Source: an optimization exercise on an open RTL-to-GDS flow (aim: small area). Production flows keep margins and buffers that such runs may drop. RTL that was checked went through simulation tests only; none was proved equivalent to the original. Not every run is shown, and edits may drop behaviour that the tests do not exercise. Only the layout flow was run in runs 3, 4 and 9; the RTL was not checked for function there.

===== constraint.sdc =====
create_clock -name core_clock -period 20.0 [get_ports {clk}]
set_input_delay 4.0000 -clock core_clock [delete_from_list [all_inputs] [get_ports {clk}]]
set_output_delay 4.0000 -clock core_clock [all_outputs]
set_load 0.01 [all_outputs]

===== run.sh =====
#!/bin/bash
# synth_recipe.tcl (not shown) runs the flow's synth.tcl, then flattens the netlist and writes it again
# the make line also repeats each setting of config.mk as NAME=value (left out here)
make -C /OpenROAD-flow-scripts/flow DESIGN_CONFIG=/design/flow/config.mk WORK_HOME=/design/flow/orfs CLKGATE_MAP_FILE= SYNTH_SCRIPT=/design/flow/synth_recipe.tcl finish

===== config.mk =====
export PLATFORM = sky130hd
export DESIGN_NAME = tt_um_enieman
export DESIGN_NICKNAME = tt_um_enieman
export VERILOG_FILES = /design/flow/design.v
export SDC_FILE = /design/flow/constraint.sdc
export NUM_CORES = 4
export LEC_CHECK = 0
export CAP_MARGIN = 20
export CORE_MARGIN = 2
export CORE_UTILIZATION = 30
export SLEW_MARGIN = 20

===== design.v =====
module tt_um_enieman (
    input  wire [7:0] ui_in,
    output wire [7:0] uo_out,
    input  wire [7:0] uio_in,
    output wire [7:0] uio_out,
    output wire [7:0] uio_oe,
    input  wire       ena,
    input  wire       clk,
    input  wire       rst_n
);
   wire rst = ~rst_n | ui_in[7];
   wire rx  = ui_in[2];
   integer i;
   reg [2:0] ph;
   always @(posedge clk) ph <= rst ? 3'd0 : ph + 3'd1;
   reg        prog;      
   reg        cal;       
   reg        act;       
   reg        txm;       
   reg        rxp;       
   reg        txo;       
   reg [3:0]  bitidx;    
   reg [11:0] cnt;       
   reg [11:0] pm1;       
   reg [8:0]  wptr;      
   reg [3:0]  tsr;       
   wire fall    = rxp & ~rx;
   wire meas    = cal & (bitidx == 4'd0);
   wire wrap    = act & (meas ? rx : (cnt == pm1));
   wire databit = (bitidx != 4'd0) & (bitidx != 4'd9);
   wire endrx   = act & ~txm & (bitidx == 4'd9);
   wire early   = (cnt[11:3] == 9'd0);
   wire iwr = act & ~txm & prog & ~cal & databit & early & (ph == wptr[4:2]);
   wire [3:0] dmd;       
   always @(posedge clk) begin
      rxp <= rx;
      cnt <= (~act | wrap | endrx) ? 12'd0 : cnt + 12'd1;
      if (rst) begin
         prog <= 1'b1;
         cal  <= 1'b1;
         act  <= 1'b0;
         txm  <= 1'b0;
         txo  <= 1'b1;
         wptr <= 9'd0;
      end else if (~act) begin
         if (fall) begin
            act    <= 1'b1;
            bitidx <= 4'd0;
         end
      end else if (~txm) begin
         if (wrap) begin
            bitidx <= bitidx + 4'd1;
            if (meas) pm1 <= cnt;
            if (databit & prog & ~cal) wptr <= wptr + 9'd1;
         end
         if (bitidx == 4'd9) begin
            cal <= 1'b0;
            if (prog) begin
               if (~cal && wptr == 9'd0) prog <= 1'b0;
               act <= 1'b0;
            end else begin
               txm    <= 1'b1;
               bitidx <= 4'd0;
               txo    <= 1'b0;
            end
         end
      end else begin
         if (wrap) begin
            bitidx <= bitidx + 4'd1;
            if (databit) wptr <= wptr + 9'd1;
            if (bitidx == 4'd9) begin
               if (wptr[6:0] == 7'd0) begin
                  act <= 1'b0;
                  txm <= 1'b0;
                  txo <= 1'b1;
               end else begin
                  bitidx <= 4'd0;
                  txo    <= 1'b0;
               end
            end else if (bitidx == 4'd8) begin
               txo <= 1'b1;
            end else begin
               txo <= tsr[0];
            end
         end
      end
   end
   always @(posedge clk) begin
      if (txm & wrap)
         tsr <= {1'b0, tsr[3:1]};
      else if (txm & (((bitidx == 4'd0) & (ph == {wptr[4:3], 1'b0})) |
                      ((bitidx == 4'd4) & (ph == {wptr[4:3], 1'b1}))))
         tsr <= dmd;
   end
   assign uo_out  = {rst, prog | rst, ~rx, ~txo, 1'b0, txo, 2'b00};
   assign uio_out = 8'h00;
   assign uio_oe  = 8'h00;
   reg [511:0] imv;      
   reg [479:0] rfv;      
   reg [127:0] dmv;      
   reg [31:0]  tv;       
   reg        pass;      
   reg [3:0]  pc;        
   reg [31:2] ir;
   reg        c;         
   reg        eqf;       
   reg [3:0]  maddr;     
   reg [3:0]  rd_s;      
   reg        pend;      
   reg        dslt;      
   reg        ltf;       
   reg        sleft;     
   reg        fill;      
   reg [4:0]  shamt;
   wire init = prog;
   wire exec = pass;
   wire [4:0] op = ir[6:2];
   wire [2:0] f3 = ir[14:12];
   wire is_alu    = ~op[4] & op[2] & ~op[0];             
   wire is_op     = is_alu & op[3];
   wire is_u      = ~op[4] & op[2] & op[0];              
   wire is_lui    = is_u & op[3];
   wire is_load   = ~op[4] & ~op[2] & ~op[3];
   wire is_store  = ~op[4] & ~op[2] & op[3];
   wire is_branch = op[4] & ~op[0];
   wire is_jalr   = op[4] & op[0] & ~op[1];
   wire is_jal    = op[4] & op[1];
   wire is_jump   = op[4] & op[0];
   wire is_shift  = is_alu & ~f3[1] & f3[0];
   wire is_slt    = is_alu & ~f3[2] & f3[1];
   wire is_logic  = is_alu & f3[2] & ~(~f3[1] & f3[0]);
   wire is_sub    = is_op & (f3 == 3'd0) & ir[30];
   wire inv       = is_sub | is_slt | is_branch;
   wire [31:0] imm =
      is_u     ? {ir[31:12], 12'h000} :
      is_store ? {{20{ir[31]}}, ir[31:25], ir[11:7]} :
                 {{20{ir[31]}}, ir[31:20]};
   wire [3:0] immd = imm[4*ph +: 4];
   wire [63:0] rfh;
   genvar g;
   generate
      for (g = 1; g < 16; g = g + 1) begin : g_rfh
         assign rfh[4*g +: 4] = rfv[32*(g-1) +: 4];
      end
   endgenerate
   assign rfh[3:0] = 4'd0;
   wire [3:0] a_rf = rfh[4*ir[18:15] +: 4];
   wire [3:0] b_rf = rfh[4*ir[23:20] +: 4];
   wire [3:0] pcd = (ph == 3'd0) ? {pc[1:0], 2'b00} :
                    (ph == 3'd1) ? {2'b00, pc[3:2]} : 4'd0;
   wire [3:0] A = is_u ? (is_lui ? 4'd0 : pcd) : a_rf;
   wire [3:0] B = (is_op | is_branch) ? b_rf : immd;
   wire [4:0] sum = A + (B ^ {4{inv}}) + ((ph == 3'd0) ? inv : c);
   wire eq  = (A == B) & ((ph == 3'd0) | eqf);
   wire ltu = ~sum[4];
   wire lts = (A[3] ^ B[3]) ? A[3] : sum[3];
   wire cond  = f3[2] ? (f3[1] ? ltu : lts) : eq;
   wire taken = cond ^ f3[0];
   wire [1:0] dsel = txm ? wptr[6:5] : ((ph == 3'd0) ? sum[3:2] : maddr[1:0]);
   wire [15:0] dmh = {dmv[96 +: 4], dmv[64 +: 4], dmv[32 +: 4], dmv[0 +: 4]};
   assign dmd = dmh[4*dsel +: 4];
   wire [4:0] pc1 = {1'b0, pc} + 5'd1;
   wire [3:0] lnk = (ph == 3'd0) ? {pc1[1:0], 2'b00} :
                    (ph == 3'd1) ? {1'b0, pc1[4:2]} : 4'd0;
   wire [3:0] lgc = f3[1] ? (f3[0] ? (A & B) : (A | B)) : (A ^ B);
   wire [3:0] eres = is_jump  ? lnk :
                     is_load  ? dmd :
                     is_logic ? lgc : sum[3:0];
   wire ewen = is_jump | is_load | is_u | (is_alu & ~is_shift & ~is_slt);
   wire [4:0] rr = sleft ? (5'd0 - shamt) : shamt;
   wire [63:0] tt = {tv, tv};
   wire [7:0] twin = tt[4*rr[4:2] +: 8];
   wire [3:0] sraw = twin[rr[1:0] +: 4];
   wire [5:0] th = sleft ? {1'b0, shamt} : (6'd32 - {1'b0, shamt});
   reg  [3:0] sres;
   always @* begin
      for (i = 0; i < 4; i = i + 1)
         sres[i] = ((({1'b0, ph, 2'b00} + i) >= th) ^ ~sleft) ? sraw[i] : fill;
   end
   wire [3:0] fres = dslt ? ((ph == 3'd0) ? {3'b000, ltf} : 4'd0) : sres;
   wire [3:0] wdata = exec ? eres : fres;
   wire       wact  = exec ? ewen : pend;
   wire [3:0] wd1 = init ? {4{ph == 3'd0}} : wdata;    
   wire [3:0] wd0 = init ? 4'd0 : wdata;               
   always @(posedge clk) begin
      for (i = 1; i < 16; i = i + 1) begin
         rfv[32*(i-1) +: 28] <= rfv[32*(i-1) + 4 +: 28];
         if (init | (wact & (rd_s == i)))
            rfv[32*(i-1) + 28 +: 4] <= {i[3] ? wd1[3] : wd0[3], i[2] ? wd1[2] : wd0[2],
                                        i[1] ? wd1[1] : wd0[1], i[0] ? wd1[0] : wd0[0]};
         else
            rfv[32*(i-1) + 28 +: 4] <= rfv[32*(i-1) +: 4];
      end
   end
   wire [3:0] dwd = init ? 4'd0 : b_rf;
   always @(posedge clk) begin
      for (i = 0; i < 4; i = i + 1) begin
         dmv[32*i +: 28] <= dmv[32*i + 4 +: 28];
         if (init | (exec & is_store & (dsel == i)))
            dmv[32*i + 28 +: 4] <= dwd;
         else
            dmv[32*i + 28 +: 4] <= dmv[32*i +: 4];
      end
   end
   always @(posedge clk) begin
      for (i = 0; i < 16; i = i + 1) begin
         imv[32*i +: 28] <= imv[32*i + 4 +: 28];
         imv[32*i + 28 +: 4] <= imv[32*i +: 4];
         if (iwr && wptr[8:5] == i)
            imv[32*i + 28 + wptr[1:0]] <= rx;
      end
   end
   always @(posedge clk) tv <= {exec ? A : tv[3:0], tv[31:4]};
   wire [63:0] imh;
   generate
      for (g = 0; g < 16; g = g + 1) begin : g_imh
         assign imh[4*g +: 4] = imv[32*g +: 4];
      end
   endgenerate
   wire [3:0] imd = imh[4*pc +: 4];
   always @(posedge clk) begin
      if (~exec) begin
         case (ph)
            3'd0: ir[3:2]   <= imd[3:2];
            3'd1: ir[7:4]   <= imd;
            3'd2: ir[11:8]  <= imd;
            3'd3: ir[15:12] <= imd;
            3'd4: ir[19:16] <= imd;
            3'd5: ir[23:20] <= imd;
            3'd6: ir[27:24] <= imd;
            3'd7: ir[31:28] <= imd;
         endcase
      end
   end
   wire [3:0] imm52 = is_jal ? ir[25:22] : {ir[25], ir[11:9]};
   wire [3:0] npc = is_jalr ? maddr :
                    (is_jal | (is_branch & taken)) ? pc + imm52 : pc1[3:0];
   always @(posedge clk) begin
      if (rst | prog) begin
         pass <= 1'b0;
         pc   <= 4'd0;
         pend <= 1'b0;
      end else if (ph == 3'd7) begin
         pass <= ~pass;
         if (exec) begin
            pc   <= npc;
            pend <= is_shift | is_slt;
         end
      end
   end
   always @(posedge clk) begin
      c   <= sum[4];
      eqf <= eq;
      if (exec) begin
         if (ph == 3'd0) begin
            maddr[1:0] <= sum[3:2];
            shamt[3:0] <= B;
         end
         if (ph == 3'd1) begin
            maddr[3:2] <= sum[1:0];
            shamt[4]   <= B[0];
         end
         if (ph == 3'd7) begin
            dslt  <= is_slt;
            ltf   <= f3[0] ? ltu : lts;
            sleft <= ~f3[2];
            fill  <= ir[30] & f3[2] & A[3];
         end
      end else if (ph == 3'd7) begin
         rd_s <= ir[10:7];
      end
   end
endmodule

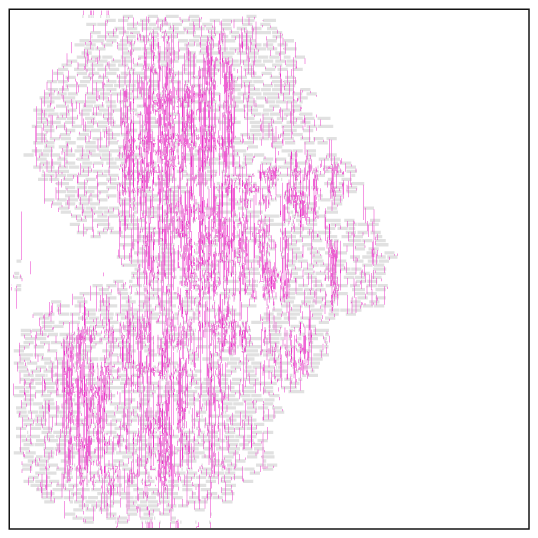
(run_1/layer_met2.png)
Scale: 1.5 px per um.
- main direction: vertical
- share of all routed wire: 44%
- longest straight run: 101 um

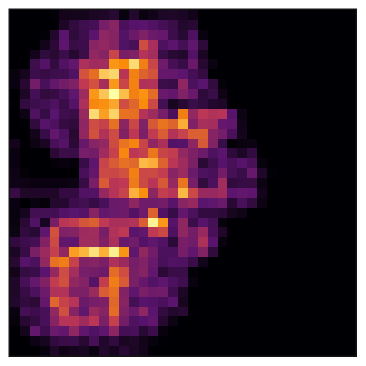
(run_1/metal_density.png)
Scale: 1 px per um. The die is cut into 35 by 35 equal tiles; black is low, pale yellow is high, scaled to the fullest tile. Values are wire area over tile area, all layers added.
- densest ninth of the die: middle
- fullest tile: 0.52
- nearly empty tiles: 44%

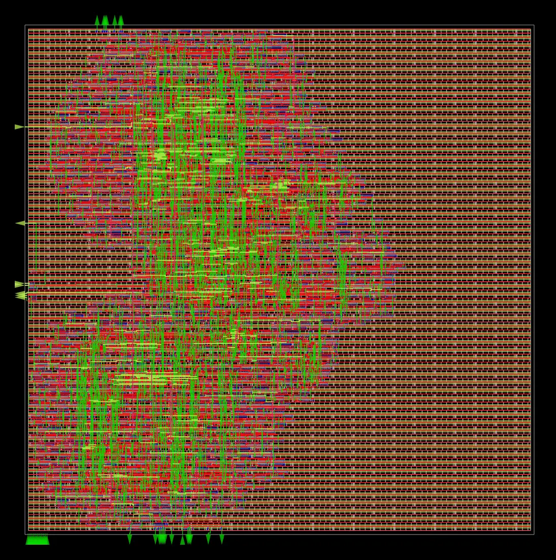
(run_1/routing.png)
WL met2: 29.6 mm
Total Wirelength: 67.7 mm
DR vias: 19024
met3 wire len: 3.82 mm
met1 WL: 32.8 mm

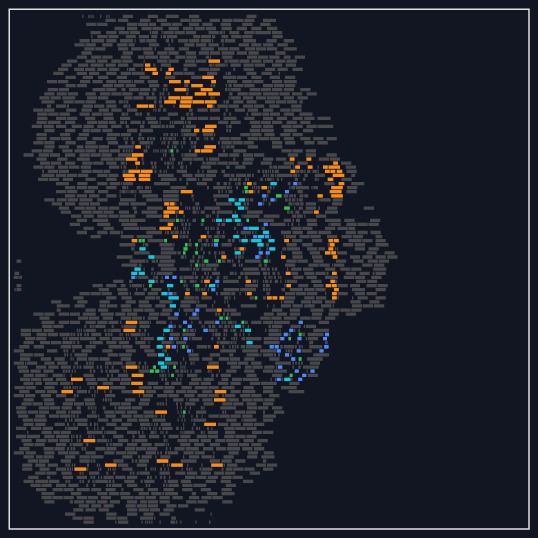
(run_1/logic_types.png)
Scale: 1.5 px per um.
- green: and/or cells (cells 40; most used and3_1)
- cyan: fa/ha/maj cells (cells 41; most used ha_1; where middle)
- blue: xor and xnor cells (cells 52; most used xnor2_1)
- orange: mux cells (cells 126; most used mux4_2)

==> reports/results.ini, run 1 <==
[timing]
setup_tns_ns=0
max_slew_margin=0.276
fmax_mhz=98.4
setup_viol=0
layout_min_cycle_time_ns=10.17
worst_slew_pin_slew_ns=1.08
period_share=0.508
skew_ns=0.0637
timing_hold_violations_final=0
rsz0062_at_grt=no
slew_viol_final=0

[clocking]
cts_hold_buf=0
cts_resized=0
cts_buffers=107
clk_latency_ns=0.72
clock-root-buffer=clkbuf_16
cts_max_level=3
cts_tree=built
cts_setup_buffers=0
clkTransAtPathRegs_ns=0.06
clockBufferDepth=3
cts.sinks=1257

[final_layout]
drive_gt1_frac=0.111
final-seq-area_um2=25800
final_common_cell=dfxtp_1
largestRegisters=imv: 512 flops, rfv: 480 flops, dmv: 128 flops
final_cell_mix=dfxtp_1 (1190), nand2_1 (231), o21ai_0 (206)
area_growth_pct=15.6
multi_input_area_um2=8570
fillCellCount=11129
largest_register_ffs=512
nets=2769
n_antenna_cell=0
regMostFlops=imv

[floorplanning]
die_area_um2=119000
initial_core_util=0.302
core_area_um2=116000
die_height_um=346
pin_count=43
die_x_um=346
rows=125

[critical_path]
reg2regPathDepth=16
end_kind=primary output
crit_type=input port to primary output
startpoint=rst_n
path_cells=clkdlybuf4s50_1 -> nor2b_1 -> buf_4 -> inv_1 -> nor2_1 -> inv_1 -> clkdlybuf4s50_1
r2r_start=ph[1]
slowest_delay_ns=0.54
cp_data_arrival_time_ns=6.17
worstPathMaxFanout=13
crit_path_start_kind=input port
required_ns=16.00
crit_slowest_cell=clkdlybuf4s50_1

[global_routing]
grt_pass1_wl_mm=105
antenna_found_initial=0
track_usage=0.111
grt_max_degree=48
grt_pass1_vias=17968
overflow=0

[place]
dp_hpwl_mm=44.5
gp_congestion=0.833
io_buffers=8

[synth]
netlist_area_um2=35000
ys.flop_type=dfxtp_1
synthArstFlopShare=0
ys_seq_elements=1257
yosysWarnings=1
synth_area_per_cell_um2=13.1
postSynthCellCount=2671
ys_seq_area_frac=0.738
ys_types=82
synth_edf_count=66

[hold_path]
holdPathStages=0
hp-start=imv[48]
min_path_type=register to register

[route]
ant_nets=0
vias_per_cell=4.40
dr.pass1.iters=6
drt-wirelength-per-cell_um=15.7
drc=0
drtIter0Drc=1240

[flow_run]
drv_cap=0

[status]
status=complete, no violations

-- run 1: logic make-up (layout without fill, tap and decap cells) --
kind of cell | Yosys count | after routing | share of synthesized area
AOI/OAI and AO/OA | 436 | 436 | 0.0773
xor gates and xnor gates | 52 | 52 | 0.0130
adders and majority gates | 41 | 41 | 0.0153
buffers and inverters | 154 | 265 | 0.0198
DFF | 1257 | 1257 | 0.738
muxes | 126 | 126 | 0.0576
other | 1 | 19 | 0.000107
and+or+nand+nor | 604 | 604 | 0.0789
-- run 1: final cells by class --
type	instances	area share
inverter	43	0.00399
multi-input combinational	1278	0.212
clock inverter	56	0.0184
sequential	1257	0.638
tap	1524	0.0471
timing repair buffer	22	0.00458
clock buffer	144	0.0761
-- run 1: routing by layer --
| layer | global-route usage | wire length (um) | vias to the layer above |
|---|---|---|---|
| met4 | 0.0405 | 1550 | 0 |
| met2 | 0.171 | 29600 | 545 |
| li1 | - | - | 9225 |
| met1 | 0.157 | 32800 | 9145 |
| met3 | 0.0186 | 3820 | 109 |
| met5 | 0 | 0 | - |
-- run 1: cells in the mapped netlist (18+ instances only) --
master / number / area, um^2
a211oi_1: 26 / 195
a21oi_1: 63 / 315
buf_4: 22 / 165
clkbuf_1: 69 / 259
dfxtp_1: 1191 / 23800
edfxtp_1: 66 / 1980
ha_1: 38 / 475
inv_1: 39 / 146
mux2_2: 21 / 236
mux2i_1: 45 / 450
mux4_2: 58 / 1310
nand2_1: 231 / 867
nand3_1: 46 / 230
nand4_1: 22 / 138
nor2_1: 169 / 634
nor2b_1: 24 / 150
nor3_1: 28 / 140
o21ai_0: 206 / 1030
xnor2_1: 34 / 298
xor2_1: 18 / 158
-- run 1: metrics by stage --
step	hold slack, ns	setup slack [ns]	area (um^2)	utilization	cells
after global placement	0.309	9.71	36600	0.316	4124
final	0.277	9.83	40500	0.349	4324
after global routing	0.261	9.56	40500	0.349	4324
after floorplan	0.310	11.22	35100	-	2689
after CTS	0.270	9.72	40500	0.349	4324
after detailed placement	0.312	9.74	36600	0.316	4124
-- run 1: worst paths after layout --
path	slack, ns	to
hold / removal	0.28	imv[44]
setup reg to reg	13.75	rfv[349]
setup / recovery	9.83	uo_out[6]
hold reg to reg	0.28	imv[44]
-- run 1: critical path, delay by kind of cell --
kind / cells / cell delay, ns
buffers and inverters: 5 / 1.64
AND/OR/NAND/NOR: 2 / 0.52
==> run_1/layer_met4.png <==
Scale: 2 px per um.
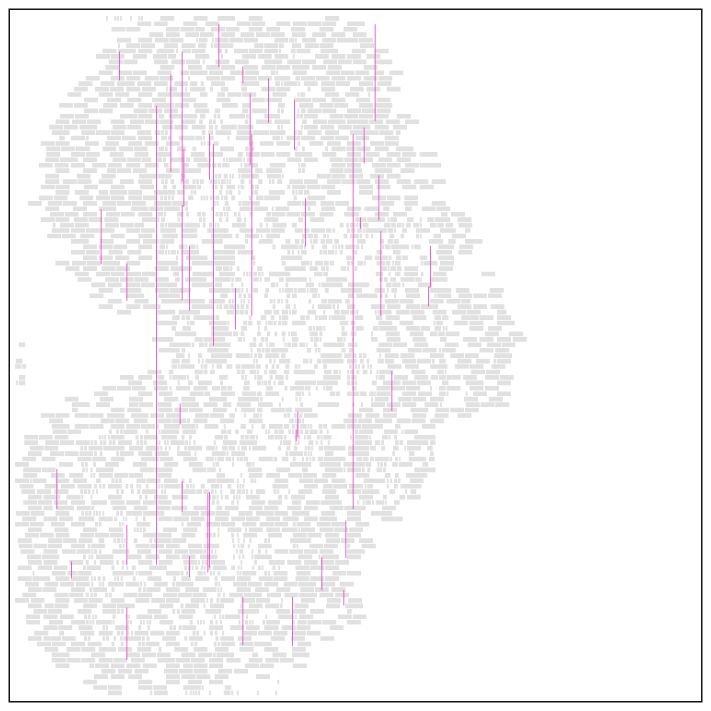

==> run 2, diff against run 1 <==
--- a/config.mk
+++ b/config.mk
@@ -8,4 +8,6 @@
 export CAP_MARGIN = 20
 export CORE_MARGIN = 2
-export CORE_UTILIZATION = 30
+export CORE_UTILIZATION = 50
+export CTS_BUF_LIST = sky130_fd_sc_hd__clkbuf_4 sky130_fd_sc_hd__clkbuf_8
+export CTS_CLUSTER_SIZE = 24
 export SLEW_MARGIN = 20
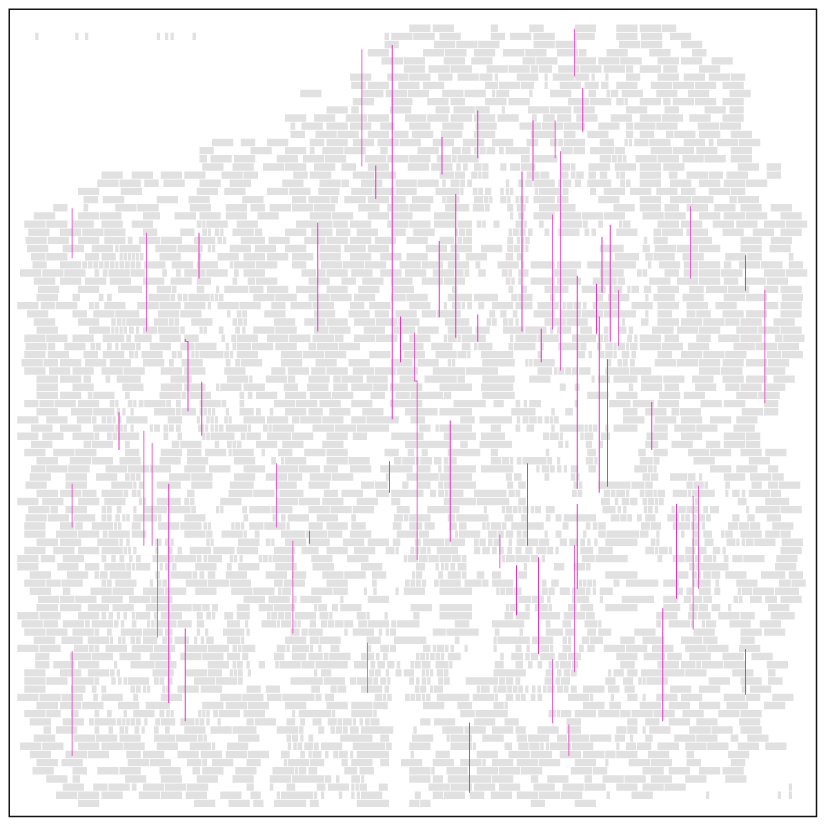
(run_2/layer_met4.png)
Scale: 3 px per um.
- main direction: vertical
- nets with wire on the layer: 35

==> reports/results.ini, run 2 <==
[status]
status=complete, no violations

[floorplanning]
initial_core_util=0.508  ; +0.206
rows=96  ; -23%
core_area_um2=68900  ; -41%
pin_count=43  ; unchanged

[timing]
layout_min_cycle_time_ns=10.41  ; +0.242 ns
setup_viol=0  ; unchanged
skew_ns=0.0448  ; -0.0189 ns
worst_slew_pin_slew_ns=1.15  ; +0.0738 ns
period_share=0.520  ; +0.0121
rsz0062_at_grt=no
max_slew_margin=0.230  ; -0.0461
setup_tns_ns=0  ; unchanged
fmax_mhz=96.1  ; -2.3%
timing_hold_violations_final=0  ; unchanged

[critical_path]
startpoint=rst_n
worstPathMaxFanout=13  ; unchanged
r2r_start=ir[22]
end_kind=primary output
required_ns=16.00  ; about the same
r2r_end=rfv[189]
reg2regPathDepth=14  ; -2
regToRegSetupSlack_ns=13.79  ; +0.04 ns
crit_slowest_cell=clkdlybuf4s50_1
slowest_delay_ns=0.63  ; +0.09 ns
cp-endpoint=uo_out[6]

[route]
drt-wirelength-per-cell_um=18.0  ; +15%
drc=0  ; unchanged
ant_nets=0  ; unchanged
drt-total-wl_mm=69.4  ; +2.5%
drtIter0Drc=1554  ; +25%
vias_per_cell=5.07  ; +15%

[final_layout]
largest_register_ffs=512  ; unchanged
nets=2844  ; +2.7%
regMostFlops=imv
drive_gt1_frac=0.154  ; +0.0429
final_common_cell=dfxtp_1
largestRegisters=imv: 512 flops, rfv: 480 flops, dmv: 128 flops
area_growth_pct=14.0
fin_area_um2=39900  ; -1.4%
final-seq-area_um2=25800  ; unchanged
multi_input_area_um2=8560  ; -0.10%
instances_no_fill=3862  ; -11%
fillCellCount=5641  ; -49%
final_cell_mix=dfxtp_1 (1190), nand2_1 (231), clkbuf_8 (225)

[global_routing]
grt_pass1_wl_mm=108  ; +3.6%
antenna_found_initial=2  ; +2
track_usage=0.196  ; +0.0853
overflow=0  ; unchanged
grt_pass1_vias=19507  ; +8.6%

[synth]
synth_fa_ha_area_frac=0.0153  ; unchanged
synth.area.mux_share=0.0576  ; unchanged
ys.flop_type=dfxtp_1
ys_seq_elements=1257  ; unchanged
postSynthCellCount=2671  ; unchanged
synthArstFlopShare=0  ; unchanged
synth-compound-area-share=0.0773  ; unchanged
yosysTopAreaCellShare=0.681  ; unchanged
synth.most_common_cell=dfxtp_1
synth_xor_area_frac=0.0130  ; unchanged
yosys.area.top_type=dfxtp_1
yosysWarnings=1  ; unchanged
synthSimpleGateAreaFrac=0.0789  ; unchanged
synth_top_family_by_area=simple AND/OR/NAND/NOR gates
ys_seq_area_frac=0.738  ; unchanged
ys_types=82  ; unchanged
netlist_top_cells_count=dfxtp_1 (1191), nand2_1 (231), o21ai_0 (206)

[clocking]
clockBufferDepth=3  ; unchanged
cts_tree=built
clock-root-buffer=clkbuf_8
cts.sinks=1257  ; unchanged
cts_hold_buf=0  ; unchanged
cts_max_level=4  ; +1
clk_latency_ns=0.84  ; +0.12 ns
cts_setup_buffers=0  ; unchanged

[place]
io_buffers=8  ; unchanged
gp_congestion=0.874  ; +4.9%
post_dp_cell_area_um2=35900  ; -2.0%
place_inst=3532  ; -14%

[flow_run]
drv_cap=0  ; unchanged

[hold_path]
min_path_type=register to register

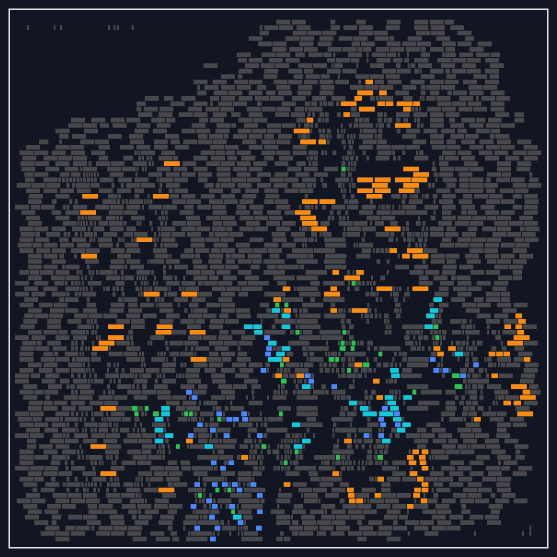
(run_2/logic_types.png)
Scale: 2 px per um.
- orange: mux cells (cells 126; most used mux4_2; where all over the die)
- green: and/or cells (cells 40; most used and3_1)
- blue: xor and xnor cells (cells 52; most used xnor2_1)
- cyan: fa/ha/maj cells (cells 41; most used ha_1)

[run 2: cell counts after synthesis]
No cell type changed its count.
[run 2: layer usage]
metal / vias to the layer above / track usage / wire length [um]
li1: 9423 / - / -
met1: 9408 / 0.262 / 31700
met2: 584 / 0.310 / 31800
met3: 154 / 0.0447 / 3980
met4: 0 / 0.0820 / 1870
met5: - / 0 / 0
[run 2: final cells by class]
class,count,area share
well taps,931,0.0292
diodes,1,0.0000627
flip-flops and latches,1257,0.647
clock inverters,47,0.0118
inverters,43,0.00405
clock buffers,282,0.0883
multi-input cells,1278,0.214
repair buffers,23,0.00483
[run 2: worst min-delay path by stage]
stage / endpoint / cells past startpoint / startpoint / slack [ns]
finish: imv[429] / 0 / imv[433] / 0.31
global route: imv[397] / 0 / imv[401] / 0.31
CTS: imv[397] / 0 / imv[401] / 0.30
detailed placement: dmv[47] / 0 / dmv[51] / 0.31
global placement: imv[294] / 0 / imv[298] / 0.31
floorplan: dmv[0] / 0 / dmv[4] / 0.31
[run 2: cells by family after synthesis]
family,after synthesis
DFF,1257
and+or+nand+nor,604
AOI/OAI and AO/OA,436
buffers and inverters,154
muxes,126
xor gates and xnor gates,52
adders and majority gates,41
other,1
[run 2: per-stage QoR]
| step | utilization | setup slack, ns | hold WS (ns) |
|---|---|---|---|
| after floorplan | - | 11.22 | 0.310 |
| after global placement | 0.521 | 9.57 | 0.310 |
| after detailed placement | 0.521 | 9.52 | 0.312 |
| after CTS | 0.579 | 9.49 | 0.300 |
| after global routing | 0.579 | 9.38 | 0.314 |
| final | 0.579 | 9.59 | 0.310 |
[run 2: worst max-delay path: cells and delay by family]
kind,cells,cell delay (ns)
buffers and inverters,4,1.61
AND/OR/NAND/NOR,2,0.79
==> run_2/metal_density.png <==
Scale: 1.5 px per um. The die is cut into 27 by 27 equal tiles; black is low, pale yellow is high, scaled to the fullest tile. Values are wire area over tile area, all layers added.
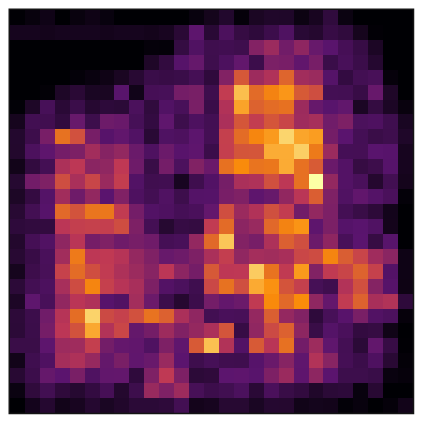

==> run 3, diff against run 2 <==
--- a/design.v
+++ b/design.v
@@ -31,5 +31,6 @@
    wire endrx   = act & ~txm & (bitidx == 4'd9);
    wire early   = (cnt[11:3] == 9'd0);
-   wire iwr = act & ~txm & prog & ~cal & databit & early & (ph == wptr[4:2]);
+   wire iwr = act & ~txm & prog & ~cal & databit & early & (wptr[1:0] == 2'd3) &
+              (ph == wptr[4:2]);
    wire [3:0] dmd;       
    always @(posedge clk) begin
@@ -87,6 +88,6 @@
    end
    always @(posedge clk) begin
-      if (txm & wrap)
-         tsr <= {1'b0, tsr[3:1]};
+      if (wrap)
+         tsr <= {rx, tsr[3:1]};
       else if (txm & (((bitidx == 4'd0) & (ph == {wptr[4:3], 1'b0})) |
                       ((bitidx == 4'd4) & (ph == {wptr[4:3], 1'b1}))))
@@ -206,7 +207,8 @@
       for (i = 0; i < 16; i = i + 1) begin
          imv[32*i +: 28] <= imv[32*i + 4 +: 28];
-         imv[32*i + 28 +: 4] <= imv[32*i +: 4];
          if (iwr && wptr[8:5] == i)
-            imv[32*i + 28 + wptr[1:0]] <= rx;
+            imv[32*i + 28 +: 4] <= tsr;
+         else
+            imv[32*i + 28 +: 4] <= imv[32*i +: 4];
       end
    end
--- a/config.mk
+++ b/config.mk
@@ -9,5 +9,6 @@
 export CORE_MARGIN = 2
 export CORE_UTILIZATION = 50
-export CTS_BUF_LIST = sky130_fd_sc_hd__clkbuf_4 sky130_fd_sc_hd__clkbuf_8
-export CTS_CLUSTER_SIZE = 24
+export CTS_BUF_LIST = sky130_fd_sc_hd__clkbuf_16
+export CTS_CLUSTER_DIAMETER = 100
+export CTS_CLUSTER_SIZE = 30
 export SLEW_MARGIN = 20
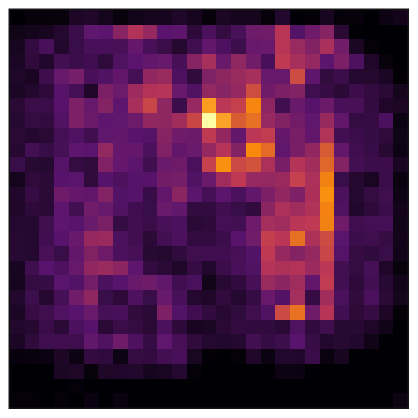
(run_3/metal_density.png)
Scale: 1.5 px per um. The die is cut into 27 by 27 equal tiles; black is low, pale yellow is high, scaled to the fullest tile. Values are wire area over tile area, all layers added.
- mean over tiles: 0.13
- nearly empty tiles: 14%
- tiles over half the peak: 5.1%
- fullest tile: 0.66

==> reports/results.ini, run 3 <==
[status]
status=complete, no violations

[floorplanning]
core_area_um2=67300  ; -2.4%
pin_count=43  ; unchanged
rows=95  ; -1.0%

[timing]
skew_ns=0.0352  ; -0.00952 ns
rsz0062_at_grt=no
layout_setup_ws_ns=9.77  ; +0.179 ns
timing_hold_violations_final=0  ; unchanged
fmax_mhz=97.8  ; +1.7%
setup_tns_ns=0  ; unchanged

[synth]
yosysWarnings=1  ; unchanged
yosys.area.top_type=dfxtp_1
ys.flop_type=dfxtp_1
synth.most_common_cell=dfxtp_1
ys_types=78  ; -4.9%
yosysTopAreaCellShare=0.699  ; +0.0181
synthArstFlopShare=0  ; unchanged
ys_seq_area_frac=0.758  ; +0.0205
postSynthCellCount=2358  ; -12%

[place]
gp_congestion=0.872  ; -0.29%
place_inst=3166  ; -10%
dp_slack_ns=9.77  ; +0.247 ns

[final_layout]
nets=2399  ; -16%
area_growth_pct=6.62
largestRegisters=imv: 512 flops, rfv: 480 flops, dmv: 128 flops
fillCellCount=5494  ; -2.6%
final_cell_mix=dfxtp_1 (1188), nor2_1 (105), nand2_1 (88)
regMostFlops=imv
drive_gt1_frac=0.0951  ; -0.0585

[clocking]
cts_max_level=2  ; -2
cts_tree=built
cts.sinks=1257  ; unchanged
cts_hold_buf=0  ; unchanged
cts_setup_buffers=0  ; unchanged
clock-root-buffer=clkbuf_16

[route]
ant_nets=0  ; unchanged
dr_wl_met2_mm=27.3  ; -14%
drc=0  ; unchanged
top_layer=met4
met3WireLength_mm=2.26  ; -43%
wl_met1_mm=28.6  ; -10%
drt-total-wl_mm=59.9  ; -14%
vias_per_cell=5.12  ; +1.1%

[critical_path]
r2r_start=ir[6]
required_ns=16.00  ; about the same
r2r_end=rfv[414]
worstPathMaxFanout=14  ; +1
end_kind=primary output
regToRegSetupSlack_ns=13.37  ; -0.42 ns

[global_routing]
grt_pass1_vias=16417  ; -16%
overflow=0  ; unchanged
antenna_found_initial=0  ; -2

[hold_path]
hp-start=imv[171]

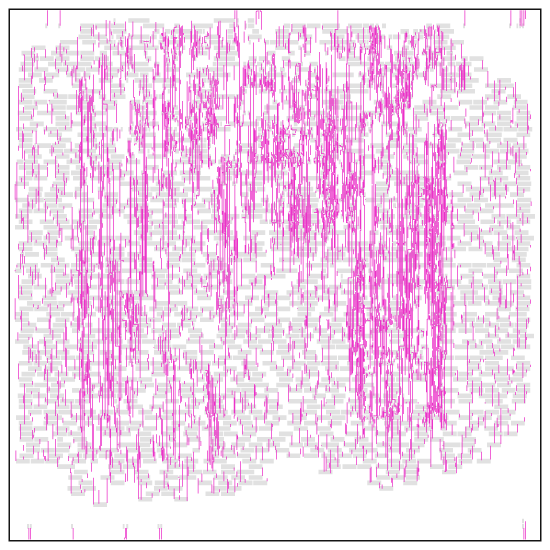
(run_3/layer_met2.png)
Scale: 2 px per um.
- nets with wire on the layer: 2035
- wire length on this layer: 27.3 mm

[run 3: cell types whose count changed in the layout (fill, tap and decap cells not counted), moves of 11 or more]
cell and delta:
a31oi_1 +17, clkbuf_4 -57, mux2i_1 +29, clkinv_2 -28, clkbuf_8 -225, nand2_1 -143, clkbuf_16 +49, nor2_1 -64
nand4_1 -14, o41ai_1 +11, mux2_2 +48, o21ai_0 -142
[run 3: worst max path at each step]
| stage | start | depth (start not counted) | slack, ns | to |
|---|---|---|---|---|
| finish | rst_n | 7 | 9.77 | uo_out[6] |
| floorplan | rst_n | 4 | 11.23 | uo_out[7] |
| CTS | rst_n | 7 | 9.76 | uo_out[6] |
| global route | rst_n | 7 | 9.63 | uo_out[6] |
| global placement | rst_n | 7 | 9.81 | uo_out[6] |
| detailed placement | rst_n | 7 | 9.77 | uo_out[6] |
[run 3: per-stage QoR]
step | utilization | instance area (um^2) | hold WS, ns
final | 0.540 | 36300 | 0.320
after global routing | 0.540 | 36300 | 0.326
after CTS | 0.540 | 36300 | 0.312
after detailed placement | 0.519 | 34900 | 0.312
after global placement | 0.519 | 34900 | 0.310
after floorplan | - | 34100 | 0.310
[run 3: per-layer routing]
metal	global-route usage	up-vias
met5	0	-
met4	0.0551	0
met3	0.0223	116
met2	0.277	339
met1	0.242	8080
li1	-	8000
[run 3: layout make-up]
cell class                 count  area [um^2]  share of cell area
timing repair buffer          22          185             0.00510
inverter                      45          169             0.00465
sequential                  1257        25800               0.711
antenna                        1         2.50           0.0000689
tap                          873         1090              0.0301
clock inverter                13          156             0.00431
clock buffer                  49         1230              0.0338
multi-input combinational    969         7650               0.211
[run 3: cell families (layout without fill, tap and decap cells)]
| group | after synthesis | after routing | synth area share |
|---|---|---|---|
| AOI/OAI and AO/OA | 286 | 286 | 0.0569 |
| and+or+nand+nor | 374 | 374 | 0.0541 |
| buffers and inverters | 150 | 129 | 0.0196 |
| adders and majority gates | 36 | 36 | 0.0139 |
| DFF | 1257 | 1257 | 0.758 |
| xor gates and xnor gates | 54 | 54 | 0.0147 |
| other | 1 | 20 | 0.000110 |
| muxes | 200 | 200 | 0.0822 |
[run 3: worst max-delay path: stages]
cell and delay, ns:
clkdlybuf4s50_1 0.45, nor2b_1 0.30, buf_4 0.24, inv_1 0.24
nor2_1 0.31, inv_1 0.14, clkdlybuf4s50_1 0.54
==> run_3/routing.png <==
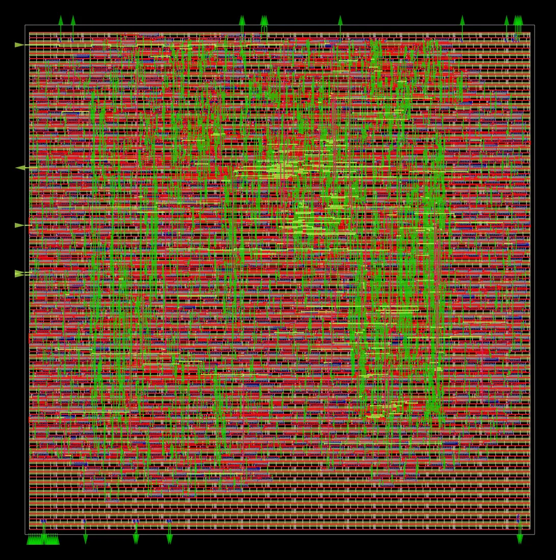

==> run 4, diff against run 3 <==
--- a/config.mk
+++ b/config.mk
@@ -9,6 +9,6 @@
 export CORE_MARGIN = 2
 export CORE_UTILIZATION = 50
-export CTS_BUF_LIST = sky130_fd_sc_hd__clkbuf_16
-export CTS_CLUSTER_DIAMETER = 100
-export CTS_CLUSTER_SIZE = 30
+export CTS_BUF_LIST = sky130_fd_sc_hd__clkbuf_8
+export CTS_CLUSTER_DIAMETER = 60
+export CTS_CLUSTER_SIZE = 18
 export SLEW_MARGIN = 20
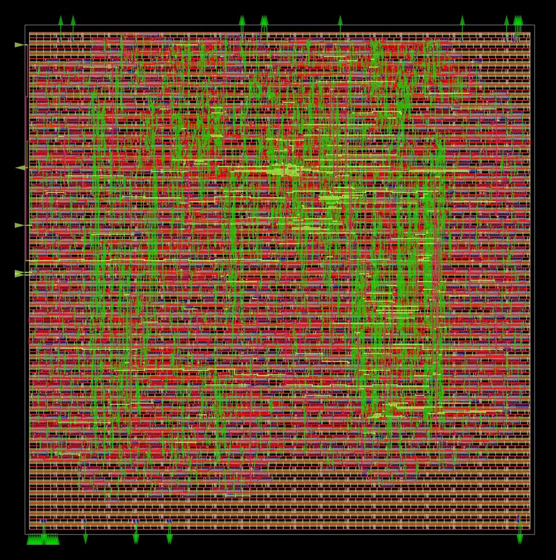
(run_4/routing.png)
met1 WL: 28.5 mm
DR vias: 16751
GRT Util Overall: 0.175
met3 wire len: 2.62 mm
Top Metal Used: met4

==> reports/results.ini, run 4 <==
[global_routing]
overflow=0  ; unchanged
grt_max_degree=66
antenna_found_initial=2  ; +2
grt_pass1_wl_mm=95.1
grt_pass1_vias=16717  ; +1.8%

[clocking]
cts_tree=built
cts_max_level=3  ; +1
clock-root-buffer=clkbuf_8
clockBufferDepth=3
clkTransAtPathRegs_ns=0.11
cts_hold_buf=0  ; unchanged
cts_setup_buffers=0  ; unchanged
cts_buffers=83
cts.sinks=1257  ; unchanged

[synth]
postSynthCellCount=2358  ; unchanged
yosys.area.top_type=dfxtp_1
yosysWarnings=1  ; unchanged
ys_seq_elements=1257
synth_edf_count=67
netlist_top_cells_count=dfxtp_1 (1190), nor2_1 (107), nand2_1 (88)
synthArstFlopShare=0  ; unchanged
synth.most_common_cell=dfxtp_1
ys_seq_area_frac=0.758  ; unchanged
ys_types=78  ; unchanged
yosysTopAreaCellShare=0.699  ; unchanged
yosys-top-cells-area=dfxtp_1 (70%), edfxtp_1 (5.9%), mux4_2 (3.8%)
ys.flop_type=dfxtp_1

[timing]
setup_tns_ns=0  ; unchanged
worst_slew_pin_slew_ns=1.18
timing_hold_violations_final=0  ; unchanged
max_slew_margin=0.214
slew_viol_final=0
period_share=0.513
skew_ns=0.0342  ; -0.00103 ns
fmax_mhz=97.4  ; -0.38%
holdWs_ns=0.314  ; -0.00519 ns
layout_setup_ws_ns=9.73  ; -0.0391 ns
rsz0062_at_grt=no

[place]
place_inst=3166  ; unchanged
dp_slack_ns=9.77  ; unchanged
gp_congestion=0.872  ; unchanged
io_buffers=8

[hold_path]
hp-start=rfv[421]
min_path_type=register to register
holdPathStages=0
min_to=rfv[417]

[route]
drt-wirelength-per-cell_um=18.5
drc=0  ; unchanged
vias_per_cell=5.11  ; -0.15%
drt-total-wl_mm=60.5  ; +0.95%
ant_nets=0  ; unchanged
dr.pass1.iters=5

[final_layout]
final_common_cell=dfxtp_1
regMostFlops=imv
nets=2433  ; +1.4%
drive_gt1_frac=0.112  ; +0.0169
final_cell_mix=dfxtp_1 (1188), nor2_1 (105), nand2_1 (88), clkbuf_8 (88), mux2i_1 (74)
largestRegisters=imv: 512 flops, rfv: 480 flops, dmv: 128 flops
largest_register_ffs=512
area_growth_pct=6.69  ; about the same

[critical_path]
r2r_start=ir[6]
worstPathMaxFanout=14  ; unchanged
regToRegSetupSlack_ns=13.36  ; about the same
crit_type=input port to primary output
end_kind=primary output
r2r_end=rfv[92]
reg2regPathDepth=18
required_ns=16.00  ; about the same

[floorplanning]
initial_core_util=0.506
die_height_um=265
die_x_um=265
rows=95  ; unchanged
pin_count=43  ; unchanged
core_area_um2=67300  ; unchanged

[status]
status=complete, no violations

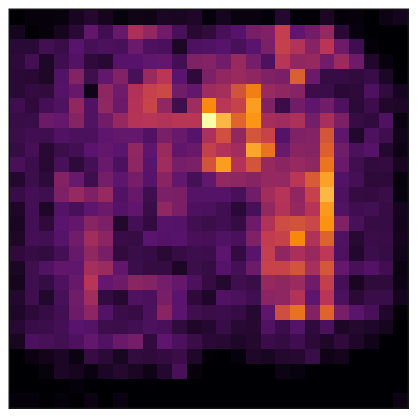
(run_4/metal_density.png)
Scale: 1.5 px per um. The die is cut into 27 by 27 equal tiles; black is low, pale yellow is high, scaled to the fullest tile. Values are wire area over tile area, all layers added.
- tiles over half the peak: 6.7%
- densest ninth of the die: top middle
- nearly empty tiles: 14%

==> run 4: worst max-delay path by stage <==
stage	startpoint	end	slack (ns)	cells after the start
global placement	rst_n	uo_out[6]	9.81	7
detailed placement	rst_n	uo_out[6]	9.77	7
floorplan	rst_n	uo_out[7]	11.23	4
global route	rst_n	uo_out[6]	9.63	7
finish	rst_n	uo_out[6]	9.73	7
CTS	rst_n	uo_out[6]	9.76	7
==> run 4: stage by stage <==
step / instance area, um^2 / util
after floorplan: 34100 / -
after global placement: 34900 / 0.519
after detailed placement: 34900 / 0.519
after CTS: 36300 / 0.540
after global routing: 36300 / 0.540
final: 36300 / 0.540
==> run 4: layer usage <==
layer | GRT usage | up-vias | part of all wire
met1 | 0.242 | 8161 | 0.47
met4 | 0.0629 | 0 | 0.034
met5 | 0 | - | 0
li1 | - | 8080 | -
met3 | 0.0332 | 137 | 0.043
met2 | 0.276 | 373 | 0.45
==> run 4: critical path, stage by stage <==
cell and delay (ns):
clkdlybuf4s50_1 0.45, nor2b_1 0.32, buf_4 0.24, inv_1 0.25, nor2_1 0.31, inv_1 0.15, clkdlybuf4s50_1 0.54
==> run 4: kinds of logic (layout without fill, tap and decap cells) <==
family                     Yosys count  in the layout  synth area share
AOI/OAI and AO/OA                  286            286            0.0569
xor gates and xnor gates            54             54            0.0147
adders and majority gates           36             36            0.0139
buffers and inverters              150            176            0.0196
DFF                               1257           1257             0.758
muxes                              200            200            0.0822
other                                1             20          0.000110
and+or+nand+nor                    374            374            0.0541
==> run 4: layout make-up <==
type / count / area, um^2
timing repair buffer: 22 / 185
inverter: 45 / 169
sequential: 1257 / 25800
clock inverter: 21 / 193
fill: 5540 / 30900
tap: 873 / 1090
multi-input combinational: 969 / 7650
antenna: 1 / 2.50
clock buffer: 88 / 1210
==> run_4/congestion.png <==
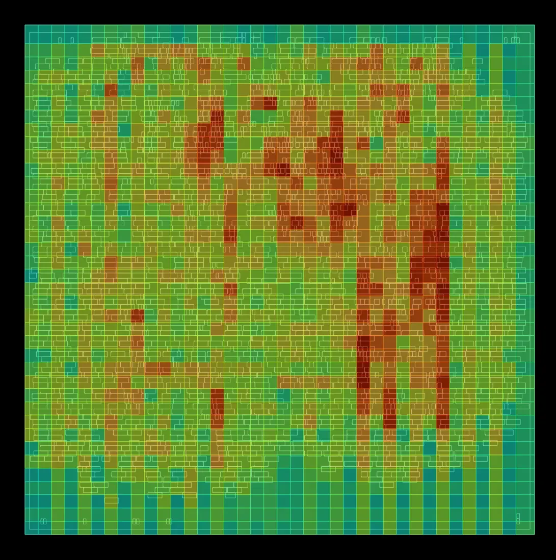

==> run 5, diff against run 4 <==
--- a/design.v
+++ b/design.v
@@ -23,14 +23,13 @@
    reg [11:0] cnt;       
    reg [11:0] pm1;       
-   reg [8:0]  wptr;      
+   reg [5:0]  bcnt;      
    reg [3:0]  tsr;       
    wire fall    = rxp & ~rx;
    wire meas    = cal & (bitidx == 4'd0);
    wire wrap    = act & (meas ? rx : (cnt == pm1));
-   wire databit = (bitidx != 4'd0) & (bitidx != 4'd9);
    wire endrx   = act & ~txm & (bitidx == 4'd9);
    wire early   = (cnt[11:3] == 9'd0);
-   wire iwr = act & ~txm & prog & ~cal & databit & early & (wptr[1:0] == 2'd3) &
-              (ph == wptr[4:2]);
+   wire iwr = act & ~txm & prog & ~cal & early & ((bitidx == 4'd4) | (bitidx == 4'd8)) &
+              (ph == {bcnt[1:0], bitidx[3]});
    wire [3:0] dmd;       
    always @(posedge clk) begin
@@ -43,5 +42,5 @@
          txm  <= 1'b0;
          txo  <= 1'b1;
-         wptr <= 9'd0;
+         bcnt <= 6'd0;
       end else if (~act) begin
          if (fall) begin
@@ -53,10 +52,10 @@
             bitidx <= bitidx + 4'd1;
             if (meas) pm1 <= cnt;
-            if (databit & prog & ~cal) wptr <= wptr + 9'd1;
+            if ((bitidx == 4'd8) & prog & ~cal) bcnt <= bcnt + 6'd1;
          end
          if (bitidx == 4'd9) begin
             cal <= 1'b0;
             if (prog) begin
-               if (~cal && wptr == 9'd0) prog <= 1'b0;
+               if (~cal && bcnt == 6'd0) prog <= 1'b0;
                act <= 1'b0;
             end else begin
@@ -69,7 +68,7 @@
          if (wrap) begin
             bitidx <= bitidx + 4'd1;
-            if (databit) wptr <= wptr + 9'd1;
+            if (bitidx == 4'd8) bcnt <= bcnt + 6'd1;
             if (bitidx == 4'd9) begin
-               if (wptr[6:0] == 7'd0) begin
+               if (bcnt[3:0] == 4'd0) begin
                   act <= 1'b0;
                   txm <= 1'b0;
@@ -90,6 +89,6 @@
       if (wrap)
          tsr <= {rx, tsr[3:1]};
-      else if (txm & (((bitidx == 4'd0) & (ph == {wptr[4:3], 1'b0})) |
-                      ((bitidx == 4'd4) & (ph == {wptr[4:3], 1'b1}))))
+      else if (txm & (((bitidx == 4'd0) & (ph == {bcnt[1:0], 1'b0})) |
+                      ((bitidx == 4'd4) & (ph == {bcnt[1:0], 1'b1}))))
          tsr <= dmd;
    end
@@ -158,5 +157,5 @@
    wire cond  = f3[2] ? (f3[1] ? ltu : lts) : eq;
    wire taken = cond ^ f3[0];
-   wire [1:0] dsel = txm ? wptr[6:5] : ((ph == 3'd0) ? sum[3:2] : maddr[1:0]);
+   wire [1:0] dsel = txm ? bcnt[3:2] : ((ph == 3'd0) ? sum[3:2] : maddr[1:0]);
    wire [15:0] dmh = {dmv[96 +: 4], dmv[64 +: 4], dmv[32 +: 4], dmv[0 +: 4]};
    assign dmd = dmh[4*dsel +: 4];
@@ -207,5 +206,5 @@
       for (i = 0; i < 16; i = i + 1) begin
          imv[32*i +: 28] <= imv[32*i + 4 +: 28];
-         if (iwr && wptr[8:5] == i)
+         if (iwr && bcnt[5:2] == i)
             imv[32*i + 28 +: 4] <= tsr;
          else
--- a/config.mk
+++ b/config.mk
@@ -8,7 +8,8 @@
 export CAP_MARGIN = 20
 export CORE_MARGIN = 2
-export CORE_UTILIZATION = 50
-export CTS_BUF_LIST = sky130_fd_sc_hd__clkbuf_8
-export CTS_CLUSTER_DIAMETER = 60
-export CTS_CLUSTER_SIZE = 18
+export CORE_UTILIZATION = 70
+export CTS_BUF_LIST = sky130_fd_sc_hd__clkbuf_16
+export CTS_CLUSTER_DIAMETER = 50
+export CTS_CLUSTER_SIZE = 36
+export PLACE_DENSITY = 0.8
 export SLEW_MARGIN = 20
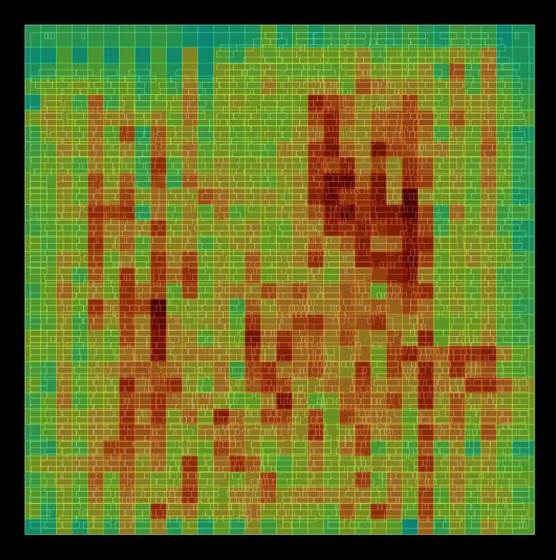
(run_5/congestion.png)
Final Util: 0.774
GR Util met3: 0.0430
GRT Util Overall: 0.258
GR Util met2: 0.425

==> reports/results.ini, run 5 <==
[synth]
synthArstFlopShare=0  ; unchanged
ys_seq_area_frac=0.763  ; +0.00451
postSynthCellCount=2308  ; -2.1%
synth_edf_count=67  ; unchanged
netlist_top_cells_count=dfxtp_1 (1187), nor2_1 (94), nand2_1 (89)
yosys.area.top_type=dfxtp_1
ys.flop_type=dfxtp_1
yosysWarnings=1  ; unchanged
netlist_area_um2=33800
synth.most_common_cell=dfxtp_1
yosysTopAreaCellShare=0.703  ; +0.00402
synth_area_per_cell_um2=14.6
ys_seq_elements=1254  ; -0.24%
yosys-top-cells-area=dfxtp_1 (70%), edfxtp_1 (6.0%), mux4_2 (3.8%)
ys_types=77  ; -1.3%

[global_routing]
grt_pass1_vias=17057  ; +2.0%
grt_max_degree=61  ; -7.6%
grt_pass1_wl_mm=98.2  ; +3.2%
overflow=0  ; unchanged
antenna_found_initial=1  ; -1

[place]
dp_hpwl_mm=39.7
place_inst=2872  ; -9.3%
io_buffers=8  ; unchanged
post_dp_cell_area_um2=34300  ; -1.7%
gp_congestion=0.910  ; +4.4%

[route]
drtIter0Drc=1523
ant_nets=0  ; unchanged
vias_per_cell=5.60  ; +9.6%
drt-wirelength-per-cell_um=21.1  ; +14%
dr.pass1.iters=7  ; +2
drt-total-wl_mm=63.2  ; +4.6%
drc=0  ; unchanged
vias=16785  ; +0.20%

[final_layout]
regMostFlops=imv
n_antenna_cell=0  ; -1
area_growth_pct=9.18
largest_register_ffs=512  ; unchanged
nets=2382  ; -2.1%
fillCellCount=2592  ; -53%
largestRegisters=imv: 512 flops, rfv: 480 flops, dmv: 128 flops
fin_area_um2=36900  ; +1.5%
drive_gt1_frac=0.123  ; +0.0107
instances_no_fill=2995
final_common_cell=dfxtp_1
final_cell_mix=dfxtp_1 (1186), nor2_1 (94), nand2_1 (89)

[critical_path]
end_kind=primary output
required_ns=16.00  ; about the same
r2r_end=rfv[383]
reg2regPathDepth=17  ; -1
regToRegSetupSlack_ns=12.54  ; -0.82 ns
r2r_start=ir[6]
crit_type=input port to primary output
cp_data_arrival_time_ns=6.22
worstPathMaxFanout=14  ; unchanged
crit_path_start_kind=input port

[clocking]
cts_setup_buffers=0  ; unchanged
clock-root-buffer=clkbuf_16
cts_tree=built
clockBufferDepth=3  ; unchanged
cts.sinks=1254  ; -0.24%
cts_resized=0
clkTransAtPathRegs_ns=0.11  ; about the same
clk_latency_ns=0.64
cts_buffers=67  ; -19%
cts_hold_buf=0  ; unchanged
cts_max_level=3  ; unchanged

[timing]
timing_hold_violations_final=0  ; unchanged
setup_viol=0
fmax_mhz=97.9  ; +0.50%
slew_viol_final=0  ; unchanged
max_slew_margin=0.250  ; +0.0363
skew_ns=0.0449  ; +0.0107 ns
worst_slew_pin_slew_ns=1.13  ; -0.0519 ns
period_share=0.511  ; -0.00255
rsz0062_at_grt=no
layout_min_cycle_time_ns=10.22
setup_tns_ns=0  ; unchanged

[status]
status=complete, no violations

[floorplanning]
die_x_um=224  ; -16%
pin_count=43  ; unchanged
die_area_um2=50000
initial_core_util=0.709  ; +0.203
core_area_um2=47600  ; -29%
rows=80  ; -16%
die_height_um=224  ; -16%

[flow_run]
drv_cap=0

[hold_path]
min_path_type=register to register
hp-start=rfv[297]
holdPathStages=0  ; unchanged
min_to=rfv[293]

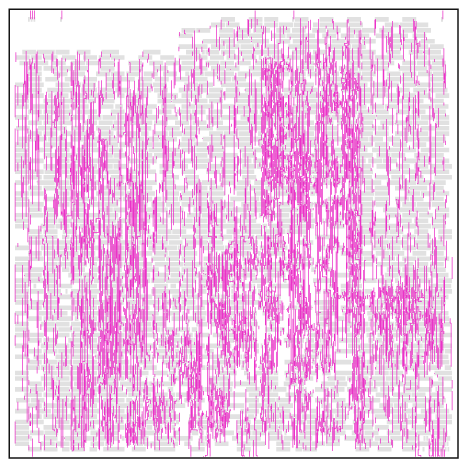
(run_5/layer_met2.png)
Scale: 2 px per um.
- share of all routed wire: 48%
- longest straight run: 89.1 um
- nets with wire on the layer: 2082
- wire length on this layer: 30.2 mm

## run 5: changes by cell type after synthesis, sizes merged, moves of 8 or more
cell / previous run / this run
a211oi: 27 / 12
a21oi: 56 / 82
a31oi: 34 / 26
and2: 7 / 17
clkbuf: 69 / 52
mux2: 69 / 80
mux2i: 74 / 62
nand3: 41 / 18
nand4: 8 / 19
nor2: 108 / 94
nor3b: 16 / 8
o21a: 1 / 9
o21ai: 66 / 75
o41ai: 13 / 1
## run 5: per-layer routing
layer,vias up,GRT usage,wire [um]
met5,-,0,20
met4,2,0.108,2610
met3,163,0.0430,3180
met2,575,0.425,30200
met1,8122,0.343,27300
li1,7923,-,-
## run 5: how the worst max path moves through the flow
stage | from | to
after floorplan | rst_n | uo_out[7]
after global placement | rst_n | uo_out[6]
after detailed placement | rst_n | uo_out[6]
after CTS | rst_n | uo_out[6]
after global routing | rst_n | uo_out[6]
final | rst_n | uo_out[6]
## run 5: stage by stage
| stage | hold slack, ns | setup WS, ns |
|---|---|---|
| detailed placement | 0.312 | 9.82 |
| global route | 0.313 | 9.68 |
| floorplan | 0.310 | 11.31 |
| global placement | 0.310 | 9.90 |
| finish | 0.302 | 9.78 |
| CTS | 0.303 | 9.82 |
## run 5: cell families (layout without fill, tap and decap cells)
family                     Yosys count  in the layout  share of synthesized area
DFF                               1254           1254                      0.763
xor gates and xnor gates            50             50                     0.0132
muxes                              205            205                     0.0878
and+or+nand+nor                    340            340                     0.0497
AOI/OAI and AO/OA                  290            290                     0.0539
adders and majority gates           37             37                     0.0144
buffers and inverters              131            185                     0.0180
other                                1             19                   0.000111
## run 5: cell type report
class	instances	area [um^2]	share of cell area
Clock buffer	69	1730	0.0468
Clock inverter	54	817	0.0222
Inverter	42	158	0.00427
Multi-Input combinational cell	941	7470	0.202
Sequential cell	1254	25800	0.699
Tap cell	615	769	0.0209
Timing Repair Buffer	20	170	0.00461
## run 5: critical path, cell delays in order
cell             delay (ns)
clkdlybuf4s50_1        0.45
nor2b_1                0.34
inv_1                  0.33
nor2_1                 0.39
inv_1                  0.19
clkdlybuf4s50_1        0.51
==> run_5/routing.png <==
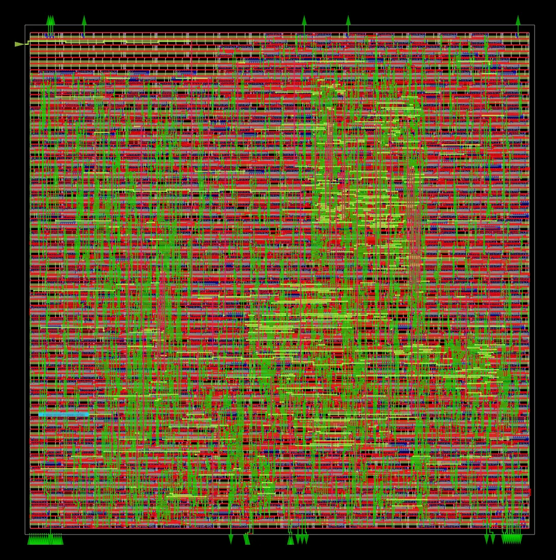

==> run 6, diff against run 5 <==
--- a/config.mk
+++ b/config.mk
@@ -10,6 +10,5 @@
 export CORE_UTILIZATION = 70
 export CTS_BUF_LIST = sky130_fd_sc_hd__clkbuf_16
-export CTS_CLUSTER_DIAMETER = 50
-export CTS_CLUSTER_SIZE = 36
-export PLACE_DENSITY = 0.8
+export CTS_CLUSTER_DIAMETER = 60
+export CTS_CLUSTER_SIZE = 30
 export SLEW_MARGIN = 20
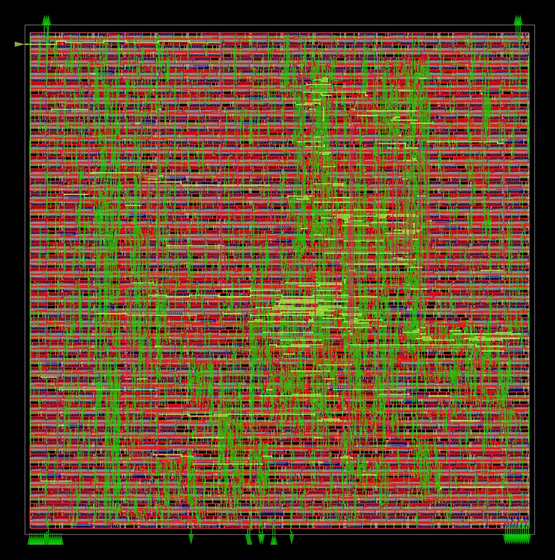
(run_6/routing.png)
Total Wirelength: 59.3 mm
WL met2: 27.7 mm
routed len/inst: 20.1 um

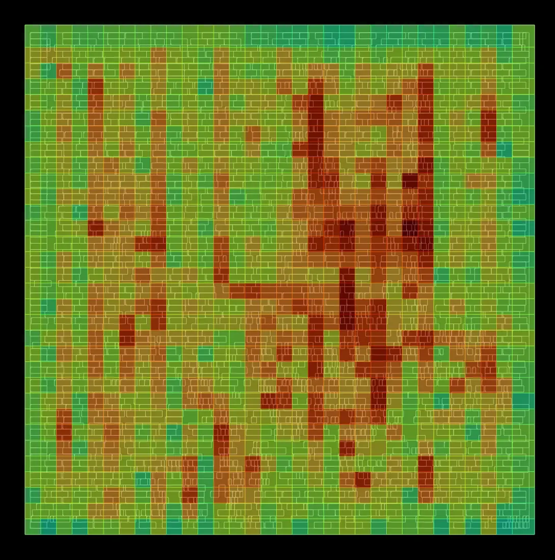
(run_6/congestion.png)
M1 GR Usage: 0.335
GR peak layer: met2
GRT Util Overall: 0.240
Final Util: 0.758

==> reports/results.ini, run 6 <==
[route]
dr.pass1.iters=6  ; -1
ant_nets=0  ; unchanged
drtIter0Drc=1116  ; -27%
vias_per_cell=5.49  ; -2.1%
drc=0  ; unchanged
vias=16198  ; -3.5%

[synth]
synthArstFlopShare=0  ; unchanged
yosys-top-cells-area=dfxtp_1 (70%), edfxtp_1 (6.0%), mux4_2 (3.8%)
ys_seq_elements=1254  ; unchanged
synth_area_per_cell_um2=14.6  ; unchanged
postSynthCellCount=2308  ; unchanged
synth_edf_count=67  ; unchanged
netlist_area_um2=33800  ; unchanged
netlist_top_cells_count=dfxtp_1 (1187), nor2_1 (94), nand2_1 (89)
yosysWarnings=1  ; unchanged
ys_seq_area_frac=0.763  ; unchanged
ys_types=77  ; unchanged
ys.flop_type=dfxtp_1
synth.most_common_cell=dfxtp_1
yosys.area.top_type=dfxtp_1
yosysTopAreaCellShare=0.703  ; unchanged

[place]
gp_congestion=0.905  ; -0.48%
dp_hpwl_mm=38.6  ; -2.8%
io_buffers=8  ; unchanged
post_dp_cell_area_um2=34400  ; about the same
place_inst=2874  ; +0.070%

[critical_path]
cp-endpoint=uo_out[6]
startpoint=rst_n
required_ns=16.00  ; about the same
end_kind=primary output
r2r_start=ir[6]
crit_type=input port to primary output
reg2regPathDepth=17  ; unchanged
regToRegSetupSlack_ns=12.66  ; +0.12 ns
r2r_end=rfv[319]
worstPathMaxFanout=14  ; unchanged
cp_data_arrival_time_ns=6.18  ; -0.04 ns
crit_path_start_kind=input port

[final_layout]
largest_register_ffs=512  ; unchanged
nets=2372  ; -0.42%
final_common_cell=dfxtp_1
multi_input_area_um2=7470  ; unchanged
regMostFlops=imv
instances_no_fill=2953  ; -1.4%
fin_area_um2=36100  ; -2.1%
final_cell_mix=dfxtp_1 (1186), nor2_1 (94), nand2_1 (89)
area_growth_pct=6.91
n_antenna_cell=0  ; unchanged
final-seq-area_um2=25800  ; unchanged
fillCellCount=2808  ; +8.3%
largestRegisters=imv: 512 flops, rfv: 480 flops, dmv: 128 flops
drive_gt1_frac=0.106  ; -0.0166

[timing]
fmax_mhz=98.2  ; +0.37%
timing_hold_violations_final=0  ; unchanged
setup_viol=0  ; unchanged
max_slew_margin=0.249  ; -0.00124
period_share=0.509  ; -0.00186
worst_slew_pin_slew_ns=1.12  ; -0.00170 ns
slew_viol_final=0  ; unchanged
rsz0062_at_grt=no
skew_ns=0.0287  ; -0.0162 ns
holdWs_ns=0.304  ; +0.00175 ns
layout_min_cycle_time_ns=10.18  ; -0.0372 ns
setup_tns_ns=0  ; unchanged

[floorplanning]
initial_core_util=0.709  ; unchanged
die_area_um2=50000  ; unchanged
pin_count=43  ; unchanged
die_height_um=224  ; unchanged
core_area_um2=47600  ; unchanged
rows=80  ; unchanged
die_x_um=224  ; unchanged

[clocking]
cts_buffers=55  ; -18%
cts_setup_buffers=0  ; unchanged
clock-root-buffer=clkbuf_16
cts_resized=0  ; unchanged
cts.sinks=1254  ; unchanged
cts_tree=built
clk_latency_ns=0.66  ; +0.02 ns
clockBufferDepth=3  ; unchanged
cts_hold_buf=0  ; unchanged
clkTransAtPathRegs_ns=0.10  ; about the same
cts_max_level=2  ; -1

[global_routing]
grt_pass1_vias=16248  ; -4.7%
grt_max_degree=59  ; -3.3%
overflow=0  ; unchanged
antenna_found_initial=1  ; unchanged
grt_pass1_wl_mm=92.0  ; -6.2%

[status]
status=complete, no violations

[flow_run]
drv_cap=0  ; unchanged

[hold_path]
min_path_type=register to register

-- run 6: cell counts after synthesis --
No cell type changed its count.
-- run 6: per-layer routing --
layer  share of wire  routed length, um  global-route usage
met3           0.037               2180              0.0310
met4           0.033               1980              0.0918
met1            0.46              27400               0.335
met5               0                  0                   0
met2            0.47              27700               0.390
-- run 6: worst min-delay path by stage --
| stage | start | cells after the start | slack [ns] | end |
|---|---|---|---|---|
| after floorplan | dmv[4] | 0 | 0.31 | dmv[0] |
| after global placement | rfv[108] | 0 | 0.31 | rfv[104] |
| after detailed placement | imv[37] | 0 | 0.31 | imv[33] |
| after CTS | dmv[124] | 0 | 0.31 | dmv[120] |
| after global routing | imv[144] | 0 | 0.31 | imv[140] |
| final | dmv[124] | 0 | 0.30 | dmv[120] |
-- run 6: critical path, cell delays in order --
cell and delay [ns]:
clkdlybuf4s50_1 0.44, nor2b_1 0.34, inv_1 0.33, nor2_1 0.40, inv_1 0.13, clkdlybuf4s50_1 0.53
-- run 6: cells by family after synthesis --
| logic type | count (synthesis) | share of synthesized area |
|---|---|---|
| muxes | 205 | 0.0878 |
| AOI/OAI and AO/OA | 290 | 0.0539 |
| buffers and inverters | 131 | 0.0180 |
| and+or+nand+nor | 340 | 0.0497 |
| adders and majority gates | 37 | 0.0144 |
| xor gates and xnor gates | 50 | 0.0132 |
| other | 1 | 0.000111 |
| DFF | 1254 | 0.763 |
-- run 6: cell type report --
class / instances / area share
tap: 615 / 0.0213
inverter: 42 / 0.00436
sequential: 1254 / 0.714
clock buffer: 56 / 0.0388
timing repair buffer: 22 / 0.00513
clock inverter: 23 / 0.00998
multi-input combinational: 941 / 0.207
-- run 6: metrics by stage --
| step | util | worst slack, ns |
|---|---|---|
| after floorplan | - | 11.31 |
| after global placement | 0.721 | 9.86 |
| after detailed placement | 0.721 | 9.78 |
| after CTS | 0.758 | 9.78 |
| after global routing | 0.758 | 9.61 |
| final | 0.758 | 9.82 |
==> run_6/layer_met4.png <==
Scale: 3 px per um.
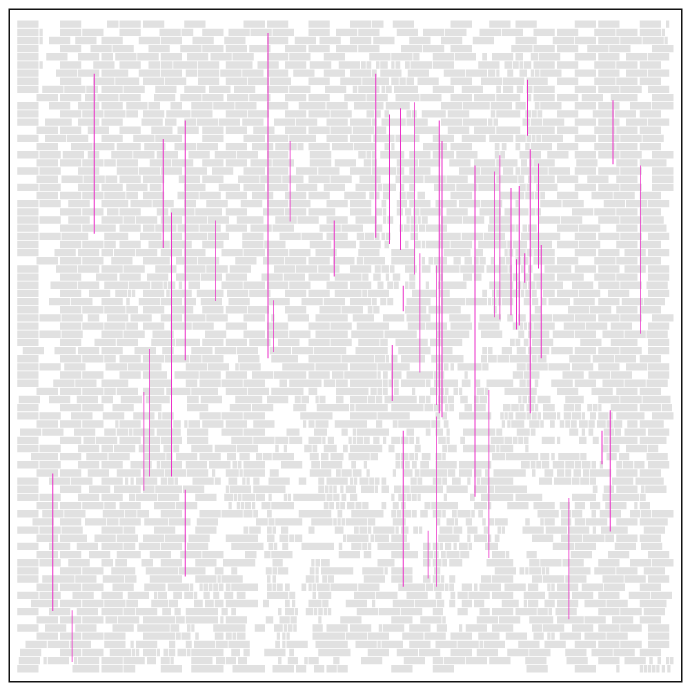

==> run 7, diff against run 6 <==
--- a/config.mk
+++ b/config.mk
@@ -8,7 +8,7 @@
 export CAP_MARGIN = 20
 export CORE_MARGIN = 2
-export CORE_UTILIZATION = 70
+export CORE_UTILIZATION = 50
 export CTS_BUF_LIST = sky130_fd_sc_hd__clkbuf_16
-export CTS_CLUSTER_DIAMETER = 60
-export CTS_CLUSTER_SIZE = 30
+export CTS_CLUSTER_DIAMETER = 80
+export CTS_CLUSTER_SIZE = 26
 export SLEW_MARGIN = 20
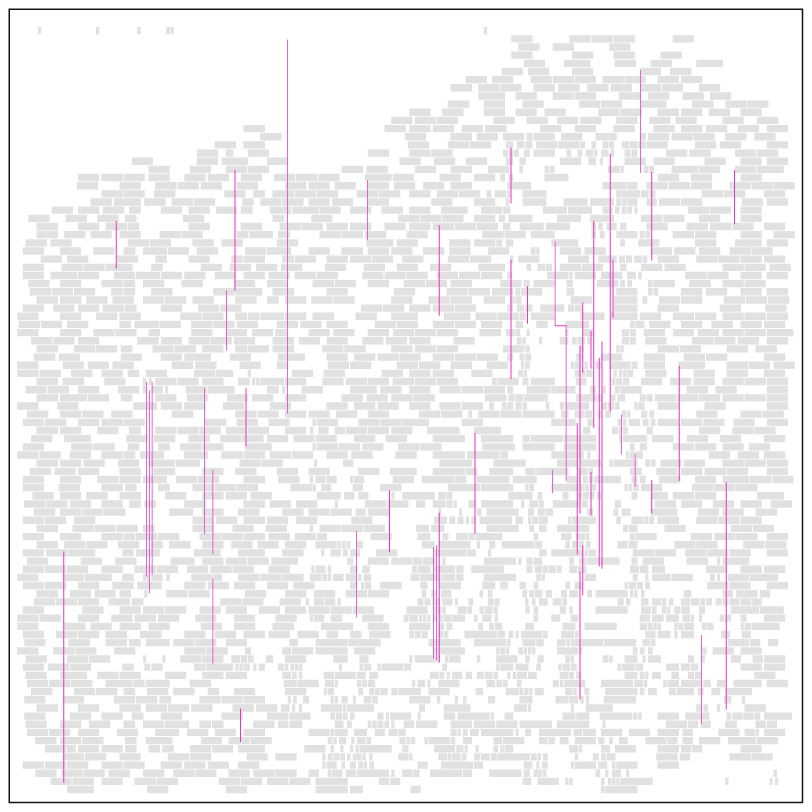
(run_7/layer_met4.png)
Scale: 3 px per um.
- wire length on this layer: 1810 um
- main direction: vertical
- longest straight run: 124 um
- share of all routed wire: 3.1%
- nets with wire on the layer: 29

==> reports/results.ini, run 7 <==
[final_layout]
largest_register_ffs=512  ; unchanged
largestRegisters=imv: 512 flops, rfv: 480 flops, dmv: 128 flops
final_common_cell=dfxtp_1
regMostFlops=imv
drive_gt1_frac=0.103  ; -0.00273
area_growth_pct=7.27
fin_area_um2=36200  ; +0.34%
fillCellCount=5519  ; +97%
n_antenna_cell=0  ; unchanged
nets=2374  ; +0.084%
instances_no_fill=3205  ; +8.5%
final_cell_mix=dfxtp_1 (1186), nor2_1 (94), nand2_1 (89)

[synth]
postSynthCellCount=2308  ; unchanged
synth.most_common_cell=dfxtp_1
ys_seq_area_frac=0.763  ; unchanged
netlist_top_cells_count=dfxtp_1 (1187), nor2_1 (94), nand2_1 (89)
synth_area_per_cell_um2=14.6  ; unchanged
ys.flop_type=dfxtp_1
ys_types=77  ; unchanged
ys_seq_elements=1254  ; unchanged
yosys-top-cells-area=dfxtp_1 (70%), edfxtp_1 (6.0%), mux4_2 (3.8%)
synthArstFlopShare=0  ; unchanged
yosysWarnings=1  ; unchanged
synth_edf_count=67  ; unchanged
yosys.area.top_type=dfxtp_1
yosysTopAreaCellShare=0.703  ; unchanged
netlist_area_um2=33800  ; unchanged

[clocking]
clockBufferDepth=3  ; unchanged
cts_hold_buf=0  ; unchanged
cts_buffers=56  ; +1.8%
cts_setup_buffers=0  ; unchanged
clock-root-buffer=clkbuf_16
cts_tree=built
cts_resized=0  ; unchanged
cts.sinks=1254  ; unchanged
clk_latency_ns=0.64  ; -0.02 ns
clkTransAtPathRegs_ns=0.09  ; about the same
cts_max_level=2  ; unchanged

[floorplanning]
die_height_um=264  ; +18%
rows=95  ; +19%
pin_count=43  ; unchanged
initial_core_util=0.504  ; -0.205
die_area_um2=69700  ; +39%
core_area_um2=67000  ; +41%
die_x_um=264  ; +18%

[timing]
setup_viol=0  ; unchanged
fmax_mhz=99.6  ; +1.4%
max_slew_margin=0.279  ; +0.0304
period_share=0.502  ; -0.00692
skew_ns=0.0321  ; +0.00334 ns
setup_tns_ns=0  ; unchanged
rsz0062_at_grt=no
layout_min_cycle_time_ns=10.04  ; -0.138 ns
layout_setup_ws_ns=9.96  ; +0.138 ns
timing_hold_violations_final=0  ; unchanged
slew_viol_final=0  ; unchanged
worst_slew_pin_slew_ns=1.07  ; -0.0504 ns

[critical_path]
crit_path_start_kind=input port
end_kind=primary output
crit_type=input port to primary output
cp_top_family=buffers and inverters
slowest_delay_ns=0.51  ; -0.02 ns
crit_slowest_cell=clkdlybuf4s50_1
path_buf_inv=4  ; unchanged
required_ns=16.00  ; about the same
r2r_start=ir[22]
cp_data_arrival_time_ns=6.04  ; -0.14 ns
path_cells=clkdlybuf4s50_1 -> nor2b_1 -> inv_1 -> nor2_1 -> inv_1 -> clkdlybuf4s50_1
worstPathMaxFanout=14  ; unchanged
reg2regPathDepth=15  ; -2
regToRegSetupSlack_ns=13.07  ; +0.41 ns
r2r_end=rfv[447]

[route]
drtIter0Drc=1088  ; -2.5%
drt-wirelength-per-cell_um=18.2  ; -9.2%
dr.pass1.iters=5  ; -1
vias=16112  ; -0.53%
ant_nets=0  ; unchanged
drc=0  ; unchanged
vias_per_cell=5.03  ; -8.4%

[hold_path]
hp-start=imv[36]
min_path_type=register to register
min_to=imv[32]
holdPathStages=0  ; unchanged

[global_routing]
track_usage=0.168  ; -0.0721
overflow=0  ; unchanged
grt_pass1_vias=15854  ; -2.4%
antenna_found_initial=0  ; -1
grt_max_degree=61  ; +3.4%
grt_pass1_wl_mm=91.1  ; -1.0%

[place]
dp_hpwl_mm=39.5  ; +2.4%
place_inst=3132  ; +9.0%
gp_congestion=0.923  ; +1.9%
dp_slack_ns=9.93  ; +0.154 ns
post_dp_cell_area_um2=34700  ; +0.94%
io_buffers=8  ; unchanged

[flow_run]
drv_cap=0  ; unchanged

[status]
status=complete, no violations

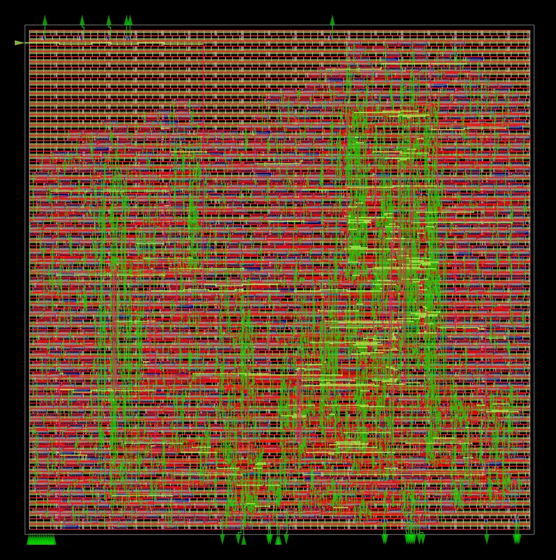
(run_7/routing.png)
met1 WL: 28.3 mm
Total Wirelength: 58.4 mm
met3 wire len: 2.55 mm

[run 7: per-stage QoR]
step	util	hold slack, ns
finish	0.541	0.311
floorplan	-	0.310
global placement	0.517	0.310
detailed placement	0.517	0.312
global route	0.541	0.314
CTS	0.540	0.308
[run 7: worst max-delay path by stage]
stage,from,cells past startpoint,to,slack (ns)
3_5_place_dp,rst_n,6,uo_out[6],9.93
6_report,rst_n,6,uo_out[6],9.96
3_3_place_gp,rst_n,6,uo_out[6],9.97
5_1_grt,rst_n,6,uo_out[6],9.82
4_1_cts,rst_n,6,uo_out[6],9.93
2_1_floorplan,rst_n,4,uo_out[7],11.31
[run 7: worst reg2reg max path: cells and delay by family, from the launching register on]
family          cells  cell delay, ns
buf+inv             1            0.07
mux                 5            2.36
compound gates      5            2.29
fa+ha+maj           2            0.65
xor+xnor            2            0.41
flops               1            0.97
[run 7: cell families (layout without fill, tap and decap cells)]
| group | Yosys count | in the layout | synth area share |
|---|---|---|---|
| fa+ha+maj | 37 | 37 | 0.0144 |
| simple gates | 340 | 340 | 0.0497 |
| flops | 1254 | 1254 | 0.763 |
| mux | 205 | 205 | 0.0878 |
| other cells | 1 | 19 | 0.000111 |
| xor+xnor | 50 | 50 | 0.0132 |
| buf+inv | 131 | 137 | 0.0180 |
| compound gates | 290 | 290 | 0.0539 |
[run 7: per-layer routing]
layer	track usage	share of wire	wire length, um
met5	0	0	0
met4	0.0587	0.031	1810
met3	0.0246	0.044	2550
met2	0.261	0.44	25700
met1	0.242	0.48	28300
[run 7: final cells by class]
| class | count | area [um^2] | area share |
|---|---|---|---|
| multi-input combinational | 941 | 7470 | 0.206 |
| sequential | 1254 | 25800 | 0.711 |
| inverter | 42 | 158 | 0.00435 |
| tap | 873 | 1090 | 0.0301 |
| timing repair buffer | 23 | 193 | 0.00532 |
| clock buffer | 56 | 1400 | 0.0387 |
| clock inverter | 16 | 153 | 0.00421 |
==> run_7/metal_density.png <==
Scale: 1.5 px per um. The die is cut into 26 by 26 equal tiles; black is low, pale yellow is high, scaled to the fullest tile. Values are wire area over tile area, all layers added.
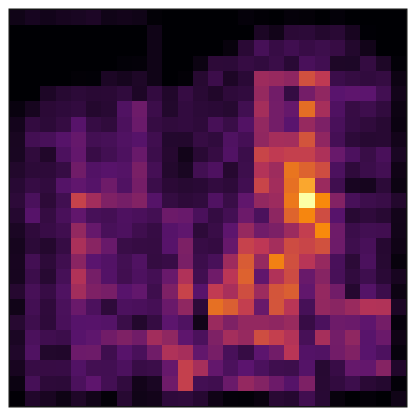

==> run 8, diff against run 7 <==
--- a/config.mk
+++ b/config.mk
@@ -9,6 +9,6 @@
 export CORE_MARGIN = 2
 export CORE_UTILIZATION = 50
-export CTS_BUF_LIST = sky130_fd_sc_hd__clkbuf_16
-export CTS_CLUSTER_DIAMETER = 80
-export CTS_CLUSTER_SIZE = 26
+export CTS_BUF_LIST = sky130_fd_sc_hd__clkbuf_8
+export CTS_CLUSTER_DIAMETER = 60
+export CTS_CLUSTER_SIZE = 18
 export SLEW_MARGIN = 20
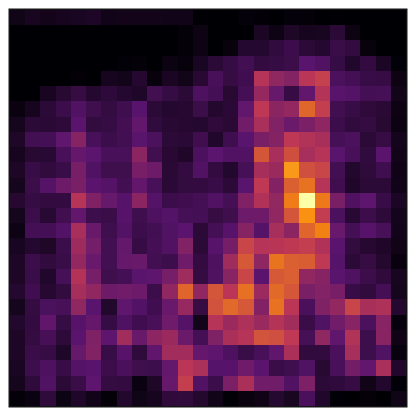
(run_8/metal_density.png)
Scale: 1.5 px per um. The die is cut into 26 by 26 equal tiles; black is low, pale yellow is high, scaled to the fullest tile. Values are wire area over tile area, all layers added.
- nearly empty tiles: 11%
- tiles over half the peak: 6.7%
- fullest tile: 0.64
- emptiest ninth of the die: top left

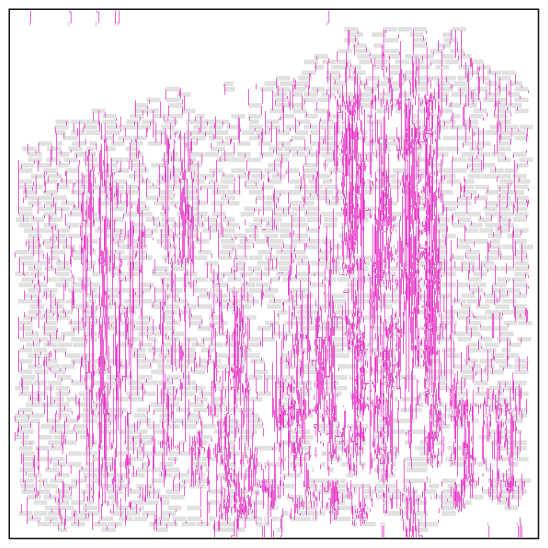
(run_8/layer_met2.png)
Scale: 2 px per um.
- share of all routed wire: 44%
- wire length on this layer: 25.6 mm
- longest straight run: 105 um
- main direction: vertical
- nets with wire on the layer: 2023

==> reports/results.ini, run 8 <==
[clocking]
cts_tree=built
cts_buffers=84  ; +50%
cts_resized=0  ; unchanged
clockBufferDepth=3  ; unchanged
cts_max_level=3  ; +1
cts_hold_buf=0  ; unchanged
cts.sinks=1254  ; unchanged
cts_setup_buffers=0  ; unchanged
clock-root-buffer=clkbuf_8
clkTransAtPathRegs_ns=0.11  ; +0.02 ns

[critical_path]
worstPathMaxFanout=14  ; unchanged
cp_data_arrival_time_ns=6.06  ; +0.02 ns
regToRegSetupSlack_ns=12.98  ; -0.09 ns
crit_path_start_kind=input port
crit_type=input port to primary output

[route]
vias_per_cell=5.00  ; -0.46%
dr.pass1.iters=5  ; unchanged
drc=0  ; unchanged
drt-wirelength-per-cell_um=18.1  ; -0.64%
drtIter0Drc=932  ; -14%
vias=16228  ; +0.72%

[place]
dp_hpwl_mm=39.5  ; unchanged
dp_slack_ns=9.93  ; unchanged
io_buffers=8  ; unchanged

[synth]
synth_edf_count=67  ; unchanged
synth.most_common_cell=dfxtp_1
ys_types=77  ; unchanged
postSynthCellCount=2308  ; unchanged
synthArstFlopShare=0  ; unchanged
yosys.area.top_type=dfxtp_1
netlist_top_cells_count=dfxtp_1 (1187), nor2_1 (94), nand2_1 (89)
ys_seq_elements=1254  ; unchanged
netlist_area_um2=33800  ; unchanged
synth_area_per_cell_um2=14.6  ; unchanged
ys_seq_area_frac=0.763  ; unchanged
yosysTopAreaCellShare=0.703  ; unchanged
ys.flop_type=dfxtp_1

[floorplanning]
core_area_um2=67000  ; unchanged
initial_core_util=0.504  ; unchanged
pin_count=43  ; unchanged
rows=95  ; unchanged

[final_layout]
fin_area_um2=36100  ; -0.26%
fin_util=0.539  ; -0.00140
regMostFlops=imv
largestRegisters=imv: 512 flops, rfv: 480 flops, dmv: 128 flops
nets=2402  ; +1.2%
final_common_cell=dfxtp_1
area_growth_pct=7.00
largest_register_ffs=512  ; unchanged

[timing]
skew_ns=0.0473  ; +0.0153 ns
setup_tns_ns=0  ; unchanged
max_slew_margin=0.279  ; about the same
layout_min_cycle_time_ns=10.06  ; +0.0145 ns
rsz0062_at_grt=no
fmax_mhz=99.4  ; -0.14%

[flow_run]
drv_cap=0  ; unchanged

[global_routing]
antenna_found_initial=1  ; +1
grt_max_degree=61  ; unchanged
grt_pass1_wl_mm=91.6  ; +0.58%
grt_pass1_vias=16061  ; +1.3%

[status]
status=complete, no violations

## run 8: cell counts after synthesis
Identical to the previous run, type by type.
## run 8: area by class of cell
cell class | count | area, um^2
well taps | 873 | 1090
multi-input cells | 941 | 7470
flip-flops and latches | 1254 | 25800
fillers | 5534 | 30900
inverters | 42 | 158
repair buffers | 23 | 193
clock inverters | 23 | 274
clock buffers | 86 | 1180
diodes | 1 | 2.50
## run 8: path summary, 6_finish.rpt
kind,to,start,cells after the start
hold reg to reg,dmv[50],dmv[54],0
hold / removal,dmv[50],dmv[54],0
setup / recovery,uo_out[6],rst_n,6
setup reg to reg,rfv[447],ir[22],15
## run 8: metrics by stage
step | cells
final | 3243
after detailed placement | 3132
after CTS | 3241
after floorplan | 2326
after global placement | 3132
after global routing | 3243
## run 8: cells by family (layout without fill, tap and decap cells)
kind of cell,after synthesis,in the layout,synth area share
flops,1254,1254,0.763
simple gates,340,340,0.0497
compound gates,290,290,0.0539
mux,205,205,0.0878
buf+inv,131,174,0.0180
xor+xnor,50,50,0.0132
fa+ha+maj,37,37,0.0144
other cells,1,20,0.000111
## run 8: critical path, stage by stage
cell	delay, ns
clkdlybuf4s50_1	0.44
nor2b_1	0.26
inv_1	0.30
nor2_1	0.39
inv_1	0.15
clkdlybuf4s50_1	0.51
## run 8: per-layer routing
metal,GRT usage,share of wire
met2,0.259,0.44
met3,0.0294,0.045
met5,0,0
met4,0.0722,0.037
met1,0.241,0.48
==> run_8/congestion.png <==
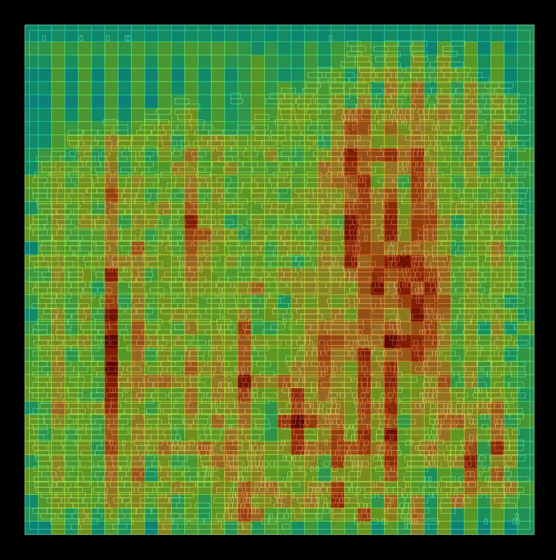

==> run 9: too many edits to list; what changed since run 8 <==
design.v: 274 -> 954 lines; modules unchanged: 0
  synchronizer: new, 9 lines
  pos_edge_detector: new, 12 lines
  neg_edge_detector: new, 12 lines
  shift_register: new, 24 lines
  uart_rx: new, 86 lines
  uart_tx: new, 64 lines
  uart_ctrl: new, 72 lines
  byte_to_word: new, 30 lines
  word_to_byte: new, 17 lines
  uart_top: new, 77 lines
  reg_file: new, 47 lines
  tt_um_enieman: edited, 274 -> 504 lines
==> module word_to_byte as of run 9 <==
module word_to_byte #(
   parameter BYTE_ADDR_WIDTH = 6)  
(
   input  wire [BYTE_ADDR_WIDTH-1:0] byte_addr_in,
   output reg  [7:0]                 byte_data_out,
   output reg  [BYTE_ADDR_WIDTH-3:0] word_addr_out,
   input  wire [31:0]                word_data_in);
   always @(*) begin
      word_addr_out = byte_addr_in[BYTE_ADDR_WIDTH-1:2];
      case (byte_addr_in[1:0])
         2'b00: byte_data_out = word_data_in[7:0];
         2'b01: byte_data_out = word_data_in[15:8];
         2'b10: byte_data_out = word_data_in[23:16];
         2'b11: byte_data_out = word_data_in[31:24];
      endcase
   end
endmodule
==> module byte_to_word as of run 9 <==
module byte_to_word #(
   parameter BYTE_ADDR_WIDTH = 6)  
(
   input  wire [BYTE_ADDR_WIDTH-1:0] byte_addr_in,
   input  wire [7:0]                 byte_data_in,
   output reg  [BYTE_ADDR_WIDTH-3:0] word_addr_out,
   output reg  [3:0]                 word_byte_en_out,
   output reg  [31:0]                word_data_out);
   always @(*) begin
      word_addr_out = byte_addr_in[BYTE_ADDR_WIDTH-1:2];
      case (byte_addr_in[1:0])
         2'b00: begin
                word_byte_en_out = 4'b0001;
                word_data_out = {24'h00_0000, byte_data_in};
                end
         2'b01: begin
                word_byte_en_out = 4'b0010;
                word_data_out = {16'h0000, byte_data_in, 8'h00};
                end
         2'b10: begin
                word_byte_en_out = 4'b0100;
                word_data_out = {8'h00, byte_data_in, 16'h0000};
                end
         2'b11: begin
                word_byte_en_out = 4'b1000;
                word_data_out = {byte_data_in, 24'h00_0000};
                end
      endcase
   end
endmodule
==> module neg_edge_detector as of run 9 <==
module neg_edge_detector (
   input  wire clk,
   input  wire rst,
   input  wire signal_in,
   output wire edge_detected);
   reg register;
   always @(posedge clk) begin
      if (rst) register <= 1;
      else register <= signal_in;
   end
   assign edge_detected = register & ~signal_in;
endmodule
==> module pos_edge_detector as of run 9 <==
module pos_edge_detector (
   input  wire clk,
   input  wire rst,
   input  wire signal_in,
   output wire edge_detected);
   reg register;
   always @(posedge clk) begin
      if (rst) register <= 1;
      else register <= signal_in;
   end
   assign edge_detected = ~register & signal_in;
endmodule
==> module uart_top as of run 9 <==
module uart_top #(
   parameter COUNTER_WIDTH = 24,        
   parameter IMEM_BYTE_ADDR_WIDTH = 6,  
   parameter DMEM_BYTE_ADDR_WIDTH = 6)  
(
   input  wire clk,
   input  wire rst,
   input  wire rx_in,
   output wire tx_out,
   output wire cpu_rst,
   output wire imem_ctrl,
   output wire imem_wr_en,
   output wire [IMEM_BYTE_ADDR_WIDTH-3:0] imem_addr,
   output wire [3:0] imem_byte_en,
   output wire [31:0] imem_wr_data,
   output wire dmem_ctrl,
   output wire dmem_rd_en,
   output wire [DMEM_BYTE_ADDR_WIDTH-3:0] dmem_addr,
   input  wire [31:0] dmem_rd_data);
   wire rx_ready, tx_empty, tx_error, tx_req;
   wire [IMEM_BYTE_ADDR_WIDTH-1:0] imem_byte_addr;
   wire [DMEM_BYTE_ADDR_WIDTH-1:0] dmem_byte_addr;
   wire [7:0] rx_data, tx_data;
   wire [COUNTER_WIDTH-1:0] cycles_per_bit;
   uart_rx #(
      .COUNTER_WIDTH(COUNTER_WIDTH))
   uart_rx0 (
      .clk(clk),
      .rst(rst),
      .uart_rx_in(rx_in),
      .data(rx_data),
      .cycles_per_bit(cycles_per_bit),
      .ready(rx_ready));
   uart_tx #(
      .COUNTER_WIDTH(COUNTER_WIDTH))
   uart_tx0 (
      .clk(clk),
      .rst(rst),
      .uart_tx_out(tx_out),
      .data(tx_data),
      .req(tx_req),
      .cycles_per_bit(cycles_per_bit),
      .empty(tx_empty),
      .error(tx_error));
   uart_ctrl #(
      .IMEM_BYTE_ADDR_WIDTH(IMEM_BYTE_ADDR_WIDTH),
      .DMEM_BYTE_ADDR_WIDTH(DMEM_BYTE_ADDR_WIDTH))
   uart_ctrl0 (
      .clk(clk),
      .rst(rst),
      .rx_ready(rx_ready),
      .tx_empty(tx_empty),
      .tx_error(tx_error),
      .cpu_rst(cpu_rst),
      .tx_req(tx_req),
      .imem_ctrl(imem_ctrl),
      .imem_wr_en(imem_wr_en),
      .imem_addr(imem_byte_addr),
      .dmem_ctrl(dmem_ctrl),
      .dmem_rd_en(dmem_rd_en),
      .dmem_addr(dmem_byte_addr));
   byte_to_word #(
      .BYTE_ADDR_WIDTH(IMEM_BYTE_ADDR_WIDTH))
   byte_to_word0 (
      .byte_addr_in(imem_byte_addr),
      .byte_data_in(rx_data),
      .word_addr_out(imem_addr),
      .word_byte_en_out(imem_byte_en),
      .word_data_out(imem_wr_data));
   word_to_byte #(
      .BYTE_ADDR_WIDTH(DMEM_BYTE_ADDR_WIDTH))
   word_to_byte0 (
      .byte_addr_in(dmem_byte_addr),
      .byte_data_out(tx_data),
      .word_addr_out(dmem_addr),
      .word_data_in(dmem_rd_data));
endmodule
==> module shift_register as of run 9 <==
module shift_register #(
   parameter NUM_BITS = 8,
   parameter RST_VALUE = 0)
(
   input  wire clk,
   input  wire rst,
   input  wire serial_in,
   input  wire shift_enable,
   input  wire [NUM_BITS-1:0] parallel_in,
   input  wire load_enable,
   output wire serial_out,
   output wire [NUM_BITS-1:0] parallel_out);
   reg [NUM_BITS-1:0] register;
   always @(posedge clk) begin
      if (rst) register <= RST_VALUE[NUM_BITS-1:0];
      else if (load_enable) register <= parallel_in;
      else if (shift_enable) begin
         for (integer unsigned i = 0; i < NUM_BITS-1; i++) register[i] <= register[i+1];
         register[NUM_BITS-1] <= serial_in;
      end
   end
   assign parallel_out = register;
   assign serial_out = register[0];
endmodule
==> module synchronizer as of run 9 <==
module synchronizer (
   input  wire clk,     
   input  wire async,   
   output wire sync);  
   reg [1:0] buff;
   always_ff @ (posedge clk) 
      buff <= {buff[0], async};
   assign sync = buff[1];
endmodule
==> module uart_rx as of run 9 <==
module uart_rx #(
   parameter COUNTER_WIDTH = 24)
(
   input  wire clk,
   input  wire rst,
   input  wire uart_rx_in,
   output wire [7:0] data,                          
   output reg  [COUNTER_WIDTH-1:0] cycles_per_bit,  
   output wire ready);                              
   localparam STATE_IDLE  = 4'h0;
   localparam STATE_START = 4'h1;
   localparam STATE_D0    = 4'h2;
   localparam STATE_D1    = 4'h3;
   localparam STATE_D2    = 4'h4;
   localparam STATE_D3    = 4'h5;
   localparam STATE_D4    = 4'h6;
   localparam STATE_D5    = 4'h7;
   localparam STATE_D6    = 4'h8;
   localparam STATE_D7    = 4'h9;
   localparam STATE_STOP  = 4'hA;
   reg baud_rate_known;
   reg [COUNTER_WIDTH-1:0] counter_val;
   reg [3:0] state;
   wire uart_rx_in_synced, start_detected, rising_edge, timer_rst, half_bit, full_bit, shift_en;
   always @(posedge clk) begin
      if (rst) baud_rate_known <= 1'b0;
      else if ((state == STATE_STOP) && (start_detected || full_bit)) baud_rate_known <= 1'b1;
   end
   synchronizer uart_rx_in_synchronizer(
      .clk(clk),
      .async(uart_rx_in),
      .sync(uart_rx_in_synced));
   neg_edge_detector start_detector(
      .clk(clk),
      .rst(rst),
      .signal_in(uart_rx_in_synced),
      .edge_detected(start_detected));
   pos_edge_detector rising_edge_detector(
      .clk(clk),
      .rst(rst),
      .signal_in(uart_rx_in_synced),
      .edge_detected(rising_edge));
   assign shift_en = ((state > STATE_START) && (state < STATE_STOP) && half_bit && baud_rate_known) ? 1'b1:1'b0;
   shift_register #(
      .NUM_BITS(8),
      .RST_VALUE(0))
   shift_reg(
      .clk(clk),
      .rst(rst),
      .serial_in(uart_rx_in_synced),
      .shift_enable(shift_en),
      .parallel_in(8'h0),
      .load_enable(1'b0),
      .serial_out(),
      .parallel_out(data));
   assign timer_rst = ((state == STATE_IDLE) || (state == STATE_STOP && start_detected) || full_bit || rst) ? 1'b1:1'b0;
   assign half_bit = counter_val == cycles_per_bit >> 1 ? 1'b1 : 1'b0;
   assign full_bit = (counter_val >= cycles_per_bit) || (state == STATE_START && !baud_rate_known && rising_edge) ? 1'b1 : 1'b0;
   always @(posedge clk) begin
      if (rst) cycles_per_bit <= {COUNTER_WIDTH{1'b1}};
      else if (state == STATE_START && rising_edge) cycles_per_bit <= counter_val;
   end
   always @(posedge clk) begin
      if (timer_rst) counter_val <= '0;
      else counter_val <= counter_val + 1;
   end
   always @(posedge clk) begin
      if (rst || (state > STATE_STOP)) state <= STATE_IDLE;
      else if (start_detected && (state == STATE_IDLE || state == STATE_STOP)) state <= STATE_START;
      else if (full_bit)
         case (state)
            STATE_START:    state <= STATE_D0;
            STATE_D0:       state <= STATE_D1;
            STATE_D1:       state <= STATE_D2;
            STATE_D2:       state <= STATE_D3;
            STATE_D3:       state <= STATE_D4;
            STATE_D4:       state <= STATE_D5;
            STATE_D5:       state <= STATE_D6;
            STATE_D6:       state <= STATE_D7;
            STATE_D7:       state <= STATE_STOP;
            STATE_STOP:     state <= STATE_IDLE;
            default:        state <= state;
         endcase
   end
   assign ready = (state == STATE_STOP && baud_rate_known) ? 1'b1:1'b0;
endmodule
--- a/config.mk
+++ b/config.mk
@@ -8,7 +8,4 @@
 export CAP_MARGIN = 20
 export CORE_MARGIN = 2
-export CORE_UTILIZATION = 50
-export CTS_BUF_LIST = sky130_fd_sc_hd__clkbuf_8
-export CTS_CLUSTER_DIAMETER = 60
-export CTS_CLUSTER_SIZE = 18
+export CORE_UTILIZATION = 30
 export SLEW_MARGIN = 20
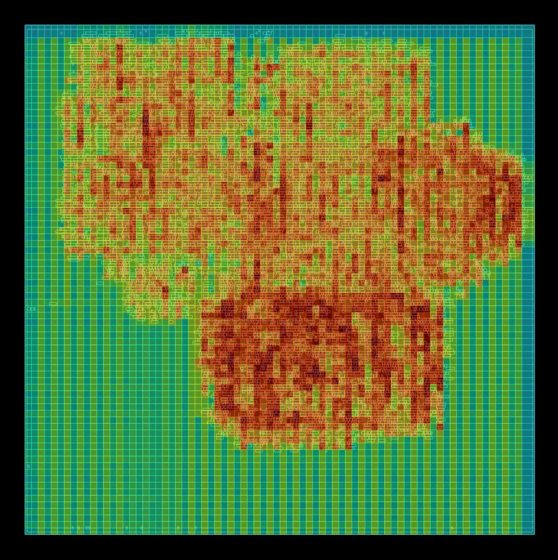
(run_9/congestion.png)
GRT Util Overall: 0.218
routed len/inst: 26.0 um
GR Util met3: 0.0509
M1 GR Usage: 0.288
GR Util met2: 0.331

==> reports/results.ini, run 9 <==
[global_routing]
grt_pass1_wl_mm=473  ; +420%
grt_pass1_vias=69750  ; +330%
grt_max_degree=250  ; +310%
antenna_found_initial=12  ; +11
grt.busiest_layer=met2

[route]
wl_met1_mm=130  ; +360%
dr.pass1.iters=9  ; +4
vias_per_cell=5.83  ; +16%
met3WireLength_mm=36.1  ; +1300%
drtIter0Drc=10089  ; +980%
vias=73117  ; +350%
top_layer=met4
dr_wl_met2_mm=141  ; +450%
ant_nets=0
drc=0  ; unchanged

[critical_path]
worstPathMaxFanout=47  ; +33
slowest_delay_ns=0.69  ; +0.18 ns
required_ns=16.00
crit_top_cell=clkdlybuf4s50_1
crit_slowest_cell=clkinv_2
path_buf_inv=4  ; unchanged
crit_type=input port to primary output
path_cells=clkdlybuf4s50_1 -> nor2b_4 -> buf_4 -> clkinv_2 -> clkdlybuf4s50_1
end_kind=primary output
cp_top_family=buffers and inverters
cp_data_arrival_time_ns=7.09  ; +1.03 ns
crit_path_start_kind=input port

[synth]
yosysWarnings=14
netlist_top_cells_count=nor2_1 (1442), dfxtp_1 (1138), nand2_1 (831)
netlist_area_um2=85500  ; +150%
synthArstFlopShare=0  ; unchanged
ys_seq_elements=1778  ; +42%
synth_area_per_cell_um2=9.49  ; -35%
ys_seq_area_frac=0.491  ; -0.272
yosysTopAreaCellShare=0.267  ; -0.437
ys.flop_type=dfxtp_1
ys_types=103  ; +34%
synth_edf_count=640  ; +860%
postSynthCellCount=9001  ; +290%
yosys.area.top_type=dfxtp_1
synth.most_common_cell=nor2_1

[final_layout]
multi_input_area_um2=40300  ; +440%
final_cell_mix=nor2_1 (1407), dfxtp_1 (1125), nand2_1 (826)
area_growth_pct=11.8
fin_util=0.338  ; -0.201
nets=8836  ; +270%
final-seq-area_um2=42000  ; +63%
fillCellCount=28258  ; +410%
final_common_cell=nor2_1
largestRegisters=FpgaPins_Fpga_CPU_Xreg_value_a4: 512 flops, imem0.register: 512 flops, dmem0.register: 128 flops

[timing]
setup_tns_ns=0  ; unchanged
layout_min_cycle_time_ns=11.09  ; +1.04 ns
fmax_mhz=90.1  ; -9.4%
max_slew_margin=0.136  ; -0.143
skew_ns=0.0677  ; +0.0204 ns
rsz0062_at_grt=no

[clocking]
cts_setup_buffers=0  ; unchanged
cts_max_level=4  ; +1
clockBufferDepth=3  ; unchanged
clkTransAtPathRegs_ns=0.07  ; -0.04 ns
clock-root-buffer=clkbuf_16
cts_tree=built
cts.sinks=1778  ; +42%
cts_buffers=185  ; +120%
cts_resized=0  ; unchanged
cts_hold_buf=0  ; unchanged

[floorplanning]
core_area_um2=283000  ; +320%
die_height_um=538
rows=195  ; +110%
initial_core_util=0.302  ; -0.202
pin_count=43  ; unchanged

[place]
dp_hpwl_mm=204  ; +420%
io_buffers=8  ; unchanged

[flow_run]
drv_cap=0  ; unchanged

[status]
status=complete, no violations

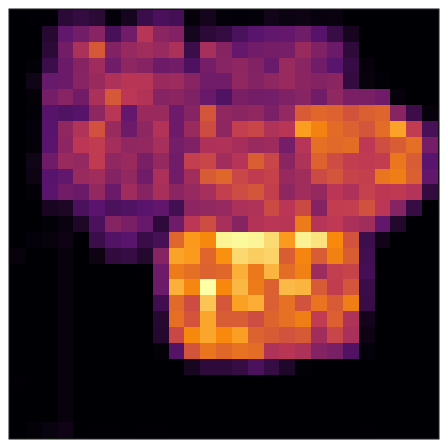
(run_9/metal_density.png)
The die is cut into 27 by 27 equal tiles; black is low, pale yellow is high, scaled to the fullest tile. Values are wire area over tile area, all layers added.
- fullest tile: 0.75
- nearly empty tiles: 39%
- mean over tiles: 0.20
- tiles over half the peak: 21%
- emptiest ninth of the die: bottom left
- densest ninth of the die: middle

==> run 9: cell types whose count changed after synthesis, sizes merged, moves of 130 or more <==
cell	change
nor2	+1348
nand2	+742
edfxtp	+573
clkbuf	+555
a21oi	+427
a22oi	+316
a211oi	+282
and3	+243
o21ai	+158
a2111oi	+151
nor3	+151
ha	+143
and2	+139
inv	+130
==> run 9: worst paths after layout <==
check	from	to	slack, ns	cells after the start
worst max register to register	FpgaPins_Fpga_CPU_alu_op2_a3[2]	imem0.rd_data0[28]	11.81	17
worst max-delay path	rst_n	uo_out[7]	8.91	5
worst min-delay path	FpgaPins_Fpga_CPU_src2_value_a3[20]	FpgaPins_Fpga_CPU_src2_value_a4[20]	0.28	0
worst min register to register	FpgaPins_Fpga_CPU_src2_value_a3[20]	FpgaPins_Fpga_CPU_src2_value_a4[20]	0.28	0
==> run 9: kinds of logic (layout without fill, tap and decap cells) <==
kind of cell / count (synthesis) / count (layout) / share of synthesized area
AO/OA/AOI/OAI: 2250 / 2250 / 0.186
XOR/XNOR: 140 / 140 / 0.0143
adder cells (fa/ha/maj): 180 / 180 / 0.0266
buffers and inverters: 937 / 713 / 0.0440
flip-flops: 1778 / 1778 / 0.491
multiplexers: 349 / 349 / 0.0605
other: 1 / 25 / 0.0000439
AND/OR/NAND/NOR: 3366 / 3366 / 0.177
==> run 9: area by class of cell <==
class | count | area share
well taps | 3743 | 0.0490
clock inverters | 77 | 0.0105
diodes | 6 | 0.000157
clock buffers | 268 | 0.0559
flip-flops and latches | 1778 | 0.440
inverters | 172 | 0.00679
multi-input cells | 6304 | 0.422
repair buffers | 196 | 0.0160
==> run 9: per-stage QoR <==
step,area (um^2),setup slack [ns],std cells
floorplan,85500,11.01,9019
CTS,95500,9.00,12537
global placement,89100,9.02,12191
finish,95600,8.91,12544
detailed placement,89200,9.00,12192
global route,95600,8.81,12539

==> gallery <==
Routing congestion.
panel A
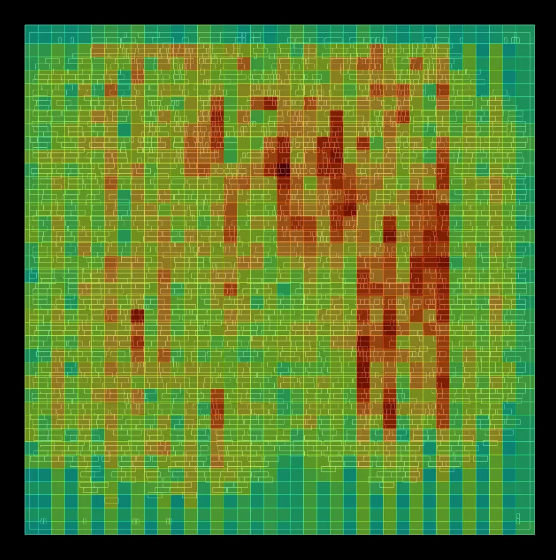
panel B
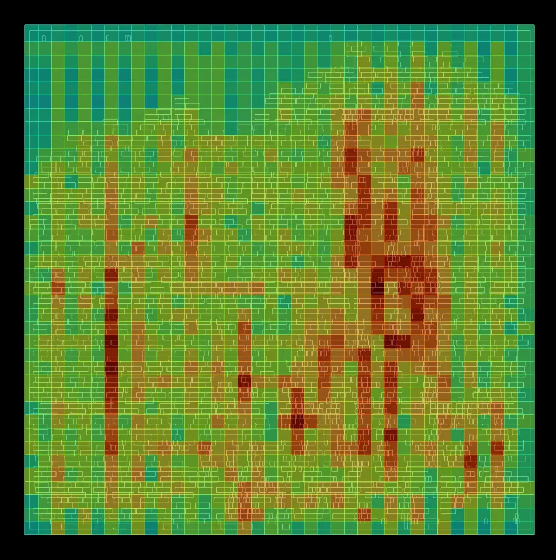
panel C
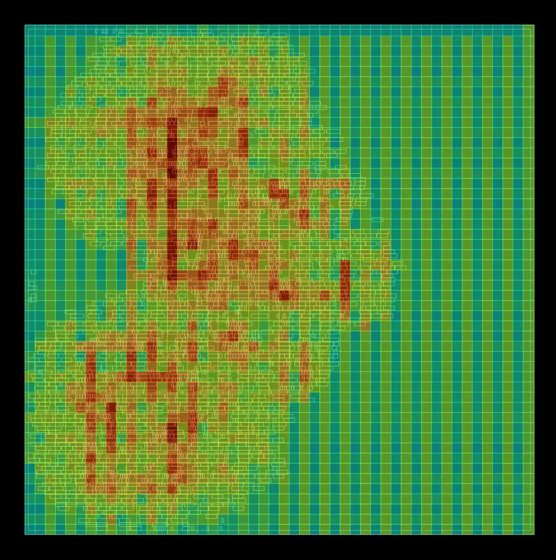
- run 7 = panel B
- run 3 = panel A
- run 1 = panel C
- lowest utilization: panel C


==> layout pictures side by side <==
Signal wires on met4.
Plate I
Scale: 3 px per um.
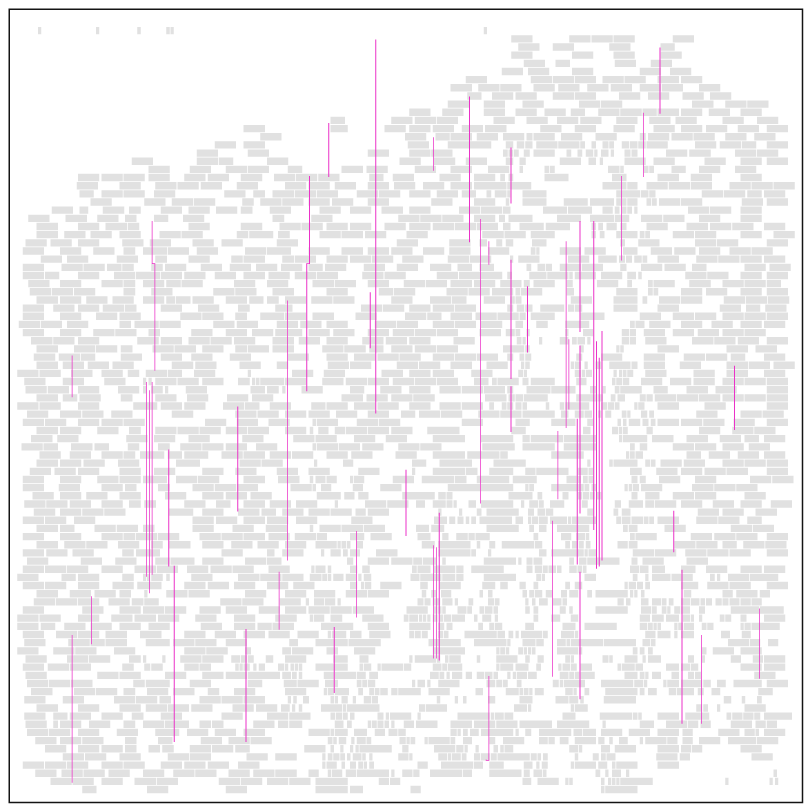
Plate II
Scale: 3 px per um.
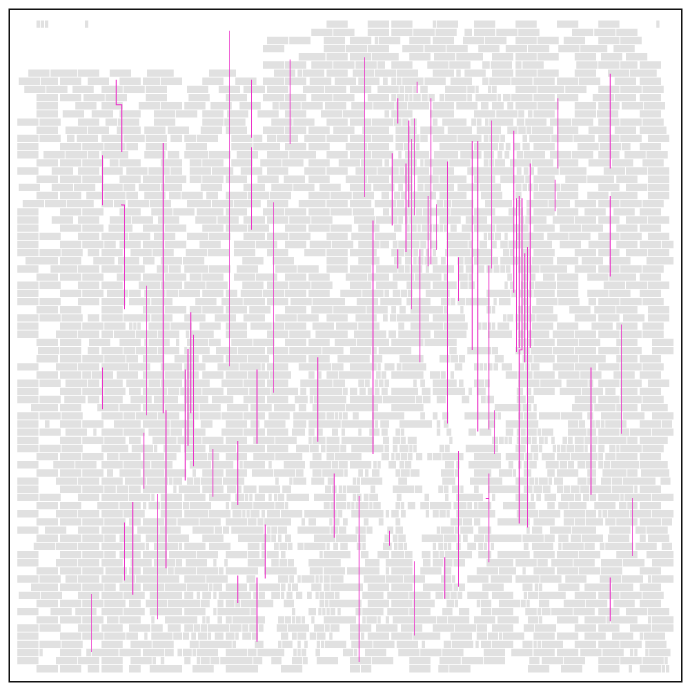
Plate III
Scale: 3 px per um.
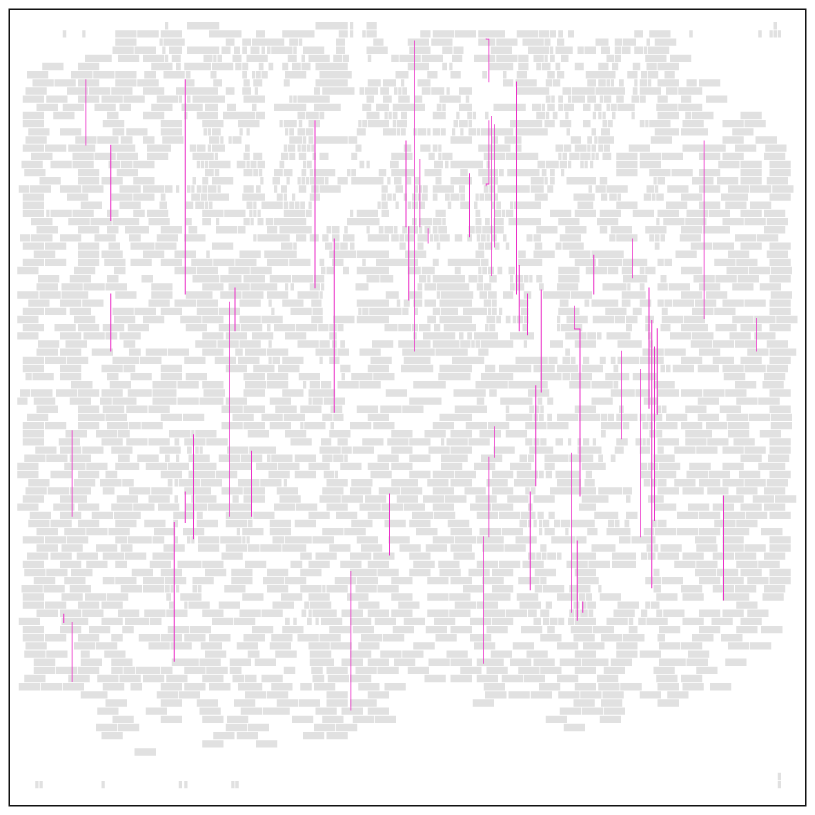
Plate IV
Scale: 1.5 px per um.
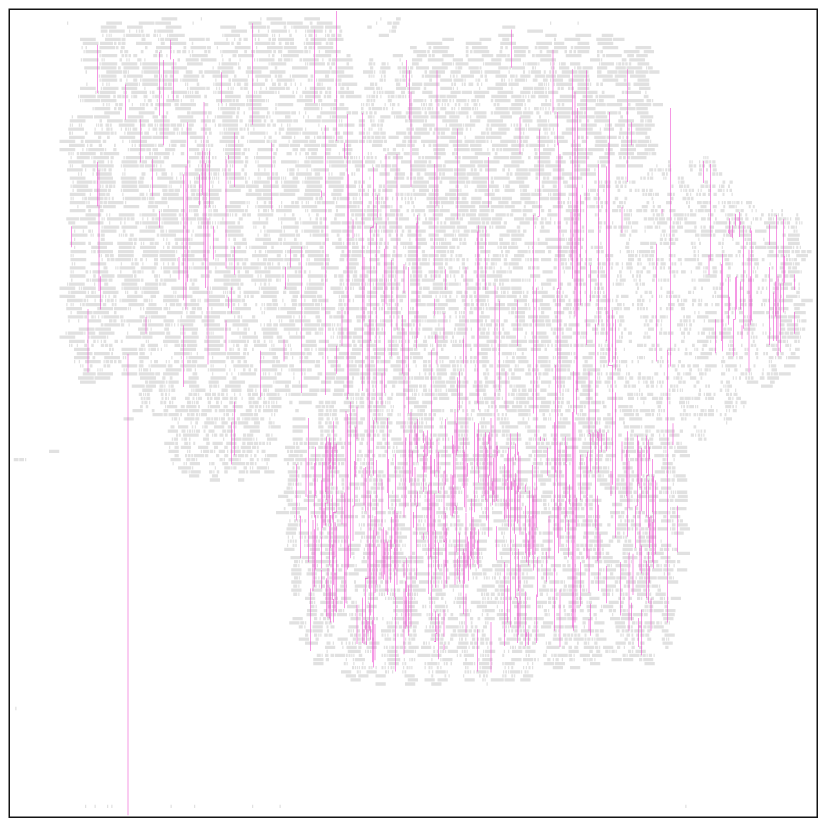
run 5: Plate II
run 8: Plate I
run 9: Plate IV
run 3: Plate III
- largest die: Plate IV
- smallest die: Plate II

Key to Plate I:
- share of all routed wire: 3.7%
- main direction: vertical

port drivers added, routing unchanged:
No port has a modelled driver above. Below, the same layouts with a new extraction and two added sets of constraints.
Step 1 assumes that a clkbuf_16 drives the clock port and a buf_2 every other input.
Step 2 also shifts input and output timing later by t, the mid clock arrival at the registers, as if the neighbouring blocks saw the same clock.
a / b / c = ideal / step 1 / step 2; a / b = the first two.
run	shift t [ns]	slack for setup (ns)	hold slack, ns	worst setup path at the end	cell pins on the clock port's net
run 1	0.753	9.835 / 9.812 / 9.812	0.277 / 0.277 / 0.277	input to output	1
run 2	0.869	9.592 / 9.566 / 9.566	0.310 / 0.310 / 0.310	input to output	1
run 3	0.685	9.771 / 9.750 / 9.750	0.320 / 0.320 / 0.320	input to output	1
run 4	0.744	9.732 / 9.711 / 9.711	0.314 / 0.314 / 0.314	input to output	1
run 5	0.679	9.783 / 9.751 / 9.751	0.302 / 0.302 / 0.302	input to output	1
run 6	0.705	9.820 / 9.796 / 9.796	0.304 / 0.304 / 0.304	input to output	1
run 7	0.683	9.959 / 9.934 / 9.934	0.311 / 0.311 / 0.311	input to output	1
run 8	0.740	9.944 / 9.919 / 9.919	0.302 / 0.302 / 0.302	input to output	1
run 9	0.934	8.905 / 8.877 / 8.877	0.277 / 0.277 / 0.277	input to output	1
After both steps every run listed still meets setup and hold. For run 5, which loses most, drivers alone change the setup slack by -0.032 ns; drivers and shift together by -0.032 ns.
